This is an optimization exercise on Yosys and OpenROAD, whose aim is small area and a short achievable clock period, not a production implementation. Only simulation tests tie the RTL to the original design; equivalence was not proved. Not every run is shown, and edits may drop behaviour that the tests do not exercise. Power is estimated from default activity; no workload was simulated.

--- config.mk ---
export PLATFORM = sky130hd
export DESIGN_NAME = adder_32bit
export DESIGN_NICKNAME = adder_32bit
export VERILOG_FILES = /design/flow/design.v
export SDC_FILE = /design/flow/constraint.sdc
export NUM_CORES = 4
export LEC_CHECK = 0
export CAP_MARGIN = 20
export CORE_MARGIN = 2
export CORE_UTILIZATION = 40
export SLEW_MARGIN = 20
--- run.sh ---
#!/bin/bash
# synth_recipe.tcl (not shown) runs the flow's synth.tcl, then flattens the netlist and writes it again
# the make line also repeats each setting of config.mk as NAME=value (left out here)
make -C /OpenROAD-flow-scripts/flow DESIGN_CONFIG=/design/flow/config.mk WORK_HOME=/design/flow/orfs CLKGATE_MAP_FILE= SYNTH_SCRIPT=/design/flow/synth_recipe.tcl finish
--- constraint.sdc ---
create_clock -name core_clock -period 40.0 [get_ports {clk}]
set_input_delay 8.0000 -clock core_clock [delete_from_list [all_inputs] [get_ports {clk}]]
set_output_delay 8.0000 -clock core_clock [all_outputs]
set_load 0.01 [all_outputs]
--- design.v ---
`timescale 1ns / 1ps
module CompareAndShift32Bit (
    input [7:0] exp_a,
    input [7:0] exp_b,
    input [23:0] man_a,
    input [23:0] man_b,
    output reg [23:0] al_man_a,
    output reg [23:0] al_man_b,
    output reg [7:0] shift
);
    always @(*) begin
        if (exp_a > exp_b) begin
            shift = exp_a - exp_b;
            al_man_a = man_a;
            al_man_b = man_b >> shift;
        end else begin
            shift = exp_b - exp_a;
            al_man_a = man_a >> shift;
            al_man_b = man_b;
        end
    end
endmodule
`timescale 1ns / 1ps
module Addition32Bit (
    input sign_a,
    input sign_b,
    input [23:0] a,b,
    output reg [24:0] res,
    output reg sign_res
    );
    always @(*) begin
        if (sign_a == sign_b) begin
            sign_res = sign_a;   
            res = a+b;
        end
        else if (a >= b) begin
            res = a - b;
            sign_res = sign_a;
        end
        else begin
            res = b - a;
            sign_res = sign_b;
        end
    end
endmodule	
`timescale 1ns / 1ps
module Normalization32Bit (
    input [24:0] res,
    input [7:0] exp_base,
    output reg [23:0] man_res,
    output reg [7:0] exp_res,
    output reg overflow
);
    reg [24:0] normalized_result;
    integer i;
    always @(*) begin
        normalized_result = res;
        exp_res = exp_base;
        if (normalized_result[24]) begin
            normalized_result = normalized_result >> 1;
            exp_res = exp_base + 1;
        end else begin
            for (i = 0; i < 24; i = i + 1) begin
                if (normalized_result[23] == 0 && exp_res > 0) begin
                    normalized_result = normalized_result << 1;
                    exp_res = exp_res - 1;
                end
            end
            if (normalized_result == 25'b0)
                exp_res = 8'b0;
        end
        man_res = normalized_result[23:0];
        overflow = (exp_res >= 8'b11111111);
    end
endmodule
`timescale 1ns / 1ps
module adder_32bit(
    input clk,
    input rst,
    input [31:0] i_a,
    input [31:0] i_b,
    input i_vld,
    output reg [31:0] o_res,
    output reg o_res_vld,
    output reg overflow
);
wire [7:0] shift;
wire [23:0] al_man_a, al_man_b;
wire sign_a, sign_b, sign_res;
wire [7:0] exp_a, exp_b, exp_res;
wire [23:0] man_a, man_b, man_res;
wire [24:0] res;
wire operation_overflow;
assign sign_a = i_a[31];
assign sign_b = i_b[31];
assign exp_a = i_a[30:23];
assign exp_b = i_b[30:23];
assign man_a = (exp_a == 8'b0) ? {1'b0, i_a[22:0]} : {1'b1, i_a[22:0]};  
assign man_b = (exp_b == 8'b0) ? {1'b0, i_b[22:0]} : {1'b1, i_b[22:0]};
wire is_nan_a = ((exp_a == 8'b11111111) && (man_a[22:0] != 0));  
wire is_nan_b = ((exp_b == 8'b11111111) && (man_b[22:0] != 0));
wire is_inf_a = ((exp_a == 8'b11111111) && (man_a[22:0] == 0));
wire is_inf_b = ((exp_b == 8'b11111111) && (man_b[22:0] == 0));
wire is_zero_a = ((i_a[30:0] == 0));  
wire is_zero_b = ((i_b[30:0] == 0));
CompareAndShift32Bit u_CompareAndShift32Bit (
    .exp_a(exp_a),           
    .exp_b(exp_b),           
    .man_a(man_a),           
    .man_b(man_b),           
    .al_man_a(al_man_a),     
    .al_man_b(al_man_b),     
    .shift(shift)            
);
Addition32Bit u_Addition32Bit (
    .sign_a(sign_a),         
    .sign_b(sign_b),         
    .a(al_man_a),            
    .b(al_man_b),            
    .res(res),               
    .sign_res(sign_res)      
);
Normalization32Bit u_Normalization32Bit (
    .res(res),                                   
    .exp_base((exp_a > exp_b) ? exp_a : exp_b),  
    .man_res(man_res),                           
    .exp_res(exp_res),                           
    .overflow(operation_overflow)                
);
always @(posedge clk or posedge rst) begin
    if (rst) begin
        o_res <= 32'b0;
        o_res_vld <= 1'b0;
        overflow <= 1'b0;
    end else if (i_vld) begin
        if (is_nan_a || is_nan_b || (is_inf_a && is_inf_b && (sign_a != sign_b))) begin
            o_res <= 32'h7FC00000;  
            overflow <= 1'b1;
        end 
        else if (is_inf_a || is_inf_b) begin
            o_res <= is_inf_a ? i_a : i_b;  
            overflow <= 1'b1;
        end 
        else if (is_zero_a && is_zero_b) begin
            o_res <= 32'b0;  
            overflow <= 1'b0;
        end 
        else begin
        o_res <= {sign_res, exp_res, man_res[22:0]};
        o_res_vld <= 1'b1;
        overflow <= operation_overflow;
        end
        o_res_vld <= 1'b1;
    end else begin
        o_res_vld <= 1'b0;
    end
end
endmodule
Fig. 1: run 1, power grid
Pins as bars on the die edge. Tap cells in gray.
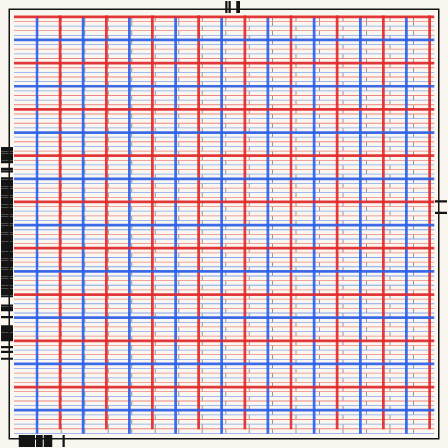
| color | net |
|---|---|
| red | VDD |
| blue | VSS |
tap cells: 782
signal pins: 101
height of the chip: 252 um
width of the chip: 252 um

Fig. 2: run 1, cells colored by class
Fill, decap, tap and diode cells in gray.
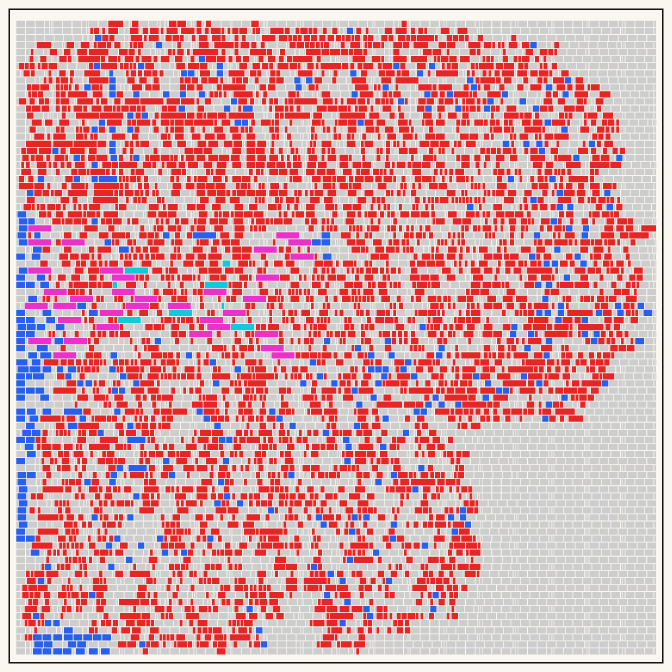
| color | class | cells |
|---|---|---|
| magenta | sequential cells | 34 |
| cyan | clock drivers and dummy loads | 8 |
| blue | remaining buffers and delay cells | 373 |
| red | remaining logic cells | 3383 |

==> metrics.md, run 1 <==
| Metric | Value |
|---|---|
| Share of synthesized area occupied by flip-flops and latches | `0.0347` |
| Post-cts hold buffer count | `0` |
| Initial antenna violation count | `1` |
| Clock slew at reported path FFs | `0.06 ns` |
| Pre-CTS setup slack | `-0.479 ns` |
| Area growth syn-to-layout | `19.1%` |
| Final Routed Wirelength | `93100 um` |
| Multiplexer share of the synthesized area | `0.212` |
| Crit path capture type | `register` |
| Maximum operating frequency | `26.1 MHz` |
| Worst setup path start | `i_a[25]` |
| # setup viols final | `0` |
| Type of the tightest min-delay check | `reg2reg` |
| Number of CTS-inserted buffers | `5` |
| Cell Area, Synth | `24500 um2` |
| Site Rows | `90` |
| GPL Wtd Cong | `1.00` |
| Primary flip-flop cell chosen by synthesis mapping | `sky130_fd_sc_hd__dfrtp_1` |
| Wire length of the first global-routing pass | `147000 um` |
| Worst Max-Slew Pin Slew | `1.27 ns` |
| Area of the core region | `60500 um2` |
| Kind of launch point of the worst setup path | `primary input` |
| M1 WL | `46100 um` |
| Post-synthesis adder-cell area fraction | `0.0623` |
| Number of global-route vias before repair | `26300` |
| Area share of the leading cell type in the synthesized netlist | `0.147` |
| Commonest non-fill, non-tap cells in the layout | `sky130_fd_sc_hd__nand2_1, sky130_fd_sc_hd__nor2_1, sky130_fd_sc_hd__mux2i_1` |
| Number of cells produced by synthesis | `3623` |
| Sum of met3 wire segment lengths after detailed routing | `6750 um` |
| Worst Hold Path Cells | `1` |
| Final worst-path setup slack | `1.66 ns` |
| Synth warn | `4` |
| Initial standard-cell utilization of the core | `0.405` |
| End of the critical path | `o_res[22]` |
| Sequential cell area | `851 um2` |
| Total area of multi-input combinational cells | `23400 um2` |
| Worst hold margin | `0.520 ns` |
| Post-synthesis share of cell area spent on xor and xnor gates | `0.0435` |
| Run status | `complete, no violations` |
| Final Max Slew Viols | `0` |
| Net count, final | `3983` |
| Clock tree from TritonCTS | `done` |
Fig. 3: run 1, clock wires, drivers and flops
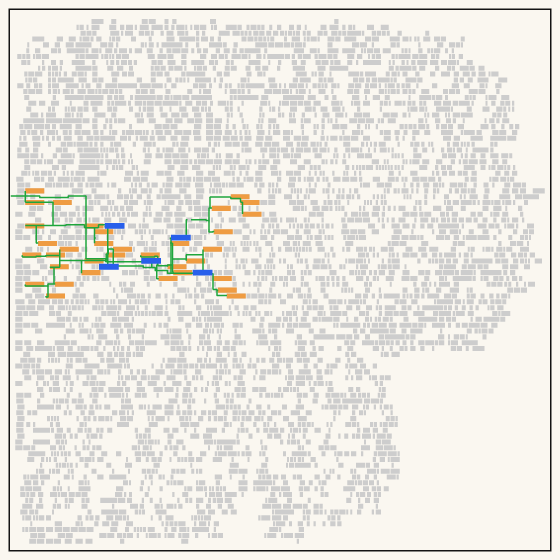
[orange] flip-flops | count: 34
[green] clock wires | length: 534 um
[blue] clock-net drivers | count: 5
routed clock nets: 6
flops lie: west
Clk. pwr: 0.0382 mW
final clock skew: 0 ns
clock network fraction of total power: 0.014
clock latency on the worst-skew pair: 0.28 ns

Fig. 4: run 1, metal layers overlaid
The bar under the picture is 100 um long.
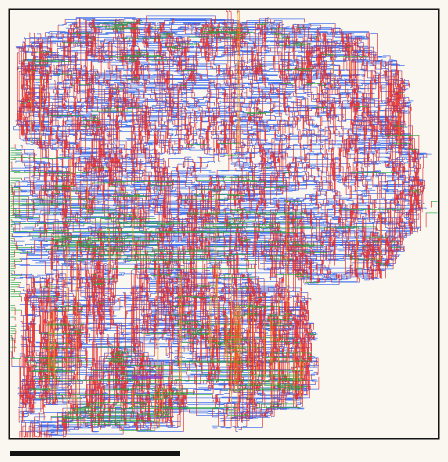
| color | layer | wire length |
|---|---|---|
| blue | M1 | 46.1 mm |
| orange | M4 | 2160 um |
| red | M2 | 38.1 mm |
| green | M3 | 6750 um |
| purple | M5 | 16.6 um |

==> run 1: per-stage QoR <==
step                      std cells  TNS [ns]  total power [mW]
after global placement         4531         0              2.48
after CTS                      4540         0              2.53
after global routing           4580    -0.728              2.93
after detailed placement       4531     -4.17              2.48
after floorplan                3623   -123.89              1.86
final                          4580         0              2.66
==> run 1: cell usage after synthesis, drive strengths merged (17+ instances only) <==
cell type	n
inv	176
and2	33
nand3	108
buf	72
mux2i	361
xnor2	92
and3	35
a31oi	43
nor3	98
a2111oi	17
o21ai	239
nor4	52
o211ai	33
o21bai	24
a21o	41
a22o	36
a21oi	318
o22ai	47
ha	114
or3	27
o21a	22
dfrtp	34
a211oi	50
nand4	48
nor2	391
o211a	17
nor2b	35
clkbuf	135
nand2	423
o31ai	38
nand2b	31
mux2	118
xor2	25
==> run 1: critical path, delay by kind of cell <==
kind / cells / cell delay [ns]
buf+inv: 18 / 2.24
compound gates: 39 / 7.95
mux: 10 / 2.78
fa+ha+maj: 23 / 4.25
xor+xnor: 11 / 1.90
simple gates: 59 / 11.32
==> run 1: per-layer routing <==
metal / track usage / vias up
met2: 0.413 / 1101
met5: 0 / -
li1: - / 13800
met4: 0.0582 / 2
met1: 0.435 / 13400
met3: 0.0288 / 119
==> run 1: registers in the layout, indices dropped and copies added (netlist names) <==
register   count
overflow       1
o_res         32
o_res_vld      1
==> run 1: cell type report <==
| type | count | share of cell area |
|---|---|---|
| clock buffer | 6 | 0.00441 |
| clock inverter | 2 | 0.000471 |
| inverter | 177 | 0.0230 |
| multi-input combinational | 3206 | 0.802 |
| sequential | 34 | 0.0291 |
| tap | 782 | 0.0335 |
| timing repair buffer | 373 | 0.108 |
==> run 1: what timing repair did <==
| item | CTS | global route |
|---|---|---|
| cloned | 0 | 2 |
| endpoints found under the setup margin | 10 | 32 |
| pin swaps | 1 | 41 |
| setup buffers | 1 | 38 |
| gates resized for setup | 11 | 118 |
==> run 1: logic make-up after synthesis <==
| kind of cell | Yosys count |
|---|---|
| adders and majority gates | 119 |
| and+or+nand+nor | 1373 |
| buffers and inverters | 384 |
| muxes | 489 |
| AOI/OAI and AO/OA | 1107 |
| xor gates and xnor gates | 117 |
| DFF | 34 |
==> run 1: power by group <==
part	leakage, nW	internal [mW]	switching [mW]	total (mW)
clock network	0.0708	0.0231	0.0151	0.0382
logic	11.7	1.04	1.52	2.56
registers	0.410	0.0500	0.0172	0.0672
Fig. 5: run 1, the clock network
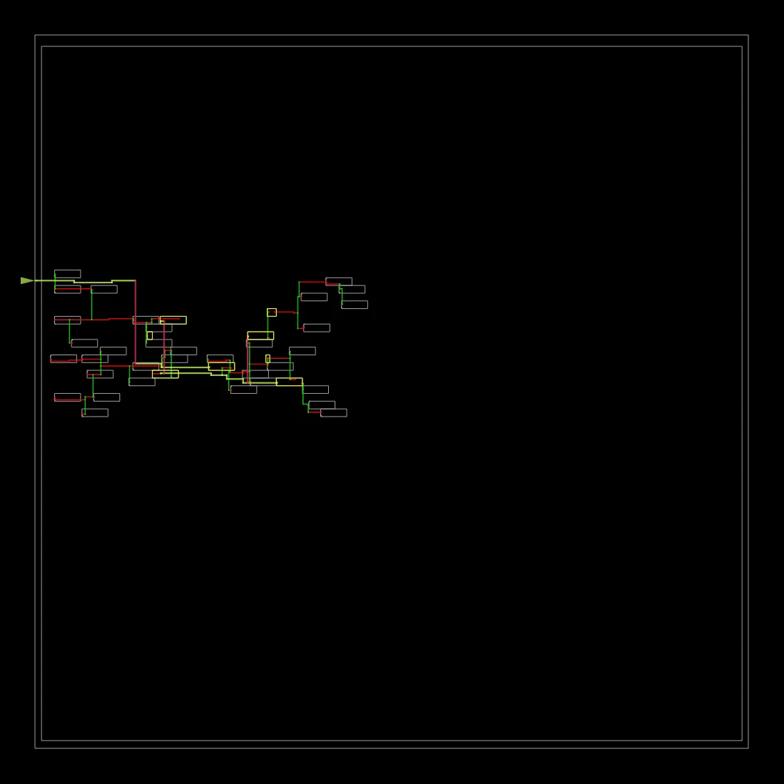

## Run 2: what changed since run 1
==> design.v (replaced) <==
`timescale 1ns / 1ps
module CompareAndShift32Bit (
    input  [30:0] a,
    input  [30:0] b,
    output        a_ge_b,
    output [7:0]  exp_x,
    output [22:0] frac_x,
    output [23:0] man_x,
    output [23:0] al_man_y
);
    assign a_ge_b = (a >= b);
    wire [30:0] x = a_ge_b ? a : b;
    wire [30:0] y = a_ge_b ? b : a;
    assign exp_x  = x[30:23];
    assign frac_x = x[22:0];
    assign man_x  = {x[30:23] != 8'd0, x[22:0]};
    wire [7:0]  shift = x[30:23] - y[30:23];
    wire [23:0] man_y = {y[30:23] != 8'd0, y[22:0]};
    assign al_man_y = (shift[7:5] != 3'd0) ? 24'd0 : (man_y >> shift[4:0]);
endmodule
`timescale 1ns / 1ps
module Addition32Bit (
    input         sub,
    input  [23:0] x,
    input  [23:0] y,
    output [24:0] res
);
    assign res = sub ? {1'b0, x} - {1'b0, y} : {1'b0, x} + {1'b0, y};
endmodule
`timescale 1ns / 1ps
module Normalization32Bit (
    input  [24:0] res,
    input  [7:0]  exp_base,
    output [22:0] man_res,
    output [7:0]  exp_res,
    output        overflow
);
    wire [7:0] e = exp_base + 8'd1;
    wire       big = e[7:5] != 3'd0;
    wire [4:0] el = e[4:0];
    wire [24:0] r0 = res;
    wire k4 = (r0[24:9] == 16'd0) & (big | el[4]);
    wire [24:0] r1 = k4 ? {r0[8:0], 16'd0} : r0;
    wire eq4 = ~big & (el[4] == k4);
    wire k3 = (r1[24:17] == 8'd0) & (~eq4 | el[3]);
    wire [24:0] r2 = k3 ? {r1[16:0], 8'd0} : r1;
    wire eq3 = eq4 & (el[3] == k3);
    wire k2 = (r2[24:21] == 4'd0) & (~eq3 | el[2]);
    wire [24:0] r3 = k2 ? {r2[20:0], 4'd0} : r2;
    wire eq2 = eq3 & (el[2] == k2);
    wire k1 = (r3[24:23] == 2'd0) & (~eq2 | el[1]);
    wire [24:0] r4 = k1 ? {r3[22:0], 2'd0} : r3;
    wire eq1 = eq2 & (el[1] == k1);
    wire k0 = ~r4[24] & (~eq1 | el[0]);
    wire [24:0] r5 = k0 ? {r4[23:0], 1'b0} : r4;
    wire [4:0] k = {k4, k3, k2, k1, k0};
    assign exp_res = r5[24] ? e - {3'd0, k} : 8'd0;
    assign man_res = r5[23:1];
    assign overflow = (exp_base == 8'd254) & res[24];
endmodule
`timescale 1ns / 1ps
module adder_32bit(
    input clk,
    input rst,
    input [31:0] i_a,
    input [31:0] i_b,
    input i_vld,
    output reg [31:0] o_res,
    output reg o_res_vld,
    output reg overflow
);
wire sign_a = i_a[31];
wire sign_b = i_b[31];
wire        a_ge_b;
wire [7:0]  exp_x;
wire [22:0] frac_x;
wire [23:0] man_x, al_man_y;
wire [24:0] res;
wire [22:0] man_res;
wire [7:0]  exp_res;
wire        operation_overflow;
CompareAndShift32Bit u_CompareAndShift32Bit (
    .a(i_a[30:0]),
    .b(i_b[30:0]),
    .a_ge_b(a_ge_b),
    .exp_x(exp_x),
    .frac_x(frac_x),
    .man_x(man_x),
    .al_man_y(al_man_y)
);
Addition32Bit u_Addition32Bit (
    .sub(sign_a ^ sign_b),
    .x(man_x),
    .y(al_man_y),
    .res(res)
);
Normalization32Bit u_Normalization32Bit (
    .res(res),
    .exp_base(exp_x),
    .man_res(man_res),
    .exp_res(exp_res),
    .overflow(operation_overflow)
);
wire exp_a_max = &i_a[30:23];
wire exp_b_max = &i_b[30:23];
wire special   = exp_a_max | exp_b_max;
wire nan_res   = (|frac_x) | (exp_a_max & exp_b_max & (sign_a ^ sign_b));
wire x_zero    = (exp_x == 8'd0) & (frac_x == 23'd0);
wire sign_res  = a_ge_b ? (sign_a & ~x_zero) : sign_b;
wire [31:0] result;
assign result[31]    = sign_res & ~(special & nan_res);
assign result[30:23] = exp_res | {8{special}};
assign result[22]    = special ? nan_res : man_res[22];
assign result[21:0]  = man_res[21:0] & {22{~special}};
always @(posedge clk or posedge rst) begin
    if (rst) begin
        o_res <= 32'b0;
        o_res_vld <= 1'b0;
        overflow <= 1'b0;
    end else begin
        o_res <= result;
        overflow <= special | operation_overflow;
        o_res_vld <= i_vld;
    end
end
endmodule
Fig. 6: run 2, the clock network
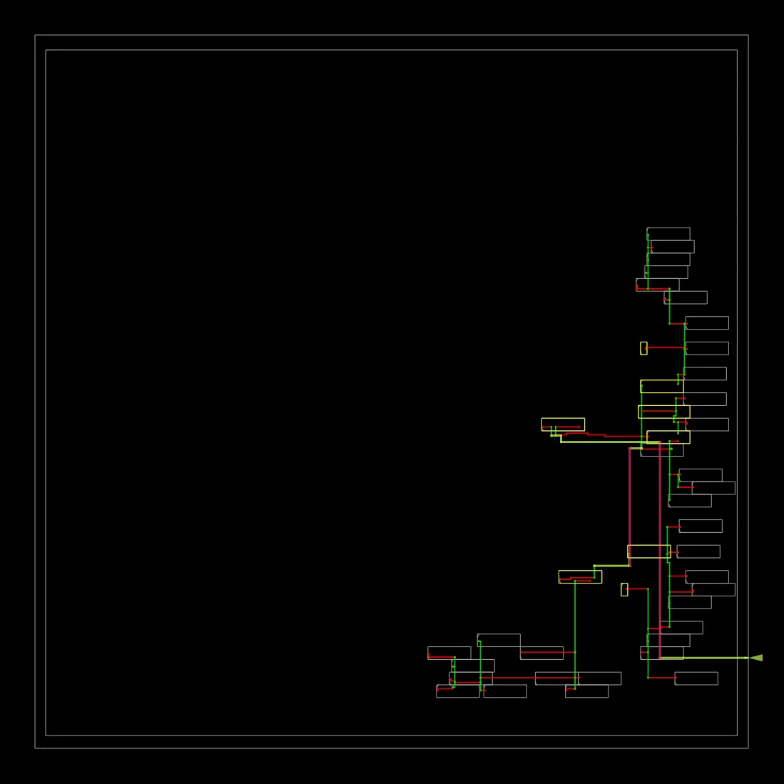
number of CTS-inserted buffers: 5
clock sink count: 34
Clk. pwr: 0.0420 mW

==> run 2 against run 1 <==
Compared with the run above: largest cell class unchanged; synthesized cell count fell by 65%; still clean; clock power is 9.9% higher; via count is 66% lower; count of clock-buffer cells in the layout is 1 higher.
==> metrics.md, run 2 <==
| Metric | Value |
|---|---|
| # setup viols final | `0` |
| Worst hold margin | `8.12 ns` |
| Power in combinational cells | `0.658 mW` |
| Area growth syn-to-layout | `15.5%` |
| Top cell family by delay on the critical path | `compound AO/OA/AOI/OAI gates` |
| Clock slew at reported path FFs | `0.05 ns` |
| Final worst-path setup slack | `13.02 ns` |
| Site Rows | `54` |
| Crit path capture type | `register` |
| Primary flip-flop cell chosen by synthesis mapping | `sky130_fd_sc_hd__dfrtp_1` |
| Wire length of the first global-routing pass | `48100 um` |
| Clock network fraction of total power | `0.055` |
| Sequential cell area | `851 um2` |
| Number of global-route vias before repair | `9079` |
| Type of the tightest min-delay check | `in2async` |
| Maximum operating frequency | `37.1 MHz` |
| Fraction of power consumed by sequential logic | `0.080` |
| Commonest non-fill, non-tap cells in the layout | `sky130_fd_sc_hd__nor2_1, sky130_fd_sc_hd__nand2_1, sky130_fd_sc_hd__a21oi_1` |
| Run status | `complete, no violations` |
| Cell Area, Synth | `8860 um2` |
| Worst Max-Slew Pin Slew | `1.01 ns` |
| Height of the chip | `153 um` |
| Kind of launch point of the worst setup path | `primary input` |
| Initial standard-cell utilization of the core | `0.407` |
| Width of the chip | `153 um` |
| Internal power | `0.349 mW` |
Fig. 7: run 2, congestion heat map
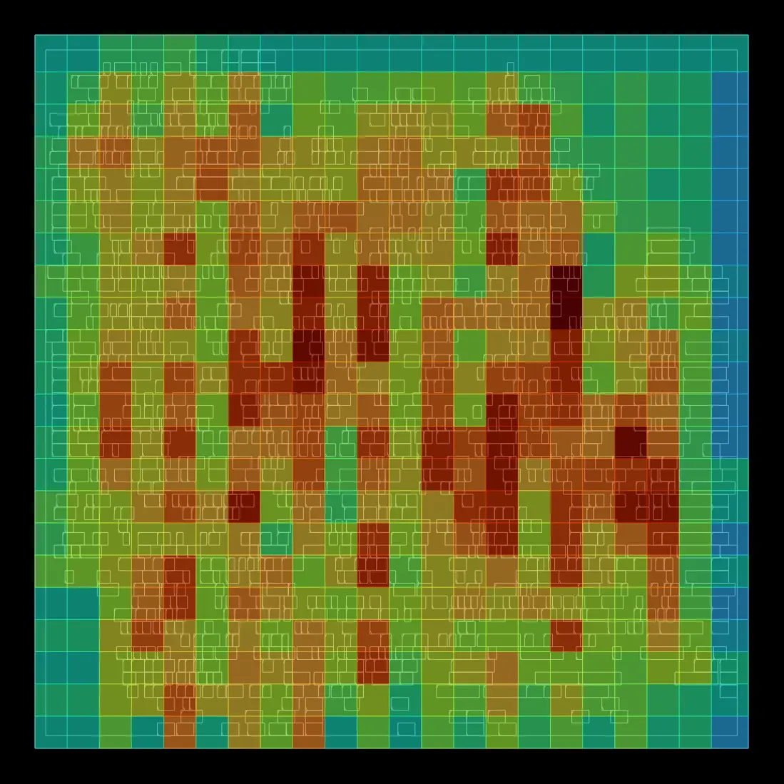
Avg WL per Cell: 18.8 um
routing usage on met1: 0.338

==> run 2: cell count changes after synthesis, moves of 31 or more <==
cell                       before  now
sky130_fd_sc_hd__ha_1         114   65
sky130_fd_sc_hd__xnor2_1       90   38
sky130_fd_sc_hd__a22o_1        36    5
sky130_fd_sc_hd__o22ai_1       46   11
sky130_fd_sc_hd__inv_1        169   74
sky130_fd_sc_hd__nand2_1      422  130
sky130_fd_sc_hd__o21ai_0      207   90
sky130_fd_sc_hd__nor2_1       386  131
sky130_fd_sc_hd__mux2_2       101   12
sky130_fd_sc_hd__mux2i_1      359   82
sky130_fd_sc_hd__nand3_1      104   28
sky130_fd_sc_hd__nor3_1        94   45
sky130_fd_sc_hd__a21oi_1      310  103
sky130_fd_sc_hd__clkbuf_1     135   34
==> run 2: cells by family after synthesis <==
kind of cell / after synthesis / share of synthesized area
fa+ha+maj: 67 / 0.0963
flops: 34 / 0.0961
compound gates: 403 / 0.300
xor+xnor: 56 / 0.0562
buf+inv: 136 / 0.0616
mux: 105 / 0.136
simple gates: 466 / 0.253
==> run 2: area by class of cell <==
| class | instances | share of cell area |
|---|---|---|
| flip-flops and latches | 34 | 0.0832 |
| clock inverters | 1 | 0.00294 |
| clock buffers | 7 | 0.0130 |
| repair buffers | 115 | 0.109 |
| inverters | 75 | 0.0275 |
| well taps | 280 | 0.0342 |
| multi-input cells | 1097 | 0.730 |
==> run 2: routing by layer <==
layer | routed length [um] | up-vias | share of wire
li1 | - | 4814 | -
met2 | 14100 | 333 | 0.47
met5 | 0 | - | 0
met1 | 13800 | 4567 | 0.46
met4 | 962 | 0 | 0.032
met3 | 1410 | 53 | 0.047
==> run 2: worst max-delay path by stage <==
stage               depth (start not counted)  slack (ns)        end     from
finish                                     70       13.02  o_res[29]  i_b[23]
global route                               70       11.16  o_res[29]  i_b[23]
CTS                                        69       13.19  o_res[29]  i_b[23]
detailed placement                         69       12.93  o_res[29]  i_b[23]
global placement                           69       13.26  o_res[29]  i_b[23]
floorplan                                  75       16.12  o_res[29]  i_b[28]
==> run 2: through the flow <==
stage / instance area [um2] / cells
detailed placement: 10100 / 1601
CTS: 10200 / 1609
floorplan: 8860 / 1267
global route: 10200 / 1609
global placement: 10100 / 1601
finish: 10200 / 1609
Fig. 8: run 2, cells colored by class
Fill, decap, tap and diode cells in gray.
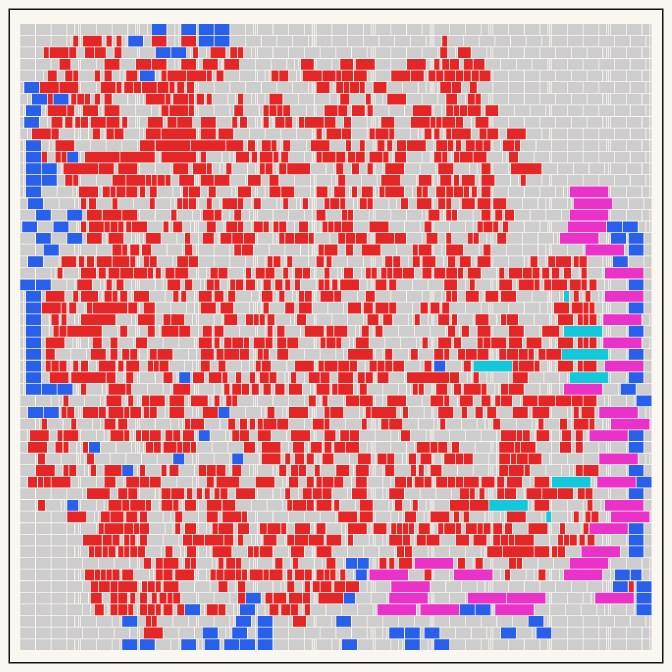

--- run 3 (changed files replaced; the others as in run 2) ---
removed: run.sh
==> design.v <==
`timescale 1ns / 1ps
module CompareAndShift32Bit (
    input  [30:0] a,
    input  [30:0] b,
    output        a_ge_b,
    output [7:0]  exp_x,
    output [22:0] frac_x,
    output [23:0] man_x,
    output [23:0] al_man_y
);
    wire [7:0] ea = a[30:23];
    wire [7:0] eb = b[30:23];
    wire [8:0] dab = {1'b0, ea} - {1'b0, eb};
    wire [8:0] dba = {1'b0, eb} - {1'b0, ea};
    wire exp_gt = dba[8];
    wire exp_eq = (ea == eb);
    wire frac_ge = (a[22:0] >= b[22:0]);
    assign a_ge_b = exp_gt | (exp_eq & frac_ge);
    assign exp_x  = a_ge_b ? ea : eb;
    assign frac_x = a_ge_b ? a[22:0] : b[22:0];
    assign man_x  = {exp_x != 8'd0, frac_x};
    wire [7:0]  shift = exp_gt ? dab[7:0] : dba[7:0];
    wire [22:0] frac_y = a_ge_b ? b[22:0] : a[22:0];
    wire        hid_y  = a_ge_b ? (eb != 8'd0) : (ea != 8'd0);
    wire [23:0] man_y  = {hid_y, frac_y};
    wire [23:0] s0 = shift[0] ? {1'b0, man_y[23:1]}  : man_y;
    wire [23:0] s1 = shift[1] ? {2'b0, s0[23:2]}     : s0;
    wire [23:0] s2 = shift[2] ? {4'b0, s1[23:4]}     : s1;
    wire [23:0] s3 = shift[3] ? {8'b0, s2[23:8]}     : s2;
    wire [23:0] s4 = shift[4] ? {16'b0, s3[23:16]}   : s3;
    assign al_man_y = (shift[7:5] != 3'd0) ? 24'd0 : s4;
endmodule
`timescale 1ns / 1ps
module Addition32Bit (
    input         sub,
    input  [23:0] x,
    input  [23:0] y,
    output [24:0] res
);
    wire [24:0] t = {1'b0, x} + {1'b0, y ^ {24{sub}}} + {24'd0, sub};
    assign res = {t[24] & ~sub, t[23:0]};
endmodule
`timescale 1ns / 1ps
module Normalization32Bit (
    input  [24:0] res,
    input  [7:0]  exp_base,
    output [22:0] man_res,
    output [7:0]  exp_res,
    output        overflow
);
    wire [7:0] e = exp_base + 8'd1;
    wire [31:0] r = {res, 7'h7f};
    wire z16 = (r[31:16] == 16'd0);
    wire [15:0] q1 = z16 ? r[15:0] : r[31:16];
    wire z8 = (q1[15:8] == 8'd0);
    wire [7:0] q2 = z8 ? q1[7:0] : q1[15:8];
    wire z4 = (q2[7:4] == 4'd0);
    wire [3:0] q3 = z4 ? q2[3:0] : q2[7:4];
    wire z2 = (q3[3:2] == 2'd0);
    wire [1:0] q4 = z2 ? q3[1:0] : q3[3:2];
    wire z1 = ~q4[1];
    wire [4:0] lz = {z16, z8, z4, z2, z1};
    wire big = e[7:5] != 3'd0;
    wire [4:0] k;
    wire [5:0] lt, gt;  
    assign lt[5] = big;
    assign gt[5] = 1'b0;
    genvar i;
    generate
        for (i = 4; i >= 0; i = i - 1) begin : g_min
            assign k[i] = gt[i+1] ? e[i] : (lt[i+1] ? lz[i] : (lz[i] & e[i]));
            assign lt[i] = lt[i+1] | (~gt[i+1] & ~lz[i] & e[i]);
            assign gt[i] = gt[i+1] | (~lt[i+1] & lz[i] & ~e[i]);
        end
    endgenerate
    wire [24:0] n = res << k;
    assign exp_res = n[24] ? e - {3'd0, k} : 8'd0;
    assign man_res = n[23:1];
    assign overflow = (exp_base == 8'd254) & res[24];
endmodule
`timescale 1ns / 1ps
module adder_32bit(
    input clk,
    input rst,
    input [31:0] i_a,
    input [31:0] i_b,
    input i_vld,
    output reg [31:0] o_res,
    output reg o_res_vld,
    output reg overflow
);
wire sign_a = i_a[31];
wire sign_b = i_b[31];
wire        a_ge_b;
wire [7:0]  exp_x;
wire [22:0] frac_x;
wire [23:0] man_x, al_man_y;
wire [24:0] res;
wire [22:0] man_res;
wire [7:0]  exp_res;
wire        operation_overflow;
CompareAndShift32Bit u_CompareAndShift32Bit (
    .a(i_a[30:0]),
    .b(i_b[30:0]),
    .a_ge_b(a_ge_b),
    .exp_x(exp_x),
    .frac_x(frac_x),
    .man_x(man_x),
    .al_man_y(al_man_y)
);
Addition32Bit u_Addition32Bit (
    .sub(sign_a ^ sign_b),
    .x(man_x),
    .y(al_man_y),
    .res(res)
);
Normalization32Bit u_Normalization32Bit (
    .res(res),
    .exp_base(exp_x),
    .man_res(man_res),
    .exp_res(exp_res),
    .overflow(operation_overflow)
);
wire exp_a_max = &i_a[30:23];
wire exp_b_max = &i_b[30:23];
wire special   = exp_a_max | exp_b_max;
wire nan_res   = (|frac_x) | (exp_a_max & exp_b_max & (sign_a ^ sign_b));
wire x_zero    = (exp_x == 8'd0) & (frac_x == 23'd0);
wire sign_res  = a_ge_b ? (sign_a & ~x_zero) : sign_b;
wire [31:0] result;
assign result[31]    = sign_res & ~(special & nan_res);
assign result[30:23] = exp_res | {8{special}};
assign result[22]    = special ? nan_res : man_res[22];
assign result[21:0]  = man_res[21:0] & {22{~special}};
always @(posedge clk or posedge rst) begin
    if (rst) begin
        o_res <= 32'b0;
        o_res_vld <= 1'b0;
        overflow <= 1'b0;
    end else begin
        o_res <= result;
        overflow <= special | operation_overflow;
        o_res_vld <= i_vld;
    end
end
endmodule
==> flow/run.sh <==
#!/bin/bash
# Standard layout, with plain buf_1 cells as the port buffers and timing
# repair aimed at slack >= 24 ns.
set -euo pipefail
bash standard.sh BUFFER_PORTS_ARGS="-buffer_cell sky130_fd_sc_hd__buf_1" SETUP_SLACK_MARGIN=24 finish > make_finish.log 2>&1
==> standard.sh <==
#!/bin/bash
# synth_recipe.tcl (not shown) runs the flow's synth.tcl, then flattens the netlist and writes it again
# the make line also repeats each setting of config.mk as NAME=value (left out here)
make -C /OpenROAD-flow-scripts/flow DESIGN_CONFIG=/design/flow/config.mk WORK_HOME=/design/flow/orfs CLKGATE_MAP_FILE= SYNTH_SCRIPT=/design/flow/synth_recipe.tcl "${@:-finish}"
==> config.mk <==
export PLATFORM = sky130hd
export DESIGN_NAME = adder_32bit
export DESIGN_NICKNAME = adder_32bit
export VERILOG_FILES = /design/flow/design.v
export SDC_FILE = /design/flow/constraint.sdc
export NUM_CORES = 4
export LEC_CHECK = 0
export ABC_AREA = 1
export CAP_MARGIN = 20
export CORE_MARGIN = 2
export CORE_UTILIZATION = 40
export SLEW_MARGIN = 20
Fig. 9: run 3, cells colored by class
Fill, decap, tap and diode cells in gray.
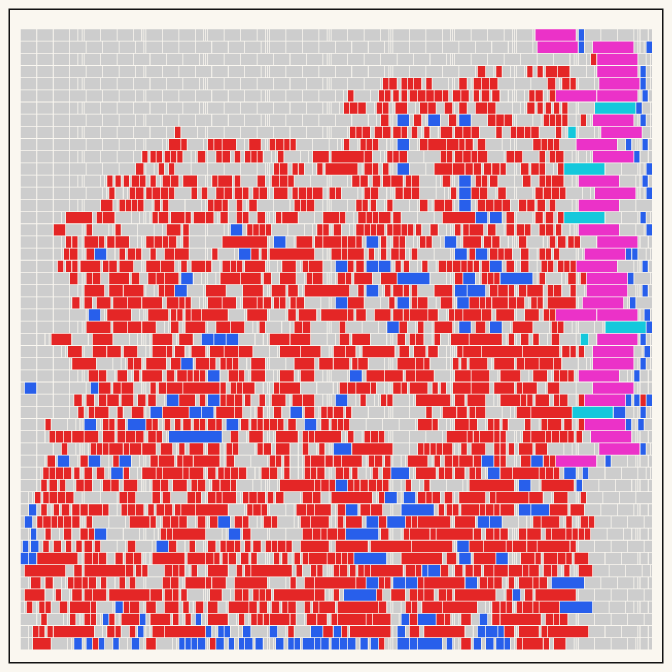
| color | class | cells |
|---|---|---|
| red | remaining logic cells | 1310 |
| cyan | clock drivers and dummy loads | 7 |
| blue | remaining buffers and delay cells | 196 |
| magenta | sequential cells | 34 |

Fig. 10: run 3, the clock network
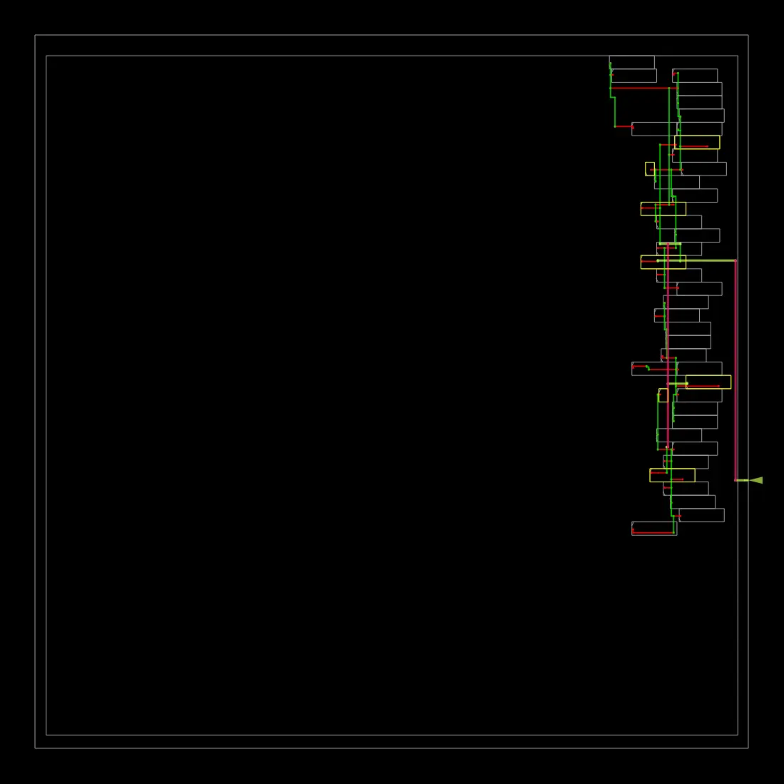
Clk. pwr: 0.0344 mW
number of sequential cells: 34

==> run 3 against run 2 <==
Compared with the run above: clock power down 18%; worst setup slack better by 11 ns; total power down 22%; largest power group unchanged; count of clock-buffer cells in the layout down 2; wire length up 1.0%; sequential power down 9.2%; combinational power down 24%; non-clock buffer count up 81.
==> metrics.md, run 3 <==
| Metric | Value |
|---|---|
| Run status | `complete, no violations` |
| List of most frequent post-synthesis cells | `sky130_fd_sc_hd__nand2_1, sky130_fd_sc_hd__nand3_1, sky130_fd_sc_hd__inv_1, sky130_fd_sc_hd__nor2_1, sky130_fd_sc_hd__o21ai_0` |
| Maximum operating frequency | `62.5 MHz` |
| Worst Max-Slew Pin Slew | `0.801 ns` |
| Commonest non-fill, non-tap cells in the layout | `sky130_fd_sc_hd__nand2_1, sky130_fd_sc_hd__nand3_1, sky130_fd_sc_hd__inv_1` |
| Registers with the most flip-flops | `o_res (32), o_res_vld (1), overflow (1)` |
| Width of the chip | `146 um` |
| # setup viols final | `0` |
| Net count, final | `1688` |
| GPL Wtd Cong | `0.937` |
| Internal power | `0.252 mW` |
| Number of global-route vias before repair | `9000` |
| Cell at the root of the clock tree | `sky130_fd_sc_hd__clkbuf_16` |
| Number of standard cells in the final layout excluding fillers | `1812` |
| Pre-CTS setup slack | `21.63 ns` |
| Most common cell in the synthesized netlist | `sky130_fd_sc_hd__nand2_1` |
| Initial antenna violation count | `0` |
| Synth warn | `1` |
| Overall power of the completed layout | `0.591 mW` |
| Type of the tightest min-delay check | `in2async` |
| Primary flip-flop cell chosen by synthesis mapping | `sky130_fd_sc_hd__dfrtp_1` |
| Final Routed Wirelength | `30600 um` |
| Crit path capture type | `register` |
| Area of the core region | `19600 um2` |
| Proportion of total power due to net switching | `0.573` |
| Avg WL per Cell | `16.9 um` |
| Site Rows | `51` |
| Worst hold margin | `7.54 ns` |
| Cell with the largest stage delay on the worst path | `sky130_fd_sc_hd__fa_2` |
| Combinational share of power | `0.848` |
| Cell Area, Synth | `8030 um2` |
| Final worst-path setup slack | `24.00 ns` |
| TNS Setup | `0 ns` |
| Final Max Slew Viols | `0` |
| Mean post-synth cell area | `5.82 um2` |
| Proportion of layout cells with a drive suffix above 1 | `0.251` |
| Flip-flop count of the largest register, all copies and words added | `32` |
| Post-layout instance area | `10800 um2` |
| Placed cells | `1699` |
| Height of the chip | `146 um` |
| Area share of the leading cell type in the synthesized netlist | `0.176` |
| Share of synthesized area occupied by flip-flops and latches | `0.106` |
| Detailed router's first-iteration violation count | `1129` |
| Clock tree from TritonCTS | `done` |
| Kind of launch point of the worst setup path | `primary input` |
| Clock sink count | `34` |
| Post-detailed-placement cell area | `8510 um2` |
| Number of CTS-inserted buffers | `5` |
| Area growth syn-to-layout | `34.4%` |
| Fraction of power consumed by sequential logic | `0.094` |
| Initial standard-cell utilization of the core | `0.410` |
| Wire length of the first global-routing pass | `45800 um` |
## run 3: cells by family after synthesis
group | synth area share
AND/OR/NAND/NOR | 0.442
buffers and inverters | 0.110
AO/OA/AOI/OAI | 0.151
adder cells (fa/ha/maj) | 0.119
XOR/XNOR | 0.0673
flip-flops | 0.106
multiplexers | 0.00421
## run 3: what timing repair did
action	in CTS	in global routing
endpoints found under the setup margin	31	31
endpoints found under the hold margin	0	0
cloned	12	3
hold buffers	0	0
resized for setup	93	232
buffers inserted	39	52
pin swaps	35	93
## run 3: final cells by class
class                           count  area (um2)  share of cell area
Timing Repair Buffer              196        1320               0.122
Clock inverter                      2        10.0            0.000927
Tap cell                          265         332              0.0307
Clock buffer                        5         125              0.0116
Sequential cell                    34         851              0.0788
Timing Repair inverter              3        22.5             0.00209
Multi-Input combinational cell   1140        7470               0.692
Inverter                          167         668              0.0619
## run 3: worst max-delay path, delay by kind of cell
kind | cells | cell delay, ns
multiplexers | 1 | 0.22
AND/OR/NAND/NOR | 29 | 3.11
adder cells (fa/ha/maj) | 5 | 1.41
AO/OA/AOI/OAI | 12 | 1.79
XOR/XNOR | 3 | 0.52
buffers and inverters | 10 | 1.04
## run 3: power by group through the flow
stage	Clock (mW)	Sequential, mW	Combinational, mW
detailed placement	0	0.0557	0.391
global route	0.0372	0.0569	0.547
floorplan	0	0.0649	0.288
finish	0.0344	0.0553	0.501
CTS	0.0354	0.0555	0.427
global placement	0	0.0557	0.391
## run 3: worst paths after layout
| kind | from | to | slack (ns) | depth (start not counted) |
|---|---|---|---|---|
| max in group asynchronous | rst | o_res[20] | 31.91 | 3 |
| max | i_b[23] | o_res[29] | 24.00 | 60 |
| min in group core_clock | i_vld | o_res_vld | 7.84 | 1 |
| min | rst | o_res_vld | 7.54 | 2 |
## run 3: metal layers
| metal | GRT usage | up-vias | part of all wire |
|---|---|---|---|
| met5 | 0 | - | 0 |
| met4 | 0.0985 | 0 | 0.036 |
| met3 | 0.0367 | 100 | 0.079 |
| met2 | 0.438 | 539 | 0.46 |
| met1 | 0.342 | 4611 | 0.42 |
| li1 | - | 4934 | - |
Fig. 11: run 3, metal layers overlaid
The bar under the picture is 50 um long.
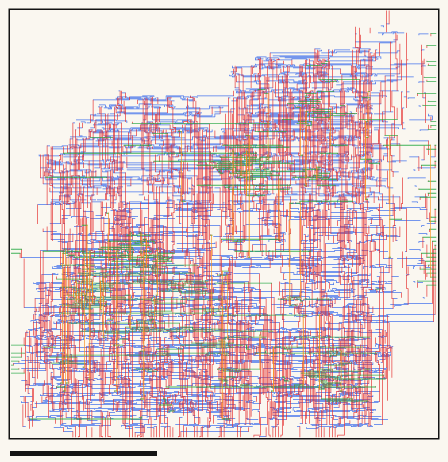

## Run 4: what changed since run 3
==> run.sh (new file) <==
#!/bin/bash
# synth_recipe.tcl (not shown) runs the flow's synth.tcl, then flattens the netlist and writes it again
# the make line also repeats each setting of config.mk as NAME=value (left out here)
make -C /OpenROAD-flow-scripts/flow DESIGN_CONFIG=/design/flow/config.mk WORK_HOME=/design/flow/orfs CLKGATE_MAP_FILE= SYNTH_SCRIPT=/design/flow/synth_recipe.tcl finish
removed: flow/run.sh
removed: standard.sh
Fig. 12: run 4, metal layers overlaid
The bar under the picture is 50 um long.
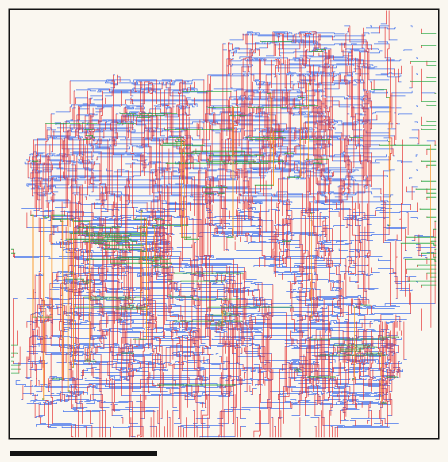
| color | layer | wire length |
|---|---|---|
| red | M2 | 12300 um |
| blue | M1 | 12300 um |
| orange | M4 | 794 um |
| green | M3 | 1220 um |

Fig. 13: run 4, the clock network
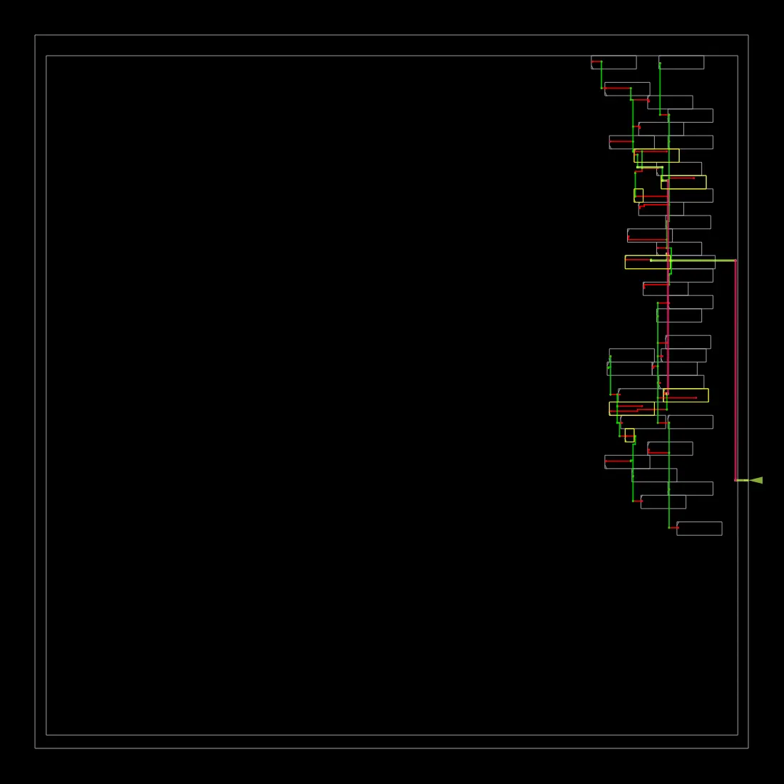
Clk. pwr: 0.0348 mW
final-layout clock buffer total: 5

==> run 4 against run 3 <==
Compared with the run above: maximum frequency decreased by 15%; hold slack improved by 0.58 ns; synthesized cell count unchanged; clock power increased by 1%; largest power group unchanged; sequential power about the same; combinational power decreased by 16%; total power decreased by 13%; count of clock-buffer cells in the layout unchanged; still clean; wire length decreased by 13%.
==> metrics.md, run 4 <==
| Metric | Value |
|---|---|
| Detailed router's first-iteration violation count | `711` |
| Synth warn | `1` |
| List of most frequent post-synthesis cells | `sky130_fd_sc_hd__nand2_1, sky130_fd_sc_hd__nand3_1, sky130_fd_sc_hd__inv_1, sky130_fd_sc_hd__nor2_1, sky130_fd_sc_hd__o21ai_0` |
| Crit path capture type | `register` |
| Commonest non-fill, non-tap cells in the layout | `sky130_fd_sc_hd__nand2_1, sky130_fd_sc_hd__nand3_1, sky130_fd_sc_hd__inv_1` |
| Post-detailed-placement cell area | `9120 um2` |
| Top register by number of flip-flops | `o_res` |
| Top cell family by delay on the critical path | `simple AND/OR/NAND/NOR gates` |
| Post-CTS setup buffer count | `0` |
| Mean post-synth cell area | `5.82 um2` |
| Cell depth of the worst setup path | `62` |
| Avg WL per Cell | `15.6 um` |
| Post-layout instance area | `9260 um2` |
| Width of the chip | `146 um` |
| Area share of the leading cell type in the synthesized netlist | `0.176` |
| # setup viols final | `0` |
| Proportion of layout cells with a drive suffix above 1 | `0.0486` |
| Cell at the root of the clock tree | `sky130_fd_sc_hd__clkbuf_16` |
| Overall power of the completed layout | `0.513 mW` |
| Post-cts hold buffer count | `0` |
| Number of CTS-inserted buffers | `5` |
| Number of global-route vias before repair | `8392` |
| Maximum operating frequency | `52.9 MHz` |
| Final Max Slew Viols | `0` |
| Total area of multi-input combinational cells | `6290 um2` |
| Clock slew at reported path FFs | `0.05 ns` |
| Type of the tightest min-delay check | `in2async` |
| Clock sink count | `34` |
| Primary flip-flop cell chosen by synthesis mapping | `sky130_fd_sc_hd__dfrtp_1` |
| Initial standard-cell utilization of the core | `0.410` |
| Cell with the largest stage delay on the worst path | `sky130_fd_sc_hd__nand2_4` |
| Share of synthesized area occupied by flip-flops and latches | `0.106` |
| Flip-flop count of the largest register, all copies and words added | `32` |
| Area of the core region | `19600 um2` |
| Clock tree from TritonCTS | `done` |
| Wire length of the first global-routing pass | `42800 um` |
| Run status | `complete, no violations` |
| Cell Area, Synth | `8030 um2` |
| Placed cells | `1698` |
| Kind of launch point of the worst setup path | `primary input` |
| Final Routed Wirelength | `26600 um` |
| Most common cell in the synthesized netlist | `sky130_fd_sc_hd__nand2_1` |
| Number of standard cells in the final layout excluding fillers | `1705` |
| Count of buffer and inverter cells on the critical path | `7` |
| Net count, final | `1581` |
| TNS Setup | `0 ns` |
| Placed wire-length estimate after detailed placement | `22400 um` |
| Count of instances resized after the clock tree is built | `0` |
| Synthesized net count | `1520` |
| Height of the chip | `146 um` |
| Registers with the most flip-flops | `o_res (32), o_res_vld (1), overflow (1)` |
| Number of cells produced by synthesis | `1379` |
| Utilization of the core after routing | `0.473` |
| Area growth syn-to-layout | `15.3%` |
==> run 4: metal layers <==
metal  track usage  part of all wire
met4        0.0760             0.030
met3        0.0100             0.046
met5             0                 0
met2         0.419              0.46
met1         0.332              0.46
==> run 4: per-stage QoR <==
stage | setup WS [ns] | hold slack (ns)
2_1_floorplan | 24.03 | 8.03
3_3_place_gp | 21.19 | 8.41
3_5_place_dp | 21.00 | 8.43
4_1_cts | 21.26 | 8.14
5_1_grt | 19.95 | 8.18
6_report | 21.09 | 8.12
==> run 4: final timing paths <==
check / endpoint / start
max in group asynchronous: o_res[14] / rst
min: overflow / rst
max: o_res[29] / i_a[23]
min in group core_clock: o_res_vld / i_vld
==> run 4: power by group <==
group	leakage [nW]	internal [mW]	total [mW]	switching (mW)
registers	0.408	0.0518	0.0555	0.00367
clock network	0.0694	0.0224	0.0348	0.0124
logic	4.18	0.146	0.423	0.277
==> run 4: cell families (layout without fill, tap and decap cells) <==
logic type / after synthesis / count (layout) / share of synthesized area
xor+xnor: 60 / 60 / 0.0673
simple gates: 785 / 785 / 0.442
mux: 3 / 3 / 0.00421
compound gates: 207 / 207 / 0.151
fa+ha+maj: 74 / 74 / 0.119
buf+inv: 216 / 277 / 0.110
flops: 34 / 34 / 0.106
==> run 4: layout make-up <==
cell class | count | share of cell area
Clock buffer | 5 | 0.0135
Clock inverter | 2 | 0.00108
Inverter | 167 | 0.0677
Multi-Input combinational cell | 1129 | 0.679
Sequential cell | 34 | 0.0919
Tap cell | 265 | 0.0358
Timing Repair Buffer | 103 | 0.111
Fig. 14: run 4, congestion heat map
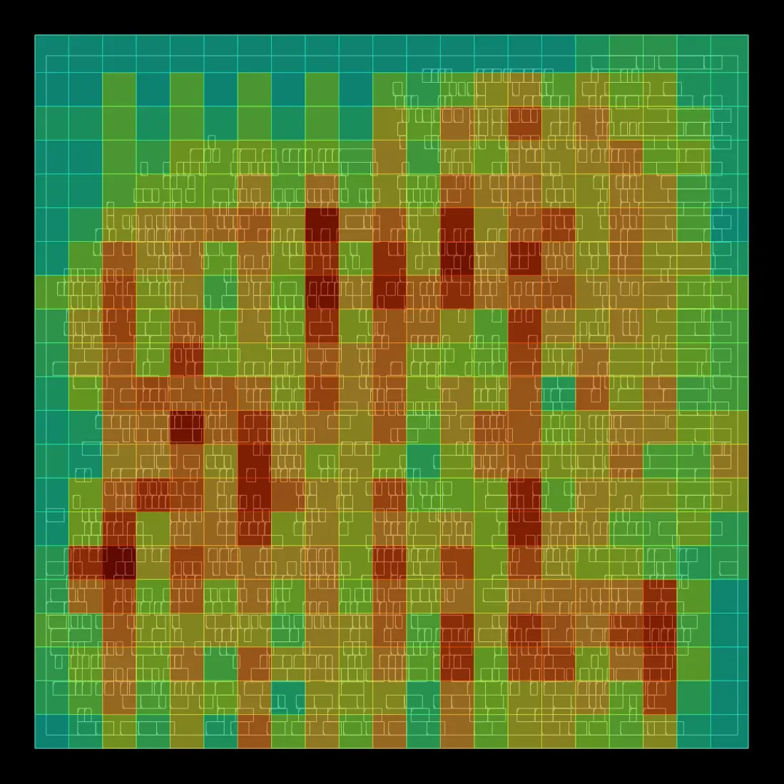

## Run 5: what changed since run 4
==> flow/run.sh (new file) <==
#!/bin/bash
# Standard layout, with plain buf_1 cells as the port buffers.
set -euo pipefail
bash standard.sh BUFFER_PORTS_ARGS="-buffer_cell sky130_fd_sc_hd__buf_1" finish > make_finish.log 2>&1
==> standard.sh (new file) <==
#!/bin/bash
# synth_recipe.tcl (not shown) runs the flow's synth.tcl, then flattens the netlist and writes it again
# the make line also repeats each setting of config.mk as NAME=value (left out here)
make -C /OpenROAD-flow-scripts/flow DESIGN_CONFIG=/design/flow/config.mk WORK_HOME=/design/flow/orfs CLKGATE_MAP_FILE= SYNTH_SCRIPT=/design/flow/synth_recipe.tcl "${@:-finish}"
removed: run.sh
Fig. 15: run 5, congestion heat map
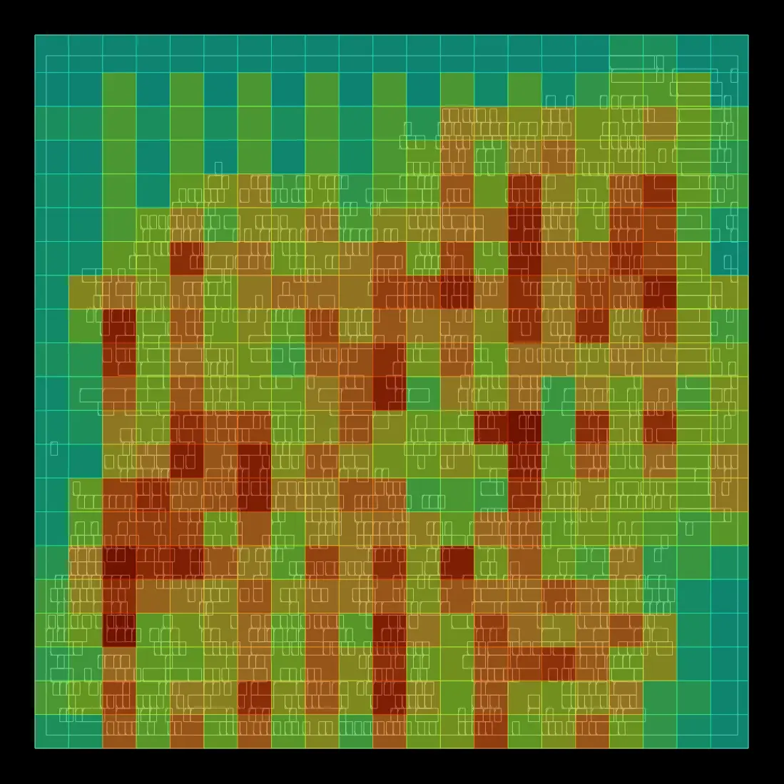
Avg WL per Cell: 15.1 um
GRT met3 Usage: 0.0235
global routing met2 resource utilization: 0.409
Tot GR Track Use: 0.237

==> run 5 against run 4 <==
Compared with the run above: still clean on timing, DRC and antenna; non-clock buffer count rose by 1; count of clock-buffer cells in the layout did not move; sequential cell count did not move; critical endpoint unchanged.
==> metrics.md, run 5 <==
| Metric | Value |
|---|---|
| Run status | `complete, no violations` |
| Proportion of layout cells with a drive suffix above 1 | `0.0493` |
| Post-cts hold buffer count | `0` |
| Dominant combinational cell family by area after synthesis | `simple AND/OR/NAND/NOR gates` |
| Top register by number of flip-flops | `o_res` |
| Clock tree from TritonCTS | `done` |
| GPL Wtd Cong | `0.937` |
| Final Max Slew Viols | `0` |
| Initial standard-cell utilization of the core | `0.410` |
| Count of instances resized after the clock tree is built | `0` |
| Commonest non-fill, non-tap cells in the layout | `sky130_fd_sc_hd__nand2_1, sky130_fd_sc_hd__nand3_1, sky130_fd_sc_hd__inv_1` |
| Cell at the root of the clock tree | `sky130_fd_sc_hd__clkbuf_16` |
| Detailed router's first-iteration violation count | `862` |
| Type of the tightest min-delay check | `in2async` |
| Area share of the leading cell type in the synthesized netlist | `0.176` |
| Crit path capture type | `register` |
| Number of standard cells in the final layout excluding fillers | `1706` |
| Share of synthesized area occupied by flip-flops and latches | `0.106` |
| Number of cells produced by synthesis | `1379` |
| Width of the chip | `146 um` |
| Multiplexer share of the synthesized area | `0.00421` |
| Area growth syn-to-layout | `7.62%` |
| Primary flip-flop cell chosen by synthesis mapping | `sky130_fd_sc_hd__dfrtp_1` |
| Clock sink count | `34` |
| # setup viols final | `0` |
| Net count, final | `1582` |
| Mean post-synth cell area | `5.82 um2` |
| Cell Area, Synth | `8030 um2` |
| Share of the synthesized area in compound gates (AO/OA/AOI/OAI) | `0.151` |
| Count of buffer and inverter cells on the critical path | `7` |
| TNS Setup | `0 ns` |
| Number of global-route vias before repair | `8298` |
| Post-synthesis adder-cell area fraction | `0.119` |
| Post-synthesis share of cell area spent on xor and xnor gates | `0.0673` |
| Wire length of the first global-routing pass | `41800 um` |
| Registers with the most flip-flops | `o_res (32), o_res_vld (1), overflow (1)` |
| Placed cells | `1699` |
| Top cell family by delay on the critical path | `simple AND/OR/NAND/NOR gates` |
| Number of CTS-inserted buffers | `5` |
| List of most frequent post-synthesis cells | `sky130_fd_sc_hd__nand2_1, sky130_fd_sc_hd__nand3_1, sky130_fd_sc_hd__inv_1, sky130_fd_sc_hd__nor2_1, sky130_fd_sc_hd__o21ai_0` |
| Antenna-violating nets left | `0` |
| Initial antenna violation count | `0` |
| Height of the chip | `146 um` |
| I/O pin count | `101` |
| Synth warn | `1` |
| Clock slew at reported path FFs | `0.05 ns` |
| Synthesized net count | `1520` |
| Flip-flop count of the largest register, all copies and words added | `32` |
| Worst Max-Slew Pin Slew | `0.740 ns` |
| Final Routed Wirelength | `25700 um` |
| H-Tree Depth | `2` |
| Maximum operating frequency | `54.6 MHz` |
| Most common cell in the synthesized netlist | `sky130_fd_sc_hd__nand2_1` |
| Placed wire-length estimate after detailed placement | `21600 um` |
| Kind of launch point of the worst setup path | `primary input` |
Fig. 16: run 5, cells colored by class
Fill, decap, tap and diode cells in gray.
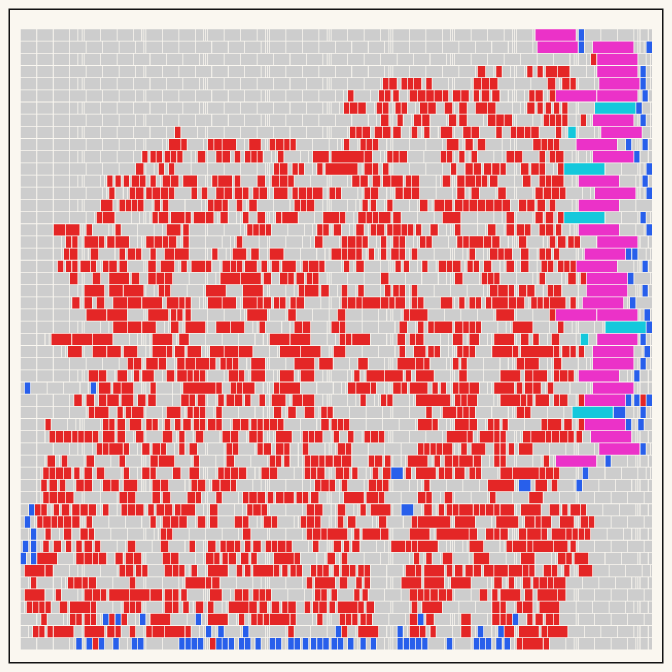
| color | class | cells |
|---|---|---|
| magenta | sequential cells | 34 |
| cyan | clock drivers and dummy loads | 7 |
| blue | remaining buffers and delay cells | 104 |
| red | remaining logic cells | 1296 |
Site Rows: 51
register fraction of the total cell area: 0.0985
post-layout instance area: 8640 um2

## run 5: cell count changes in the layout (fill, tap and decap cells not counted), sizes merged
cell | before | now
buf | 3 | 104
clkdlybuf4s50 | 100 | 0
## run 5: layer usage
metal	GRT usage	up-vias	part of all wire
li1	-	4699	-
met1	0.313	4084	0.46
met5	0	-	0
met4	0.0730	0	0.027
met2	0.409	319	0.46
met3	0.0235	54	0.055
## run 5: final cells by class
cell class	instances	area [um2]
Inverter	167	627
Sequential cell	34	851
Timing Repair Buffer	104	405
Fill cell	2181	10900
Multi-Input combinational cell	1129	6290
Tap cell	265	332
Clock inverter	2	10.0
Clock buffer	5	125
## run 5: where the power goes
group	internal [mW]	switching, mW	total [mW]
clock network	0.0224	0.0121	0.0344
logic	0.123	0.276	0.399
registers	0.0518	0.00348	0.0553
total	0.197	0.291	0.488
## run 5: metrics by stage
stage	instance area, um2	hold slack, ns	worst slack (ns)	util	power [mW]
5_1_grt	8640	7.54	20.42	0.441	0.541
6_report	8640	7.54	21.69	0.441	0.488
2_1_floorplan	8030	8.03	24.03	-	0.353
4_1_cts	8640	7.54	21.89	0.441	0.484
3_5_place_dp	8510	7.82	21.63	0.434	0.447
3_3_place_gp	8510	7.82	22.04	0.434	0.447
## run 5: logic make-up after synthesis
group / count (synthesis)
AND/OR/NAND/NOR: 785
buffers and inverters: 216
AO/OA/AOI/OAI: 207
adder cells (fa/ha/maj): 74
XOR/XNOR: 60
flip-flops: 34
multiplexers: 3
## run 5: worst paths after layout
path	from	endpoint	slack, ns	depth (start not counted)
max in group asynchronous	rst	o_res[20]	31.91	3
min	rst	o_res_vld	7.54	2
max	i_a[23]	o_res[29]	21.69	62
min in group core_clock	i_vld	o_res_vld	7.84	1
Fig. 17: run 5, power grid
Pins as bars on the die edge. Tap cells in gray.
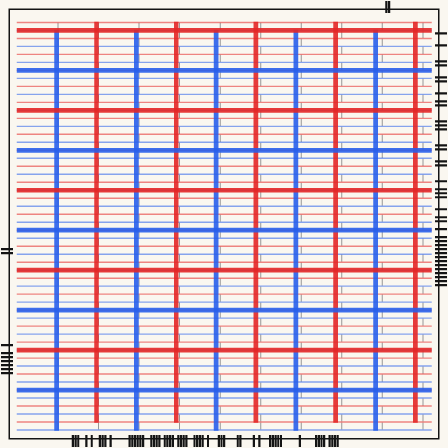

==> run 6: a larger rewrite; changed files in full <==
==> design.v <==
`timescale 1ns / 1ps
module CompareAndShift32Bit (
    input  [30:0] a,
    input  [30:0] b,
    input         sub,
    output        a_ge_b,
    output [7:0]  exp_x,
    output [22:0] frac_x,
    output [23:0] man_x,
    output [23:0] al_man_y
);
    wire [7:0] ea = a[30:23];
    wire [7:0] eb = b[30:23];
    wire [8:0] dab = {1'b0, ea} - {1'b0, eb};
    wire [8:0] dba = {1'b0, eb} - {1'b0, ea};
    wire exp_gt = dba[8];
    wire exp_eq = (ea == eb);
    reg [22:0] gt, eq;
    integer s, i;
    always @(*) begin
        gt = a[22:0] & ~b[22:0];
        eq = ~(a[22:0] ^ b[22:0]);
        for (s = 1; s < 23; s = s * 2)
            for (i = 2*s - 1; i < 23; i = i + 2*s) begin
                gt[i] = gt[i] | (eq[i] & gt[i-s]);
                eq[i] = eq[i] & eq[i-s];
            end
        gt[22] = gt[22] | (eq[22] & (gt[21] | (eq[21] & (gt[19] | (eq[19] & gt[15])))));
        eq[22] = eq[22] & eq[21] & eq[19] & eq[15];
    end
    wire frac_ge = gt[22] | eq[22];
    assign a_ge_b = exp_gt | (exp_eq & frac_ge);
    assign exp_x  = a_ge_b ? ea : eb;
    assign frac_x = a_ge_b ? a[22:0] : b[22:0];
    assign man_x  = {exp_x != 8'd0, frac_x};
    wire [7:0]  shift = exp_gt ? dab[7:0] : dba[7:0];
    wire [22:0] frac_y = a_ge_b ? b[22:0] : a[22:0];
    wire        hid_y  = a_ge_b ? (eb != 8'd0) : (ea != 8'd0);
    wire [23:0] man_y  = {hid_y, frac_y} ^ {24{sub}};
    wire [15:0] f = {16{sub}};
    wire [23:0] s0 = shift[0] ? {f[0],    man_y[23:1]} : man_y;
    wire [23:0] s1 = shift[1] ? {f[1:0],  s0[23:2]}    : s0;
    wire [23:0] s2 = shift[2] ? {f[3:0],  s1[23:4]}    : s1;
    wire [23:0] s3 = shift[3] ? {f[7:0],  s2[23:8]}    : s2;
    wire [23:0] s4 = shift[4] ? {f[15:0], s3[23:16]}   : s3;
    assign al_man_y = (shift[7:5] != 3'd0) ? {24{sub}} : s4;
endmodule
`timescale 1ns / 1ps
module Addition32Bit (
    input         sub,
    input  [23:0] x,
    input  [23:0] y,
    output [24:0] res
);
    wire [23:0] p = x ^ y;
    wire [23:0] g = x & y;
    reg  [23:0] G, P;
    integer s, i;
    always @(*) begin
        G = {g[23:1], g[0] | (p[0] & sub)};
        P = p;
        for (s = 1; s < 24; s = s * 2)
            for (i = 2*s - 1; i < 24; i = i + 2*s) begin
                G[i] = G[i] | (P[i] & G[i-s]);
                P[i] = P[i] & P[i-s];
            end
        for (s = 8; s >= 1; s = s / 2)
            for (i = 3*s - 1; i < 24; i = i + 2*s) begin
                G[i] = G[i] | (P[i] & G[i-s]);
                P[i] = P[i] & P[i-s];
            end
    end
    assign res[23:0] = p ^ {G[22:0], sub};
    assign res[24]   = G[23] & ~sub;
endmodule
`timescale 1ns / 1ps
module Normalization32Bit (
    input  [24:0] res,
    input  [7:0]  exp_base,
    output [22:0] man_res,
    output [7:0]  exp_res,
    output        overflow
);
    wire [7:0] e = exp_base + 8'd1;
    wire [31:0] r = {res, 7'h7f};
    wire z16 = (r[31:16] == 16'd0);
    wire [15:0] q1 = z16 ? r[15:0] : r[31:16];
    wire z8 = (q1[15:8] == 8'd0);
    wire [7:0] q2 = z8 ? q1[7:0] : q1[15:8];
    wire z4 = (q2[7:4] == 4'd0);
    wire [3:0] q3 = z4 ? q2[3:0] : q2[7:4];
    wire z2 = (q3[3:2] == 2'd0);
    wire [1:0] q4 = z2 ? q3[1:0] : q3[3:2];
    wire z1 = ~q4[1];
    wire [4:0] lz = {z16, z8, z4, z2, z1};
    wire big = e[7:5] != 3'd0;
    wire [4:0] k;
    wire [5:0] lt, gt;  
    assign lt[5] = big;
    assign gt[5] = 1'b0;
    genvar i;
    generate
        for (i = 4; i >= 0; i = i - 1) begin : g_min
            assign k[i] = gt[i+1] ? e[i] : (lt[i+1] ? lz[i] : (lz[i] & e[i]));
            assign lt[i] = lt[i+1] | (~gt[i+1] & ~lz[i] & e[i]);
            assign gt[i] = gt[i+1] | (~lt[i+1] & lz[i] & ~e[i]);
        end
    endgenerate
    wire [24:0] n = res << k;
    assign exp_res = n[24] ? e - {3'd0, k} : 8'd0;
    assign man_res = n[23:1];
    assign overflow = (exp_base == 8'd254) & res[24];
endmodule
`timescale 1ns / 1ps
module adder_32bit(
    input clk,
    input rst,
    input [31:0] i_a,
    input [31:0] i_b,
    input i_vld,
    output [31:0] o_res,
    output reg o_res_vld,
    output overflow
);
wire sign_a = i_a[31];
wire sign_b = i_b[31];
wire        a_ge_b;
wire [7:0]  exp_x;
wire [22:0] frac_x;
wire [23:0] man_x, al_man_y;
wire [24:0] res;
CompareAndShift32Bit u_CompareAndShift32Bit (
    .a(i_a[30:0]),
    .b(i_b[30:0]),
    .sub(sign_a ^ sign_b),
    .a_ge_b(a_ge_b),
    .exp_x(exp_x),
    .frac_x(frac_x),
    .man_x(man_x),
    .al_man_y(al_man_y)
);
Addition32Bit u_Addition32Bit (
    .sub(sign_a ^ sign_b),
    .x(man_x),
    .y(al_man_y),
    .res(res)
);
wire exp_a_max = &i_a[30:23];
wire exp_b_max = &i_b[30:23];
wire special   = exp_a_max | exp_b_max;
wire nan_res   = (|frac_x) | (exp_a_max & exp_b_max & (sign_a ^ sign_b));
wire x_zero    = (exp_x == 8'd0) & (frac_x == 23'd0);
wire sign_res  = a_ge_b ? (sign_a & ~x_zero) : sign_b;
reg [24:0] r_res;
reg [7:0]  r_exp;
reg        r_sign, r_special, r_nan;
always @(posedge clk or posedge rst) begin
    if (rst) begin
        r_res <= 25'b0;
        r_exp <= 8'b0;
        r_sign <= 1'b0;
        r_special <= 1'b0;
        r_nan <= 1'b0;
        o_res_vld <= 1'b0;
    end else begin
        r_res <= res;
        r_exp <= exp_x;
        r_sign <= sign_res & ~(special & nan_res);
        r_special <= special;
        r_nan <= special & nan_res;
        o_res_vld <= i_vld;
    end
end
wire [22:0] man_res;
wire [7:0]  exp_res;
wire        operation_overflow;
Normalization32Bit u_Normalization32Bit (
    .res(r_res),
    .exp_base(r_exp),
    .man_res(man_res),
    .exp_res(exp_res),
    .overflow(operation_overflow)
);
assign o_res[31]    = r_sign;
assign o_res[30:23] = exp_res | {8{r_special}};
assign o_res[22]    = r_special ? r_nan : man_res[22];
assign o_res[21:0]  = man_res[21:0] & {22{~r_special}};
assign overflow     = r_special | operation_overflow;
endmodule
Fig. 18: run 6, power grid
Pins as bars on the die edge. Tap cells in gray.
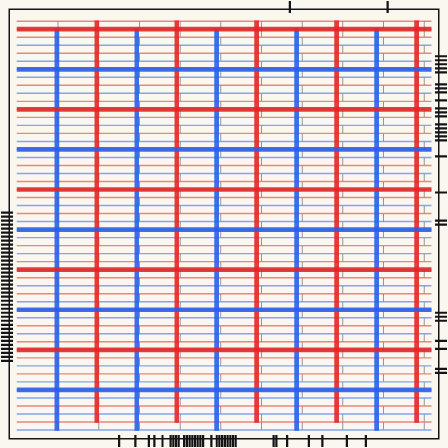
| color | net |
|---|---|
| blue | VSS |
| red | VDD |
met1 rails: 52
tap cells: 265
signal pins: 101
met4 straps: 10

==> run 6 against run 5 <==
Compared with the run above: still clean; hold slack improved by 0.23 ns; final cell count rose by 0.41%; via count fell by 0.15%; sequential share of layout area rose by 0.72 points; final area rose by 1.4%; area after synthesis fell by 0.62%; count of clock-buffer cells in the layout did not move; sequential cell count rose by 3.
==> metrics.md, run 6 <==
| Metric | Value |
|---|---|
| Clock slew at reported path FFs | `0.05 ns` |
| Number of cells produced by synthesis | `1377` |
| End of the critical path | `r_res[22]` |
| Area growth syn-to-layout | `9.86%` |
| Worst Max-Slew Pin Slew | `0.835 ns` |
| Worst setup path start | `i_a[28]` |
| Kind of launch point of the worst setup path | `primary input` |
| Initial antenna violation count | `0` |
| Tot GR Track Use | `0.245` |
| Site Rows | `51` |
| H-Tree Depth | `2` |
| Clock tree from TritonCTS | `done` |
| Share of synthesized area occupied by flip-flops and latches | `0.116` |
| TNS Setup | `0 ns` |
| Met2 Routed Length | `12700 um` |
| Width of the chip | `145 um` |
| Synth warn | `3` |
| Area of the core region | `19500 um2` |
| Synthesized net count | `1527` |
| Run status | `complete, no violations` |
| Primary flip-flop cell chosen by synthesis mapping | `sky130_fd_sc_hd__dfrtp_1` |
| Final Max Slew Viols | `0` |
| Post-synthesis share of cell area spent on xor and xnor gates | `0.0307` |
| Post-cts hold buffer count | `0` |
| Top register by number of flip-flops | `r_res` |
| Multiplexer share of the synthesized area | `0` |
| Cell Area, Synth | `7980 um2` |
| Avg WL per Cell | `15.4 um` |
| Placed wire-length estimate after detailed placement | `22000 um` |
| Wire length of the first global-routing pass | `42600 um` |
| Dominant combinational cell family by area after synthesis | `simple AND/OR/NAND/NOR gates` |
| I/O pin count | `101` |
| Number of CTS-inserted buffers | `5` |
| Crit path capture type | `register` |
| Sum of met3 wire segment lengths after detailed routing | `1200 um` |
| Number of global-route vias before repair | `8449` |
Fig. 19: run 6, the clock network
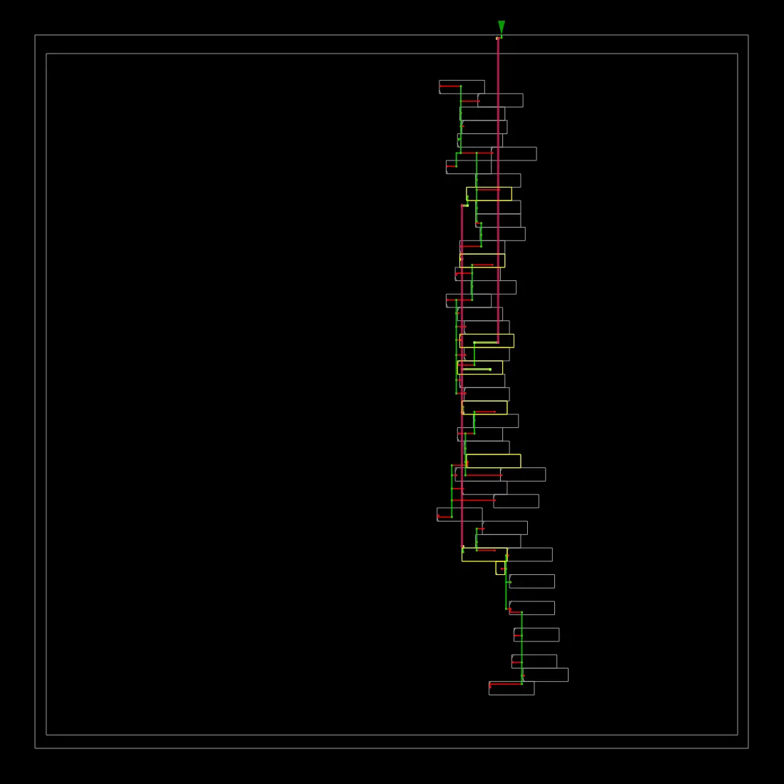
Clk. pwr: 0.0486 mW
number of sequential cells: 37
clock sink count: 37

run 6: cell count changes after synthesis, sizes merged, moves of 6 or more:
cell / before / now
a21oi: 63 / 48
buf: 28 / 22
clkbuf: 21 / 33
fa: 4 / 16
nand2: 399 / 429
nand3: 240 / 288
nand3b: 7 / 14
nor2: 97 / 78
nor3: 19 / 5
o211ai: 13 / 22
o21ai: 96 / 66
o22ai: 0 / 6
xor2: 51 / 21
run 6: cells by family after synthesis:
kind of cell / Yosys count
simple gates: 839
compound gates: 169
buf+inv: 221
xor+xnor: 28
flops: 37
fa+ha+maj: 83
run 6: how the worst min path moves through the flow:
stage,startpoint,to,cells after the start
after floorplan,i_vld,o_res_vld,0
after global placement,rst,o_res_vld,3
after detailed placement,rst,o_res_vld,3
after CTS,rst,o_res_vld,3
after global routing,i_vld,o_res_vld,1
final,rst,o_res_vld,3
run 6: critical path: cells and delay by family:
family / cells / cell delay, ns
buffers and inverters: 6 / 1.28
and+or+nand+nor: 22 / 2.95
AOI/OAI and AO/OA: 8 / 2.08
adders and majority gates: 4 / 1.69
run 6: final cells by class:
type	count	area, um2
fillers	2202	10800
multi-input cells	1119	6180
flip-flops and latches	37	926
inverters	166	623
repair buffers	118	510
well taps	265	332
clock buffers	5	125
clock inverters	3	65.1
run 6: layer usage:
metal	up-vias	track usage
li1	4693	-
met1	4074	0.310
met2	321	0.437
met3	54	0.0142
met4	0	0.0922
met5	-	0
run 6: power breakdown:
part / total (mW) / internal [mW] / switching (mW)
combinational: 0.415 / 0.138 / 0.276
sequential: 0.0677 / 0.0522 / 0.0156
clock: 0.0486 / 0.0355 / 0.0131
total: 0.531 / 0.226 / 0.305
run 6: per-stage QoR:
step	power [mW]	hold WS, ns	setup WS, ns	instances
floorplan	0.374	8.03	25.96	1377
global placement	0.477	8.08	24.11	1705
detailed placement	0.479	8.08	23.93	1705
CTS	0.530	7.79	24.18	1713
global route	0.588	7.82	23.26	1713
finish	0.531	7.77	24.15	1713
Fig. 20: run 6, cells colored by class
Fill, decap, tap and diode cells in gray.
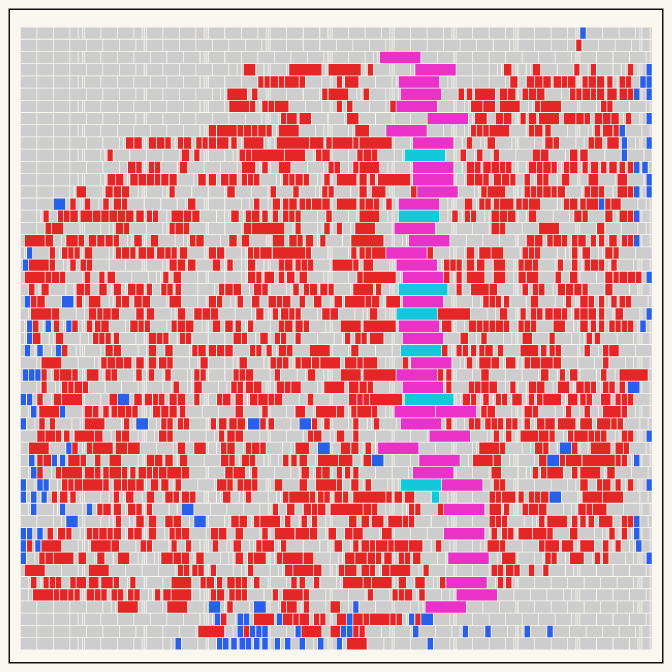

## Run 7: what changed since run 6
==> flow/run.sh (replaced) <==
#!/bin/bash
# Standard layout, with plain buf_1 cells as the port buffers and timing
# repair aimed at setup slack >= 26 ns.
set -euo pipefail
bash standard.sh BUFFER_PORTS_ARGS="-buffer_cell sky130_fd_sc_hd__buf_1" SETUP_SLACK_MARGIN=26 finish > make_finish.log 2>&1
Fig. 21: run 7, cells colored by class
Fill, decap, tap and diode cells in gray.
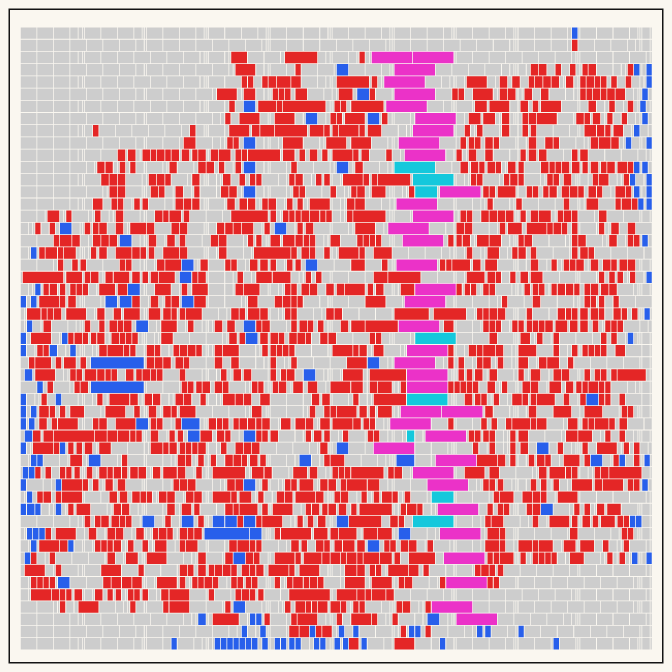
| color | class | cells |
|---|---|---|
| red | remaining logic cells | 1291 |
| magenta | sequential cells | 37 |
| cyan | clock drivers and dummy loads | 8 |
| blue | remaining buffers and delay cells | 153 |

==> run 7 against run 6 <==
Compared with the run above: non-clock buffer count increased by 35; still clean; area after synthesis is the same; sequential cell count unchanged; worst setup slack better by 2.1 ns; highest routed layer unchanged.
==> metrics.md, run 7 <==
| Metric | Value |
|---|---|
| Kind of launch point of the worst setup path | `primary input` |
| Area share of the leading cell type in the synthesized netlist | `0.196` |
| Most common cell in the synthesized netlist | `sky130_fd_sc_hd__nand2_1` |
| # setup viols final | `0` |
| Detailed router's first-iteration violation count | `600` |
| Cell with the largest stage delay on the worst path | `sky130_fd_sc_hd__xor2_1` |
| Type of the tightest min-delay check | `in2async` |
| Worst hold margin | `7.78 ns` |
| Number of global-route vias before repair | `8751` |
| Worst setup path start | `i_a[28]` |
| Primary flip-flop cell chosen by synthesis mapping | `sky130_fd_sc_hd__dfrtp_1` |
| Run status | `complete, no violations` |
| Number of standard cells in the final layout excluding fillers | `1754` |
| Initial standard-cell utilization of the core | `0.409` |
| Placed wire-length estimate after detailed placement | `21900 um` |
| Clock sink count | `37` |
| List of most frequent post-synthesis cells | `sky130_fd_sc_hd__nand2_1, sky130_fd_sc_hd__nand3_1, sky130_fd_sc_hd__inv_1, sky130_fd_sc_hd__nor2_1, sky130_fd_sc_hd__ha_1` |
| Share of synthesized area occupied by flip-flops and latches | `0.116` |
| Maximum operating frequency | `72.7 MHz` |
| Placed cells | `1703` |
| Number of cells produced by synthesis | `1377` |
| Avg WL per Cell | `16.0 um` |
| H-Tree Depth | `2` |
| Flip-flop count of the largest register, all copies and words added | `25` |
| Utilization of the core after routing | `0.484` |
| GPL Wtd Cong | `0.934` |
| Overall power of the completed layout | `0.552 mW` |
| Cell at the root of the clock tree | `sky130_fd_sc_hd__clkbuf_16` |
| Pre-CTS setup slack | `23.79 ns` |
| Commonest non-fill, non-tap cells in the layout | `sky130_fd_sc_hd__nand2_1, sky130_fd_sc_hd__nand3_1, sky130_fd_sc_hd__inv_1` |
| Synth warn | `3` |
| Post-layout instance area | `9460 um2` |
| Final worst-path setup slack | `26.25 ns` |
| Initial antenna violation count | `0` |
| Registers with the most flip-flops | `r_res (25), r_exp (8)` |
| Site Rows | `51` |
| Synthesized net count | `1527` |
Fig. 22: run 7, clock wires, drivers and flops
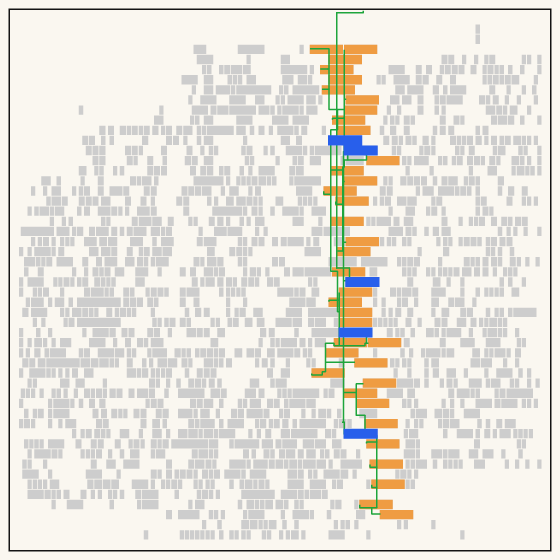
[blue] clock-net drivers | count: 5
[orange] flip-flops | count: 37
[green] clock wires | length: 462 um
routed clock nets: 6
clock network fraction of total power: 0.072
Clk. pwr: 0.0397 mW

==> run 7: cell count changes in the layout (fill, tap and decap cells not counted), moves of 6 or more <==
cell,before,now
sky130_fd_sc_hd__buf_4,18,48
sky130_fd_sc_hd__nand3_1,285,265
sky130_fd_sc_hd__nand3_2,2,22
sky130_fd_sc_hd__nand2_2,10,18
sky130_fd_sc_hd__nand2_1,416,404
sky130_fd_sc_hd__inv_1,159,152
sky130_fd_sc_hd__clkinvlp_4,0,6
==> run 7: per-layer routing <==
| layer | GRT usage | part of all wire | vias up |
|---|---|---|---|
| met5 | 0 | 0 | - |
| met4 | 0.114 | 0.050 | 0 |
| met3 | 0.0214 | 0.054 | 85 |
| met2 | 0.453 | 0.48 | 324 |
| met1 | 0.316 | 0.42 | 4311 |
| li1 | - | - | 4777 |
==> run 7: cells by family (layout without fill, tap and decap cells) <==
kind of cell / Yosys count / count (layout) / share of synthesized area
DFF: 37 / 37 / 0.116
xor gates and xnor gates: 28 / 28 / 0.0307
buffers and inverters: 221 / 330 / 0.110
adders and majority gates: 83 / 83 / 0.145
and+or+nand+nor: 839 / 842 / 0.471
AOI/OAI and AO/OA: 169 / 169 / 0.127
==> run 7: area by class of cell <==
type                            instances  area (um2)
Sequential cell                        37         926
Clock inverter                          1        5.00
Clock buffer                            7         153
Multi-Input combinational cell       1122        6530
Tap cell                              265         332
Timing Repair Buffer                  153         857
Inverter                              166         638
Fill cell                            2182       10100
Timing Repair inverter                  3        20.0
==> run 7: worst paths after layout <==
kind,end,cells past startpoint,slack [ns]
setup / recovery,r_res[22],33,26.25
hold / removal,r_exp[6],3,7.78
max in group asynchronous,r_res[6],3,31.92
min in group core_clock,o_res_vld,1,7.83
==> run 7: repair_timing <==
| action | CTS | global route |
|---|---|---|
| cloned | 5 | 3 |
| setup buffers | 6 | 29 |
| pin swaps | 5 | 26 |
| hold buffers | 0 | 0 |
| setup endpoints to repair | 19 | 10 |
| resized for setup | 30 | 58 |
==> run 7: where the power goes <==
group	switching (mW)	leakage, nW	internal [mW]
Sequential	0.0155	0.436	0.0522
Clock	0.0134	0.0799	0.0263
Combinational	0.289	4.45	0.155
==> run 7: critical path, delay by kind of cell <==
kind / cells / cell delay [ns]
and+or+nand+nor: 13 / 1.17
adders and majority gates: 4 / 1.53
buffers and inverters: 6 / 0.76
xor gates and xnor gates: 1 / 0.78
AOI/OAI and AO/OA: 9 / 1.70
Fig. 23: run 7, the clock network
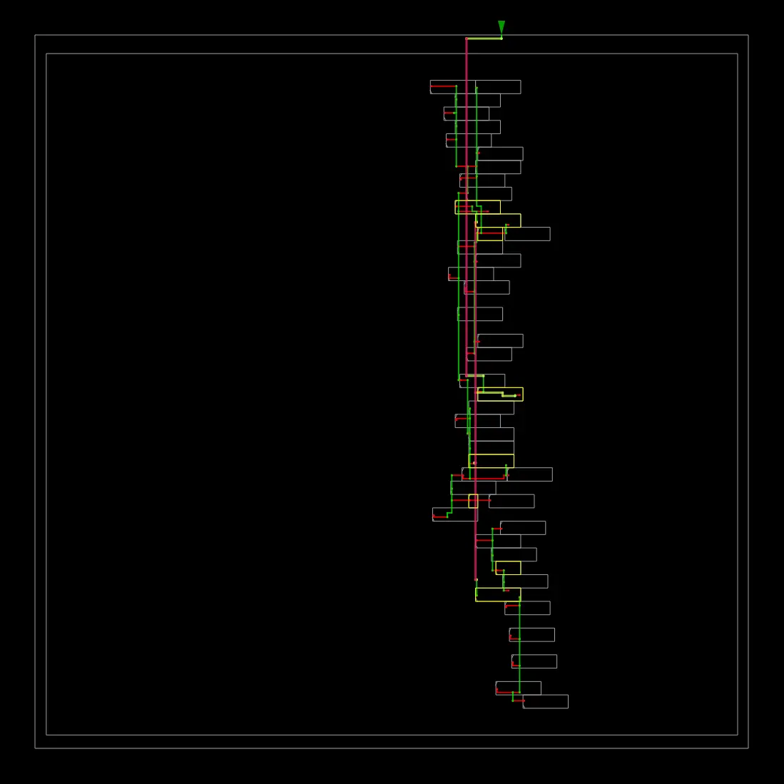

## Run 8: what changed since run 7
==> flow/run.sh (replaced) <==
#!/bin/bash
# Standard layout, with plain buf_1 cells as the port buffers and timing
# repair aimed at setup slack >= 24 ns.
set -euo pipefail
bash standard.sh BUFFER_PORTS_ARGS="-buffer_cell sky130_fd_sc_hd__buf_1" SETUP_SLACK_MARGIN=24 finish > make_finish.log 2>&1
Fig. 24: run 8, the clock network
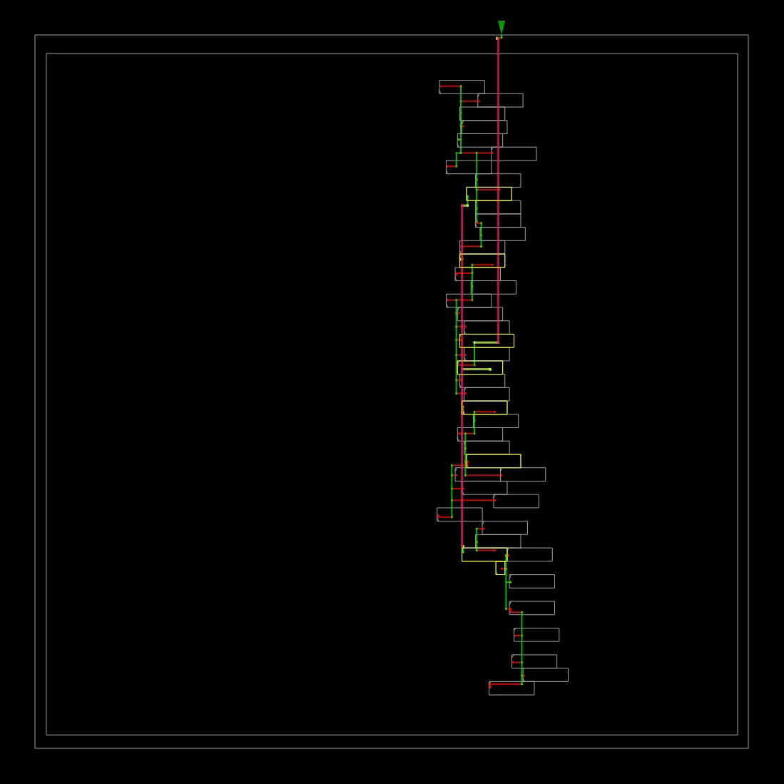
Clk. pwr: 0.0486 mW

==> run 8 against run 7 <==
Compared with the run above: worst setup slack worse by 1.2 ns; total power down 3.6%; sequential power hardly changed; utilization is 3.4 points lower; global-route usage shrank 1.1 points; maximum frequency down 8.2%; sequential share of layout area rose by 0.73 points; combinational power fell by 6.3%; critical path depth grew 16; synthesized cell count stayed put; final cell count decreased by 2.3%.
==> metrics.md, run 8 <==
| Metric | Value |
|---|---|
| Run status | `complete, no violations` |
| Maximum operating frequency | `66.7 MHz` |
| Area share of the leading cell type in the synthesized netlist | `0.196` |
| Cell with the largest stage delay on the worst path | `sky130_fd_sc_hd__fa_1` |
| Number of flip-flops and latches in the synthesized netlist | `37` |
| Width of the chip | `145 um` |
| Share of synthesized registers carrying an async set or reset | `1.00` |
| Placed wire-length estimate after detailed placement | `22000 um` |
| I/O pin count | `101` |
| Final worst-path setup slack | `25.01 ns` |
| Mean post-synth cell area | `5.79 um2` |
| Flip-flop count of the largest register, all copies and words added | `25` |
| Clock sink count | `37` |
| Net count, final | `1597` |
| Site Rows | `51` |
| Height of the chip | `145 um` |
| Layout filler cell count | `2199` |
| Synth warn | `3` |
| Post-detailed-placement cell area | `8580 um2` |
| Proportion of layout cells with a drive suffix above 1 | `0.0463` |
| Commonest non-fill, non-tap cells in the layout | `sky130_fd_sc_hd__nand2_1, sky130_fd_sc_hd__nand3_1, sky130_fd_sc_hd__inv_1` |
| TNS Setup | `0 ns` |
| Post-CTS setup buffer count | `0` |
| Share of synthesized area occupied by flip-flops and latches | `0.116` |
| Kind of launch point of the worst setup path | `primary input` |
| Worst setup path start | `i_b[14]` |
| Sequential cell area | `926 um2` |
| List of most frequent post-synthesis cells | `sky130_fd_sc_hd__nand2_1, sky130_fd_sc_hd__nand3_1, sky130_fd_sc_hd__inv_1, sky130_fd_sc_hd__nor2_1, sky130_fd_sc_hd__ha_1` |
| Total area of multi-input combinational cells | `6220 um2` |
| Number of standard cells in the final layout excluding fillers | `1713` |
| Placed cells | `1705` |
| Total die area | `21100 um2` |
| Number of global-route vias before repair | `8449` |
| Detailed router's first-iteration violation count | `529` |
| Number of cells produced by synthesis | `1377` |
| Number of CTS-inserted buffers | `5` |
| Worst Max-Slew Pin Slew | `0.875 ns` |
| Most common cell in the synthesized netlist | `sky130_fd_sc_hd__nand2_1` |
| Cell Area, Synth | `7980 um2` |
| GPL Wtd Cong | `0.923` |
| Cell at the root of the clock tree | `sky130_fd_sc_hd__clkbuf_16` |
| Antenna-violating nets left | `0` |
| Wire length of the first global-routing pass | `42600 um` |
| H-Tree Depth | `2` |
| Pre-CTS setup slack | `23.93 ns` |
| Registers with the most flip-flops | `r_res (25), r_exp (8)` |
| Initial standard-cell utilization of the core | `0.409` |
| Final Max Slew Viols | `0` |
| Crit path capture type | `register` |
| Tot GR Track Use | `0.245` |
| # setup viols final | `0` |
| Avg WL per Cell | `15.3 um` |
| Utilization of the core after routing | `0.451` |
| Type of the tightest min-delay check | `in2async` |
| Initial antenna violation count | `0` |
| Clock slew at reported path FFs | `0.05 ns` |
| Primary flip-flop cell chosen by synthesis mapping | `sky130_fd_sc_hd__dfrtp_1` |
| Final Routed Wirelength | `26300 um` |
Fig. 25: run 8, cells colored by class
Fill, decap, tap and diode cells in gray.
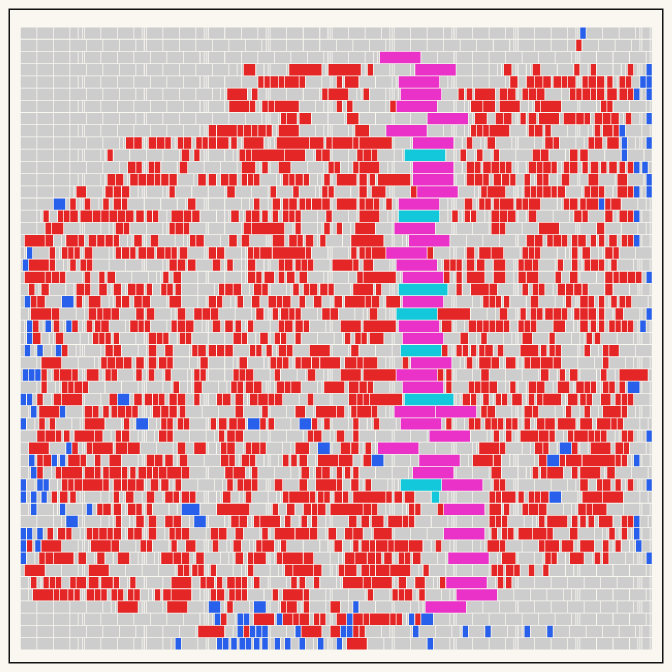
| color | class | cells |
|---|---|---|
| cyan | clock drivers and dummy loads | 8 |
| blue | remaining buffers and delay cells | 118 |
| red | remaining logic cells | 1285 |
| magenta | sequential cells | 37 |
post-layout instance area: 8800 um2
register fraction of the total cell area: 0.105
area of the core region: 19500 um2

run 8: report_power, final:
| group | internal, mW | switching (mW) |
|---|---|---|
| clock | 0.0355 | 0.0131 |
| sequential | 0.0522 | 0.0156 |
| combinational | 0.139 | 0.277 |
run 8: cell families (layout without fill, tap and decap cells):
kind of cell | Yosys count | after routing | synth area share
AOI/OAI and AO/OA | 169 | 169 | 0.127
xor gates and xnor gates | 28 | 28 | 0.0307
adders and majority gates | 83 | 83 | 0.145
buffers and inverters | 221 | 292 | 0.110
DFF | 37 | 37 | 0.116
and+or+nand+nor | 839 | 839 | 0.471
run 8: worst max path at each step:
stage                      endpoint  cells past startpoint
after global placement    r_res[22]                     49
after detailed placement  r_res[22]                     40
after CTS                 r_res[22]                     40
final                     r_res[22]                     49
after floorplan           r_res[22]                     38
after global routing      r_res[22]                     49
run 8: critical path: cells and delay by family:
| family | cells | cell delay [ns] |
|---|---|---|
| AND/OR/NAND/NOR | 33 | 3.25 |
| adder cells (fa/ha/maj) | 4 | 1.62 |
| AO/OA/AOI/OAI | 5 | 1.20 |
| buffers and inverters | 7 | 1.08 |
run 8: stage by stage:
| step | hold slack, ns | power, mW |
|---|---|---|
| CTS | 7.79 | 0.530 |
| finish | 7.77 | 0.532 |
| floorplan | 8.03 | 0.374 |
| global route | 7.82 | 0.589 |
| global placement | 8.08 | 0.477 |
| detailed placement | 8.08 | 0.479 |
run 8: area by class of cell:
cell class / count / area share
sequential: 37 / 0.105
multi-input combinational: 1119 / 0.706
clock inverter: 3 / 0.00739
inverter: 166 / 0.0708
tap: 265 / 0.0377
clock buffer: 5 / 0.0142
timing repair buffer: 118 / 0.0584
run 8: timing repair:
action | 4_1_cts | 5_1_grt
setup endpoints to repair | 0 | 10
hold buffers | 0 | 0
gates resized for setup | 0 | 7
run 8: metal layers:
layer  GRT usage  vias up  part of all wire
met5           0        -                 0
met4      0.0922        0             0.036
met3      0.0142       52             0.046
met2       0.437      323              0.49
met1       0.310     4080              0.43
li1            -     4694                 -
Fig. 26: run 8, clock wires, drivers and flops
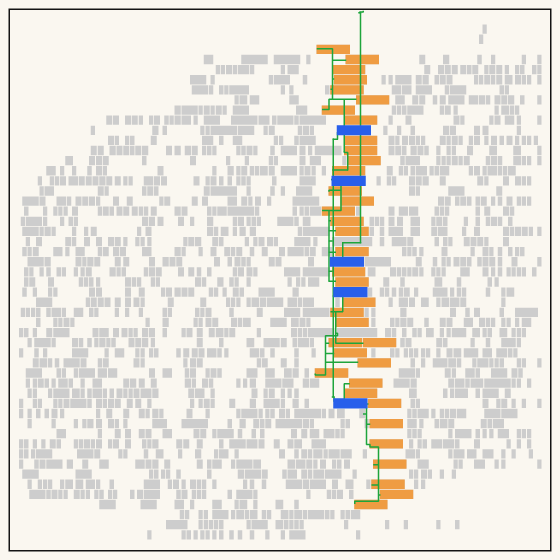

## Run 9: what changed since run 8
==> flow/run.sh (replaced) <==
#!/bin/bash
# The standard ORFS layout with three changes:
#  - ABC maps with the script below (area mapping, no buffering; the
#    layout's repair steps size and buffer instead),
#  - plain buf_1 cells as the port buffers,
#  - timing repair aimed at setup slack >= 26 ns.
set -euo pipefail
rm -rf scripts_custom
cp -r "$FLOW_HOME/scripts" scripts_custom
printf '%s\n' strash '&get -n' '&dch' '&nf' '&put' topo 'stime -c' > scripts_custom/abc_area.script
bash standard.sh SCRIPTS_DIR="$PWD/scripts_custom" \
    BUFFER_PORTS_ARGS="-buffer_cell sky130_fd_sc_hd__buf_1" \
    SETUP_SLACK_MARGIN=26 finish > make_finish.log 2>&1
Fig. 27: run 9, clock wires, drivers and flops
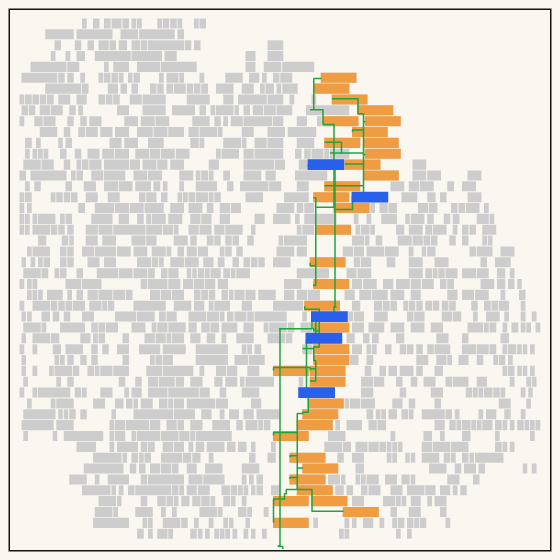
[green] clock wires | length: 406 um
[orange] flip-flops | count: 37
[blue] clock-net drivers | count: 5
routed clock nets: 6
clock network fraction of total power: 0.079
Clk. pwr: 0.0446 mW

==> run 9 against run 8 <==
Compared with the run above: sequential cell count unchanged; global-route usage up 0.35 points; area after synthesis down 14%; utilization up 8.3 points; maximum frequency up 6.8%; critical endpoint unchanged.
==> metrics.md, run 9 <==
| Metric | Value |
|---|---|
| Area growth syn-to-layout | `32.1%` |
| Commonest non-fill, non-tap cells in the layout | `sky130_fd_sc_hd__buf_1, sky130_fd_sc_hd__a21oi_1, sky130_fd_sc_hd__o21ai_0` |
| Overall power of the completed layout | `0.564 mW` |
| Number of cells produced by synthesis | `912` |
| Sequential cell area | `926 um2` |
| Clock slew at reported path FFs | `0.05 ns` |
| Proportion of total power due to net switching | `0.530` |
| Number of flip-flops and latches in the synthesized netlist | `37` |
| Maximum operating frequency | `71.3 MHz` |
| Type of the tightest min-delay check | `in2async` |
| Final Max Slew Viols | `0` |
| Run status | `complete, no violations` |
| Combinational share of power | `0.797` |
| Registers with the most flip-flops | `r_res (25), r_exp (8)` |
| Clock tree from TritonCTS | `done` |
| Cell at the root of the clock tree | `sky130_fd_sc_hd__clkbuf_16` |
| Worst Max-Slew Pin Slew | `0.976 ns` |
| Share of synthesized registers carrying an async set or reset | `1.00` |
| Fraction of power consumed by sequential logic | `0.124` |
| Synthesized net count | `1062` |
| Clock sink count | `37` |
| Detailed router's first-iteration violation count | `586` |
| Area share of the leading cell type in the synthesized netlist | `0.134` |
| Mean post-synth cell area | `7.56 um2` |
| Site Rows | `48` |
| Number of CTS-inserted buffers | `5` |
| Net count, final | `1242` |
| Width of the chip | `135 um` |
| Total die area | `18300 um2` |
| Placed wire-length estimate after detailed placement | `17300 um` |
| Initial standard-cell utilization of the core | `0.404` |
| Synth warn | `3` |
| Internal power | `0.265 mW` |
| TNS Setup | `0 ns` |
| Net switching power | `0.299 mW` |
| List of most frequent post-synthesis cells | `sky130_fd_sc_hd__o21ai_0, sky130_fd_sc_hd__a21oi_1, sky130_fd_sc_hd__nand2_1, sky130_fd_sc_hd__clkinv_1, sky130_fd_sc_hd__mux2i_1` |
| Cell Area, Synth | `6900 um2` |
| Crit path capture type | `register` |
| Layout filler cell count | `1688` |
| Area of the core region | `17100 um2` |
Fig. 28: run 9, the clock network
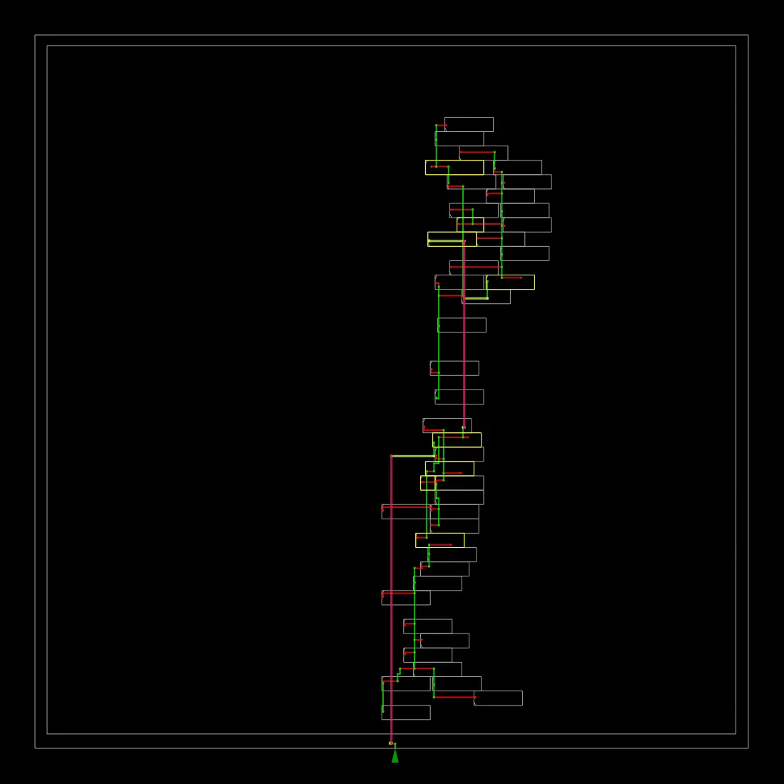
final-layout clock buffer total: 6

[run 9: routing by layer]
layer / vias up / share of wire / track usage / wire length, um
li1: 3769 / - / - / -
met1: 3548 / 0.42 / 0.311 / 9860
met2: 319 / 0.48 / 0.442 / 11300
met3: 73 / 0.044 / 0.0105 / 1040
met4: 0 / 0.048 / 0.116 / 1130
met5: - / 0 / 0 / 0
[run 9: kinds of logic after synthesis]
family,after synthesis,synth area share
and+or+nand+nor,243,0.161
buffers and inverters,78,0.0430
DFF,37,0.134
xor gates and xnor gates,58,0.0737
AOI/OAI and AO/OA,321,0.278
muxes,92,0.142
adders and majority gates,83,0.168
[run 9: cell type report]
type	count	share of cell area
clock buffers	6	0.0153
multi-input cells	805	0.713
well taps	225	0.0309
inverters	77	0.0341
repair buffers	166	0.101
flip-flops and latches	37	0.102
clock inverters	2	0.00412
[run 9: path summary, 6_finish.rpt]
path                          from         to  cells past startpoint
max in group asynchronous      rst   r_res[8]                      3
min                            rst  o_res_vld                      2
max                        i_a[27]  r_res[22]                     32
min in group core_clock      i_vld  o_res_vld                      1
[run 9: timing repair]
item                                    CTS  global route
hold buffers                              0             0
resized for setup                       132            41
buffers inserted                         43            17
pin swaps                                41            41
gates cloned                              7             1
endpoints found under the setup margin   43            26
[run 9: critical path: cells and delay by family]
family / cells / cell delay [ns]
xor gates and xnor gates: 1 / 0.21
and+or+nand+nor: 8 / 1.27
buffers and inverters: 4 / 0.56
muxes: 3 / 0.56
adders and majority gates: 4 / 1.67
AOI/OAI and AO/OA: 12 / 1.97
[run 9: power groups by stage]
stage          combinational, mW  clock, mW  sequential, mW
2_1_floorplan              0.291          0          0.0621
3_3_place_gp               0.395          0          0.0703
3_5_place_dp               0.394          0          0.0703
4_1_cts                    0.428     0.0456          0.0696
5_1_grt                    0.496     0.0473          0.0712
6_report                   0.449     0.0446          0.0701
[run 9: per-stage QoR]
stage / cell area [um2] / setup WS (ns) / std cells / hold slack (ns) / utilization
global placement: 7750 / 24.82 / 1242 / 7.82 / 0.454
global route: 9110 / 25.64 / 1318 / 7.54 / 0.534
floorplan: 7050 / 25.91 / 912 / 8.02 / -
detailed placement: 7750 / 24.70 / 1242 / 7.82 / 0.454
finish: 9110 / 25.97 / 1318 / 7.53 / 0.534
CTS: 8790 / 25.96 / 1300 / 7.52 / 0.516
Fig. 29: run 9, congestion heat map
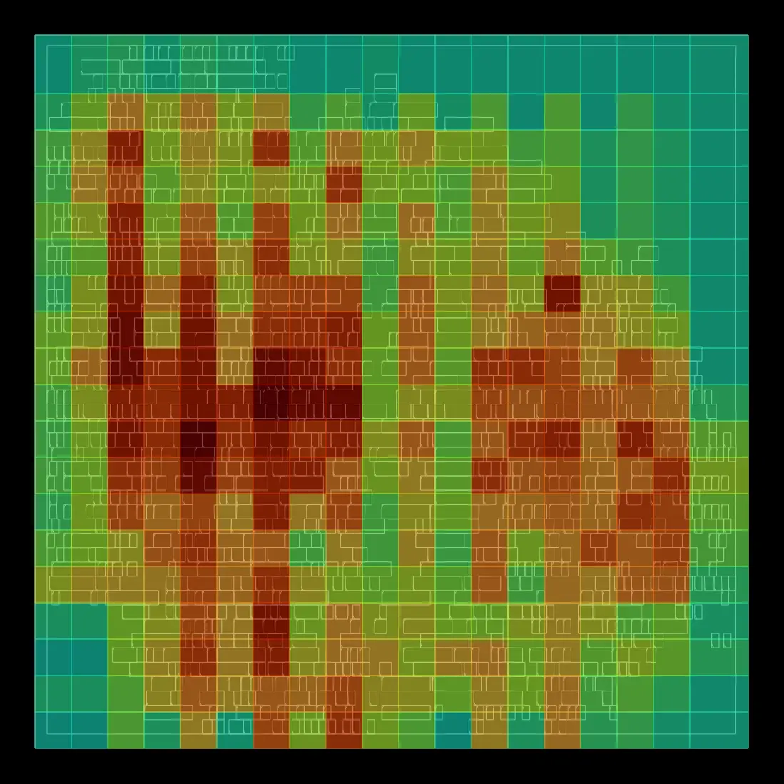

## Run 10: what changed since run 9
--- a/flow/run.sh
+++ b/flow/run.sh
@@ -7,7 +7,7 @@
 set -euo pipefail
 rm -rf scripts_custom
 cp -r "$FLOW_HOME/scripts" scripts_custom
-printf '%s\n' strash '&get -n' '&dch' '&nf' '&put' topo 'stime -c' > scripts_custom/abc_area.script
+printf '%s\n' strash dch amap topo 'stime -c' > scripts_custom/abc_area.script
 bash standard.sh SCRIPTS_DIR="$PWD/scripts_custom" \
     BUFFER_PORTS_ARGS="-buffer_cell sky130_fd_sc_hd__buf_1" \
     SETUP_SLACK_MARGIN=26 finish > make_finish.log 2>&1
Fig. 30: run 10, congestion heat map
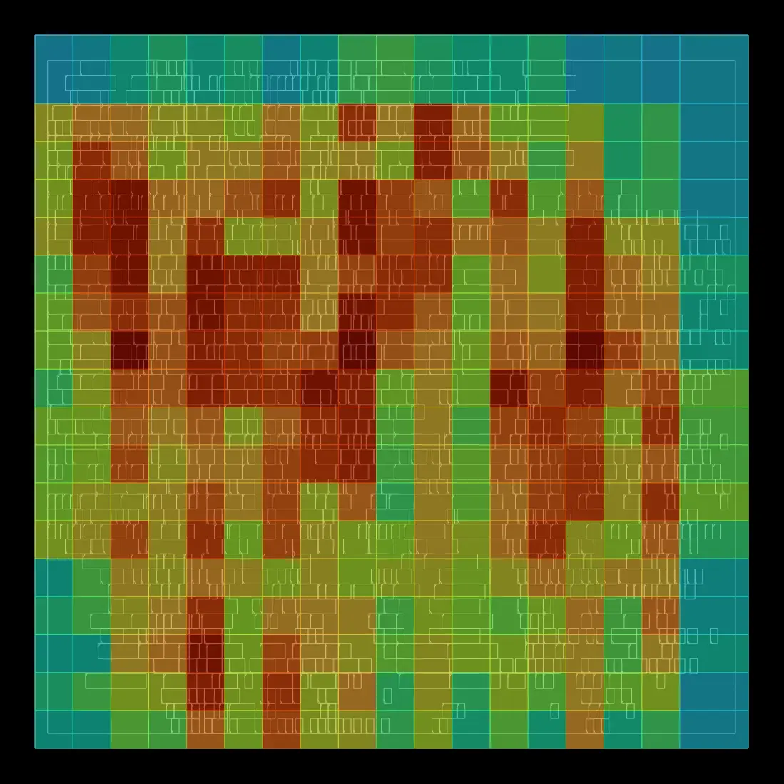
Tot GR Track Use: 0.277
global routing met2 resource utilization: 0.486
GRT Max-Usage Layer: met2

Fig. 31: run 10, the clock network
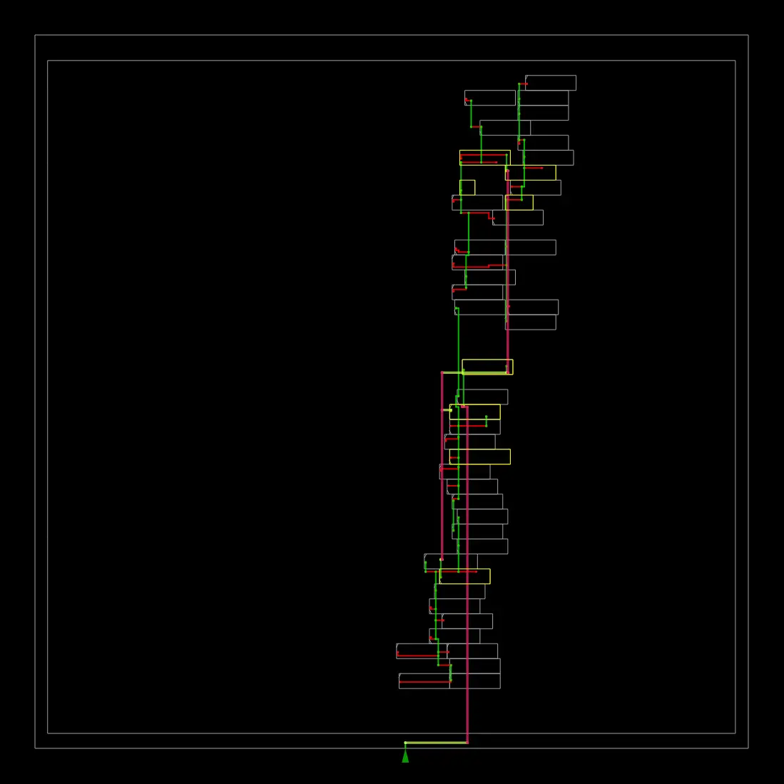
Clk. pwr: 0.0449 mW

==> run 10 against run 9 <==
Compared with the run above: critical endpoint is now r_res[12]; via count up 7.3%; count of clock-buffer cells in the layout unchanged; final cell count up 3.3%.
==> metrics.md, run 10 <==
| Metric | Value |
|---|---|
| Overall power of the completed layout | `0.571 mW` |
| Post-detailed-placement cell area | `7250 um2` |
| Detailed router's first-iteration violation count | `587` |
| Clock sink count | `37` |
| Avg WL per Cell | `18.3 um` |
| Post-cts hold buffer count | `0` |
| Width of the chip | `130 um` |
| Area share of the leading cell type in the synthesized netlist | `0.146` |
| Share of synthesized registers carrying an async set or reset | `1.00` |
| Number of standard cells in the final layout excluding fillers | `1362` |
| Maximum operating frequency | `62.4 MHz` |
| Number of global-route vias before repair | `7393` |
| Commonest non-fill, non-tap cells in the layout | `sky130_fd_sc_hd__nor2_1, sky130_fd_sc_hd__clkinv_1, sky130_fd_sc_hd__buf_1` |
| I/O pin count | `101` |
| GPL Wtd Cong | `0.998` |
| Final Routed Wirelength | `24900 um` |
| Final Max Slew Viols | `0` |
| Site Rows | `45` |
| Proportion of layout cells with a drive suffix above 1 | `0.257` |
| Most common cell in the synthesized netlist | `sky130_fd_sc_hd__nor2_1` |
| Total die area | `16800 um2` |
| Antenna-violating nets left | `0` |
| Kind of launch point of the worst setup path | `primary input` |
| Crit path capture type | `register` |
| H-Tree Depth | `2` |
| Primary flip-flop cell chosen by synthesis mapping | `sky130_fd_sc_hd__dfrtp_1` |
| Height of the chip | `130 um` |
| Run status | `complete, no violations` |
| Synthesized net count | `1051` |
| Placed cells | `1223` |
| Flip-flop count of the largest register, all copies and words added | `25` |
| Final worst-path setup slack | `23.97 ns` |
| Synth warn | `3` |
| Clock tree from TritonCTS | `done` |
| Number of flip-flops and latches in the synthesized netlist | `37` |
| Area growth syn-to-layout | `48.1%` |
| Pre-CTS setup slack | `22.77 ns` |
| Worst hold margin | `7.77 ns` |
| Placed wire-length estimate after detailed placement | `16400 um` |
| Wire length of the first global-routing pass | `37300 um` |
| Worst Max-Slew Pin Slew | `0.871 ns` |
| Number of CTS-inserted buffers | `5` |
| Clock slew at reported path FFs | `0.05 ns` |
| Mean post-synth cell area | `7.02 um2` |
| List of most frequent post-synthesis cells | `sky130_fd_sc_hd__nor2_1, sky130_fd_sc_hd__clkinv_1, sky130_fd_sc_hd__o22ai_1, sky130_fd_sc_hd__a21oi_1, sky130_fd_sc_hd__o21ai_0` |
| Registers with the most flip-flops | `r_res (25), r_exp (8)` |
run 10: changes by cell type in the layout (fill, tap and decap cells not counted), moves of 13 or more:
cell,delta
sky130_fd_sc_hd__a21oi_2,+13
sky130_fd_sc_hd__o22ai_1,+65
sky130_fd_sc_hd__buf_4,+22
sky130_fd_sc_hd__a21oi_1,-28
sky130_fd_sc_hd__clkinv_1,+43
sky130_fd_sc_hd__clkinv_2,-13
sky130_fd_sc_hd__mux2i_1,-69
sky130_fd_sc_hd__buf_6,+45
sky130_fd_sc_hd__o22ai_2,+17
sky130_fd_sc_hd__o21ai_0,-43
sky130_fd_sc_hd__xnor2_1,-36
sky130_fd_sc_hd__nor2_1,+55
sky130_fd_sc_hd__o22a_1,+68
run 10: logic make-up (layout without fill, tap and decap cells):
family | count (synthesis) | in the layout | synth area share
AO/OA/AOI/OAI | 405 | 405 | 0.425
buffers and inverters | 119 | 369 | 0.0712
AND/OR/NAND/NOR | 255 | 255 | 0.172
adder cells (fa/ha/maj) | 83 | 83 | 0.183
flip-flops | 37 | 37 | 0.146
XOR/XNOR | 2 | 2 | 0.00277
run 10: final cells by class:
type	instances	area (um2)
clock buffers	6	139
clock inverters	2	37.5
fillers	1424	5950
inverters	118	522
multi-input cells	745	5650
flip-flops and latches	37	927
well taps	211	264
repair buffers	238	1770
repair inverters	5	65.1
run 10: critical path, delay by kind of cell:
family	cells	cell delay, ns
simple gates	6	0.51
buf+inv	43	4.18
fa+ha+maj	3	1.22
compound gates	15	2.29
run 10: what timing repair did:
item                                    CTS  global route
endpoints found under the setup margin   37            33
gates resized for setup                 113           118
pin swaps                                61            60
hold endpoints to repair                  0             0
gates cloned                              6             2
buffers inserted                        103            20
run 10: final timing paths:
check	startpoint	to	slack, ns
setup / recovery	i_b[3]	r_res[12]	23.97
hold / removal	rst	r_sign	7.77
max in group asynchronous	rst	r_res[24]	31.91
min in group core_clock	i_vld	o_res_vld	7.82
run 10: where the power goes:
part | internal (mW) | switching, mW
clock network | 0.0310 | 0.0139
logic | 0.201 | 0.255
registers | 0.0515 | 0.0191
total | 0.283 | 0.288
run 10: metal layers:
layer  vias to the layer above  share of wire  GRT usage
met2                       376           0.49      0.486
met1                      3842           0.41      0.349
met5                         -              0          0
li1                       3961              -          -
met3                        90          0.055     0.0168
met4                         0          0.044      0.127
Fig. 32: run 10, cells colored by class
Fill, decap, tap and diode cells in gray.
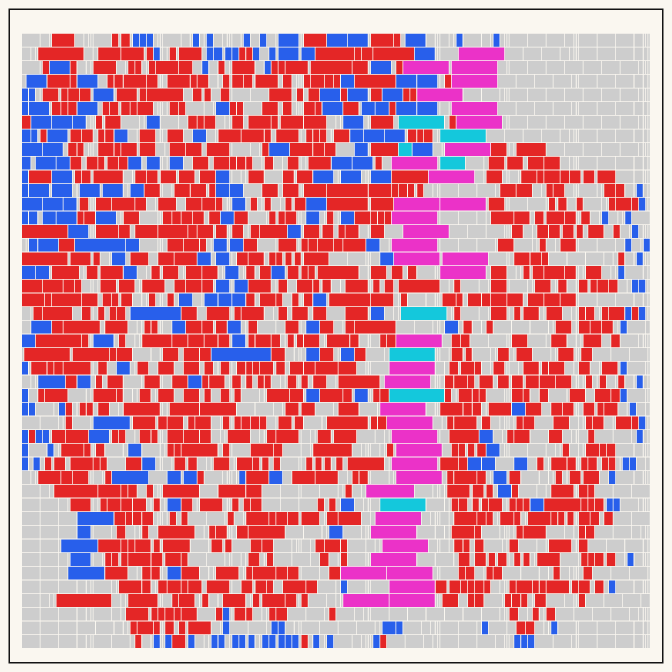

## Run 11: what changed since run 10
--- a/flow/run.sh
+++ b/flow/run.sh
@@ -7,7 +7,7 @@
 set -euo pipefail
 rm -rf scripts_custom
 cp -r "$FLOW_HOME/scripts" scripts_custom
-printf '%s\n' strash dch amap topo 'stime -c' > scripts_custom/abc_area.script
+printf '%s\n' strash dch 'map -a' topo 'stime -c' > scripts_custom/abc_area.script
 bash standard.sh SCRIPTS_DIR="$PWD/scripts_custom" \
     BUFFER_PORTS_ARGS="-buffer_cell sky130_fd_sc_hd__buf_1" \
     SETUP_SLACK_MARGIN=26 finish > make_finish.log 2>&1
Fig. 33: run 11, cells colored by class
Fill, decap, tap and diode cells in gray.
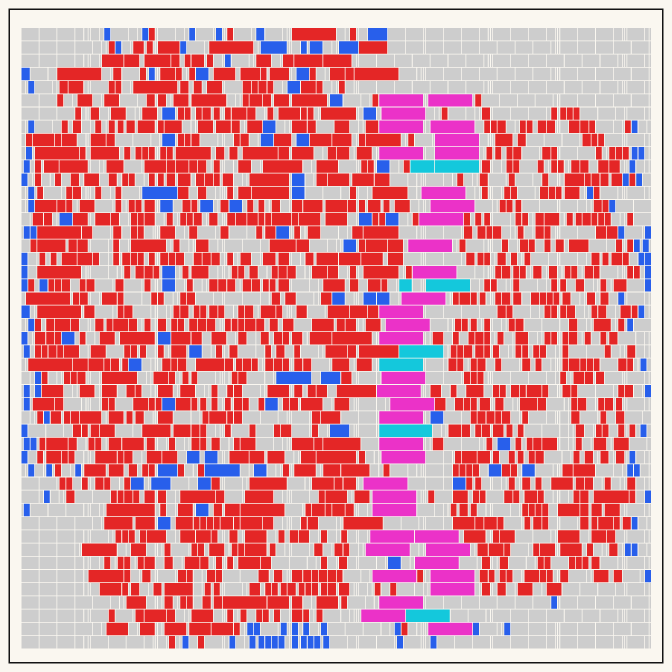
| color | class | cells |
|---|---|---|
| cyan | clock drivers and dummy loads | 8 |
| blue | remaining buffers and delay cells | 152 |
| magenta | sequential cells | 37 |
| red | remaining logic cells | 1075 |

Fig. 34: run 11, power grid
Pins as bars on the die edge. Tap cells in gray.
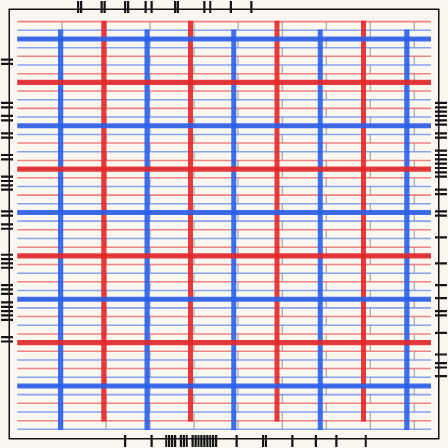
| color | net |
|---|---|
| red | VDD |
| blue | VSS |
met4 straps: 9
signal pins: 101
tap cells: 220
met1 rails: 48

==> run 11 against run 10 <==
Compared with the run above: worst setup slack better by 1.9 ns; wire length down 11%; first-iteration DRC count down 8.5%; still clean; via count down 3.9%; final cell count up 9.5%; die area up 7.0%; synthesized cell count up 22%; final area down 4.7%.
==> metrics.md, run 11 <==
| Metric | Value |
|---|---|
| Net count, final | `1421` |
| Number of global-route vias before repair | `7210` |
| Synth warn | `3` |
| Tot GR Track Use | `0.237` |
| Area of the core region | `16600 um2` |
| Maximum operating frequency | `70.9 MHz` |
| Most common cell in the synthesized netlist | `sky130_fd_sc_hd__nand2_1` |
| I/O pin count | `101` |
| Area growth syn-to-layout | `31.7%` |
| Worst Max-Slew Pin Slew | `0.874 ns` |
| Crit path capture type | `register` |
| Initial antenna violation count | `0` |
| TNS Setup | `0 ns` |
| Primary flip-flop cell chosen by synthesis mapping | `sky130_fd_sc_hd__dfrtp_1` |
| Top cell family by delay on the critical path | `compound AO/OA/AOI/OAI gates` |
| Flip-flop count of the largest register, all copies and words added | `25` |
| Number of cells produced by synthesis | `1101` |
| Cell at the root of the clock tree | `sky130_fd_sc_hd__clkbuf_16` |
| Number of flip-flops and latches in the synthesized netlist | `37` |
| # setup viols final | `0` |
| Antenna-violating nets left | `0` |
| Top register by number of flip-flops | `r_res` |
| Site Rows | `47` |
| Wire length of the first global-routing pass | `35000 um` |
| Width of the chip | `134 um` |
| Run status | `complete, no violations` |
| Clock sink count | `37` |
| Cell with the largest stage delay on the worst path | `sky130_fd_sc_hd__fa_2` |
| GPL Wtd Cong | `0.916` |
| Type of the tightest min-delay check | `in2async` |
| Pre-CTS setup slack | `24.61 ns` |
| Synthesized net count | `1251` |
| Overall power of the completed layout | `0.517 mW` |
| Detailed router's first-iteration violation count | `537` |
| Cell Area, Synth | `6780 um2` |
==> run 11: cell types whose count changed in the layout (fill, tap and decap cells not counted), sizes merged, moves of 35 or more <==
cell / previous run / this run
clkinv: 114 / 149
o21ai: 71 / 159
o22ai: 93 / 7
xor2: 0 / 41
o22a: 70 / 0
buf: 234 / 149
nand2: 70 / 254
==> run 11: worst paths after layout <==
| check | to | slack, ns |
|---|---|---|
| worst max-delay path | r_res[22] | 25.89 |
| worst min-delay path | r_sign | 7.59 |
| max in group asynchronous | r_res[10] | 31.82 |
| min in group core_clock | o_res_vld | 7.82 |
==> run 11: cell type report <==
cell class / instances / area (um2)
clock buffer: 6 / 139
clock inverter: 2 / 37.5
fill: 1776 / 7650
inverter: 166 / 682
multi-input combinational: 907 / 6010
sequential: 37 / 926
tap: 220 / 275
timing repair buffer: 152 / 853
timing repair inverter: 2 / 10.0
==> run 11: per-layer routing <==
layer,track usage,share of wire,wire [um],up-vias
met1,0.316,0.45,9860,3563
met5,0,0,0,-
met2,0.414,0.48,10500,246
li1,-,-,-,4073
met3,0.00680,0.039,858,61
met4,0.0801,0.037,818,0
==> run 11: logic make-up after synthesis <==
logic type | after synthesis | synth area share
XOR/XNOR | 52 | 0.0672
flip-flops | 37 | 0.137
multiplexers | 9 | 0.0133
AND/OR/NAND/NOR | 424 | 0.255
buffers and inverters | 167 | 0.0930
adder cells (fa/ha/maj) | 83 | 0.171
AO/OA/AOI/OAI | 329 | 0.264
==> run 11: stage by stage <==
step                std cells   util  area (um2)  hold slack (ns)
floorplan                1101      -        7030             8.02
global placement         1428  0.466        7730             7.89
detailed placement       1428  0.466        7730             7.89
CTS                      1461  0.500        8290             7.59
global route             1492  0.538        8930             7.62
finish                   1492  0.538        8930             7.59
==> run 11: power by group <==
group / internal (mW) / leakage, nW / switching, mW
sequential: 0.0522 / 0.434 / 0.0138
combinational: 0.149 / 3.14 / 0.257
clock: 0.0310 / 0.0831 / 0.0133
==> run 11: timing repair <==
item	4_1_cts	5_1_grt
resized for setup	45	113
gates cloned	8	4
pin swaps	18	48
endpoints found under the setup margin	15	21
setup buffers	17	27
hold buffers	0	0

==> gallery <==
Clock wires, drivers and flops.
panel A
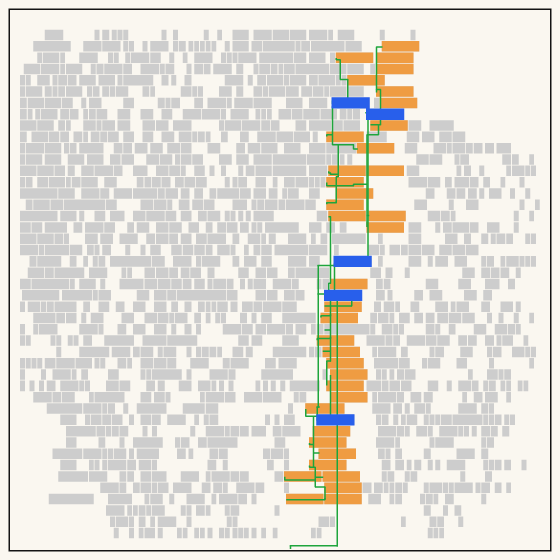
panel B
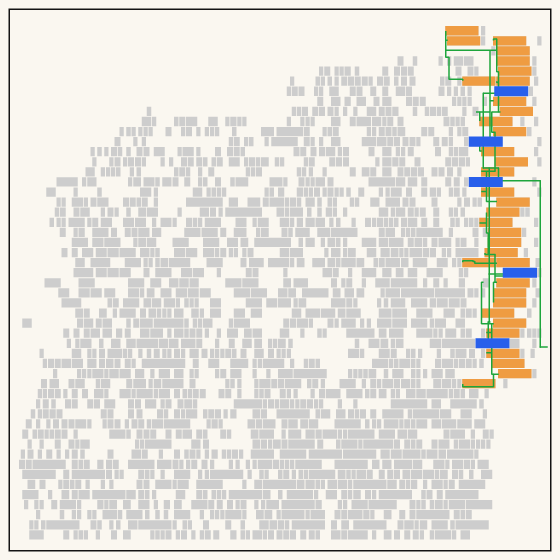
panel C
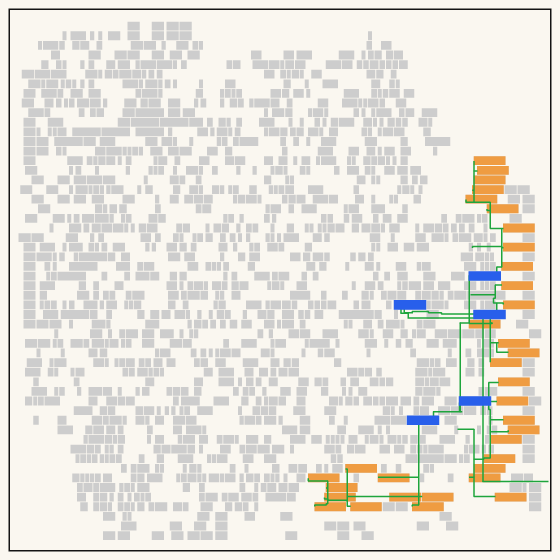
panel D
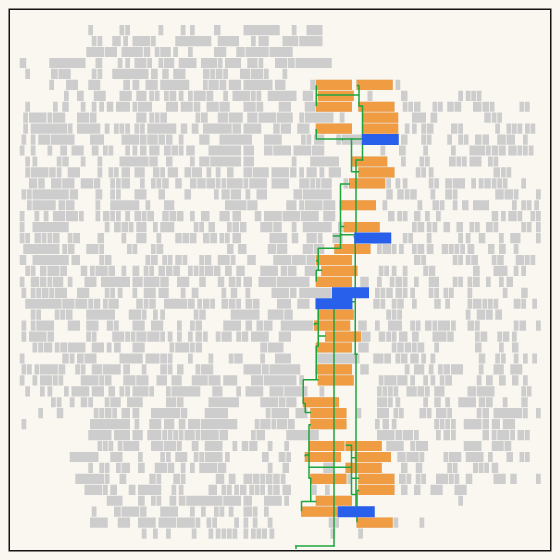
panel E
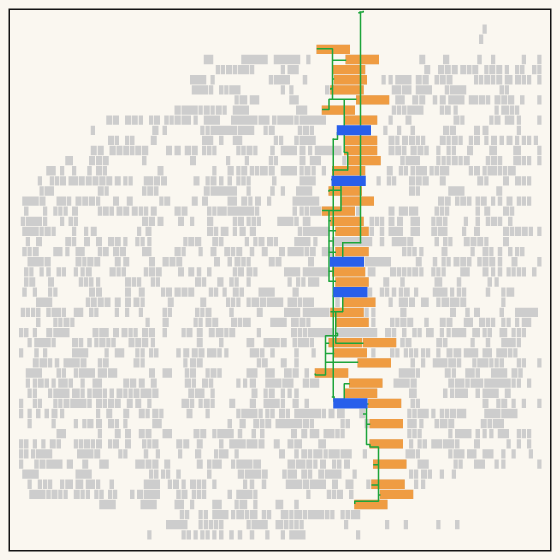
run 6 -> panel E
run 11 -> panel D
run 3 -> panel B
run 10 -> panel A
run 2 -> panel C


==> notes/layouts.md <==
Pictures saved along the way, in no particular order.

Power grid.
Pins as bars on the die edge. Tap cells in gray.
picture 1
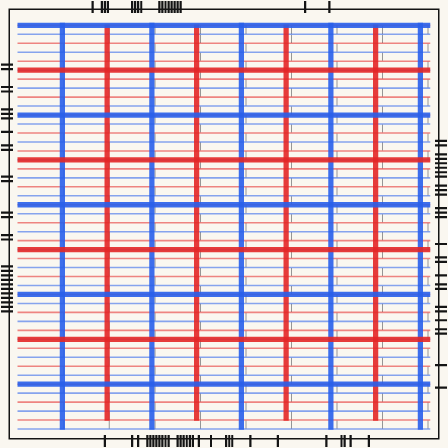
picture 2
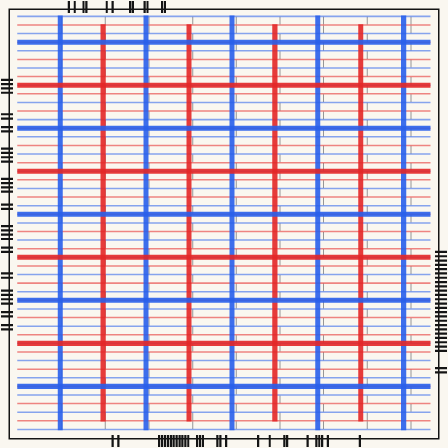
picture 3
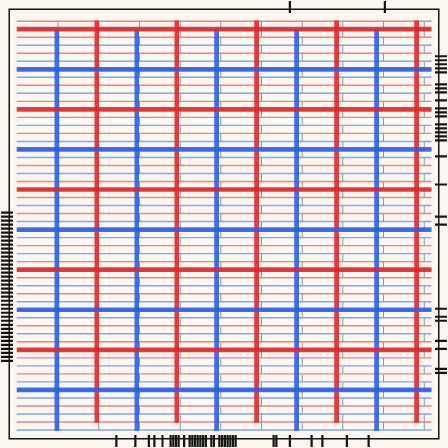
picture 4
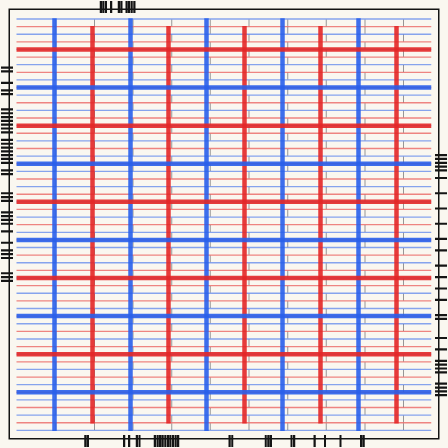
run 7: picture 3
run 2: picture 4
run 9: picture 2
run 10: picture 1

Key to picture 1:
| color | net |
|---|---|
| blue | VSS |
| red | VDD |
met4 straps: 9
met5 straps: 9
tap cells: 211
rows: 45

[separate check: timing with driven ports]
How much do the figures lean on ideal ports? The routed layouts below were timed once more, with nothing changed but the port constraints.
Step 1 assumes that a clkbuf_16 drives the clock port and a buf_2 every other input.
Step 2, shift: input delay + t, output delay - t, t = (earliest + latest rising clock arrival at the registers) / 2. This alone moves slack from input paths to output paths.
Three values: ideal, step 1, step 2; two values: the first two.
run	shift t [ns]	setup WS [ns]	worst hold slack (ns)
run 1	0.320	1.660 / 1.678 / 1.358	0.520 / 0.520 / 0.520
run 2	0.312	13.016 / 13.033 / 12.721	8.117 / 8.102 / 8.414
run 3	0.301	23.999 / 23.982 / 23.681	7.542 / 7.529 / 7.830
run 4	0.300	21.087 / 21.097 / 20.796	8.125 / 8.115 / 8.416
run 5	0.300	21.692 / 21.696 / 21.396	7.543 / 7.530 / 7.830
run 6	0.305	24.154 / 24.160 / 23.855	7.775 / 7.764 / 8.069
run 7	0.310	26.249 / 26.259 / 25.949	7.776 / 7.761 / 8.071
run 8	0.305	25.014 / 25.019 / 24.714	7.775 / 7.763 / 8.068
run 9	0.304	25.965 / 25.967 / 25.663	7.530 / 7.517 / 7.821
run 10	0.309	23.971 / 23.984 / 23.674	7.767 / 7.753 / 8.063
run 11	0.306	25.892 / 25.886 / 25.580	7.592 / 7.579 / 7.885
After both steps every run listed still meets setup and hold. For run 3, which loses most, drivers alone change the setup slack by -0.017 ns; drivers and shift together by -0.318 ns.
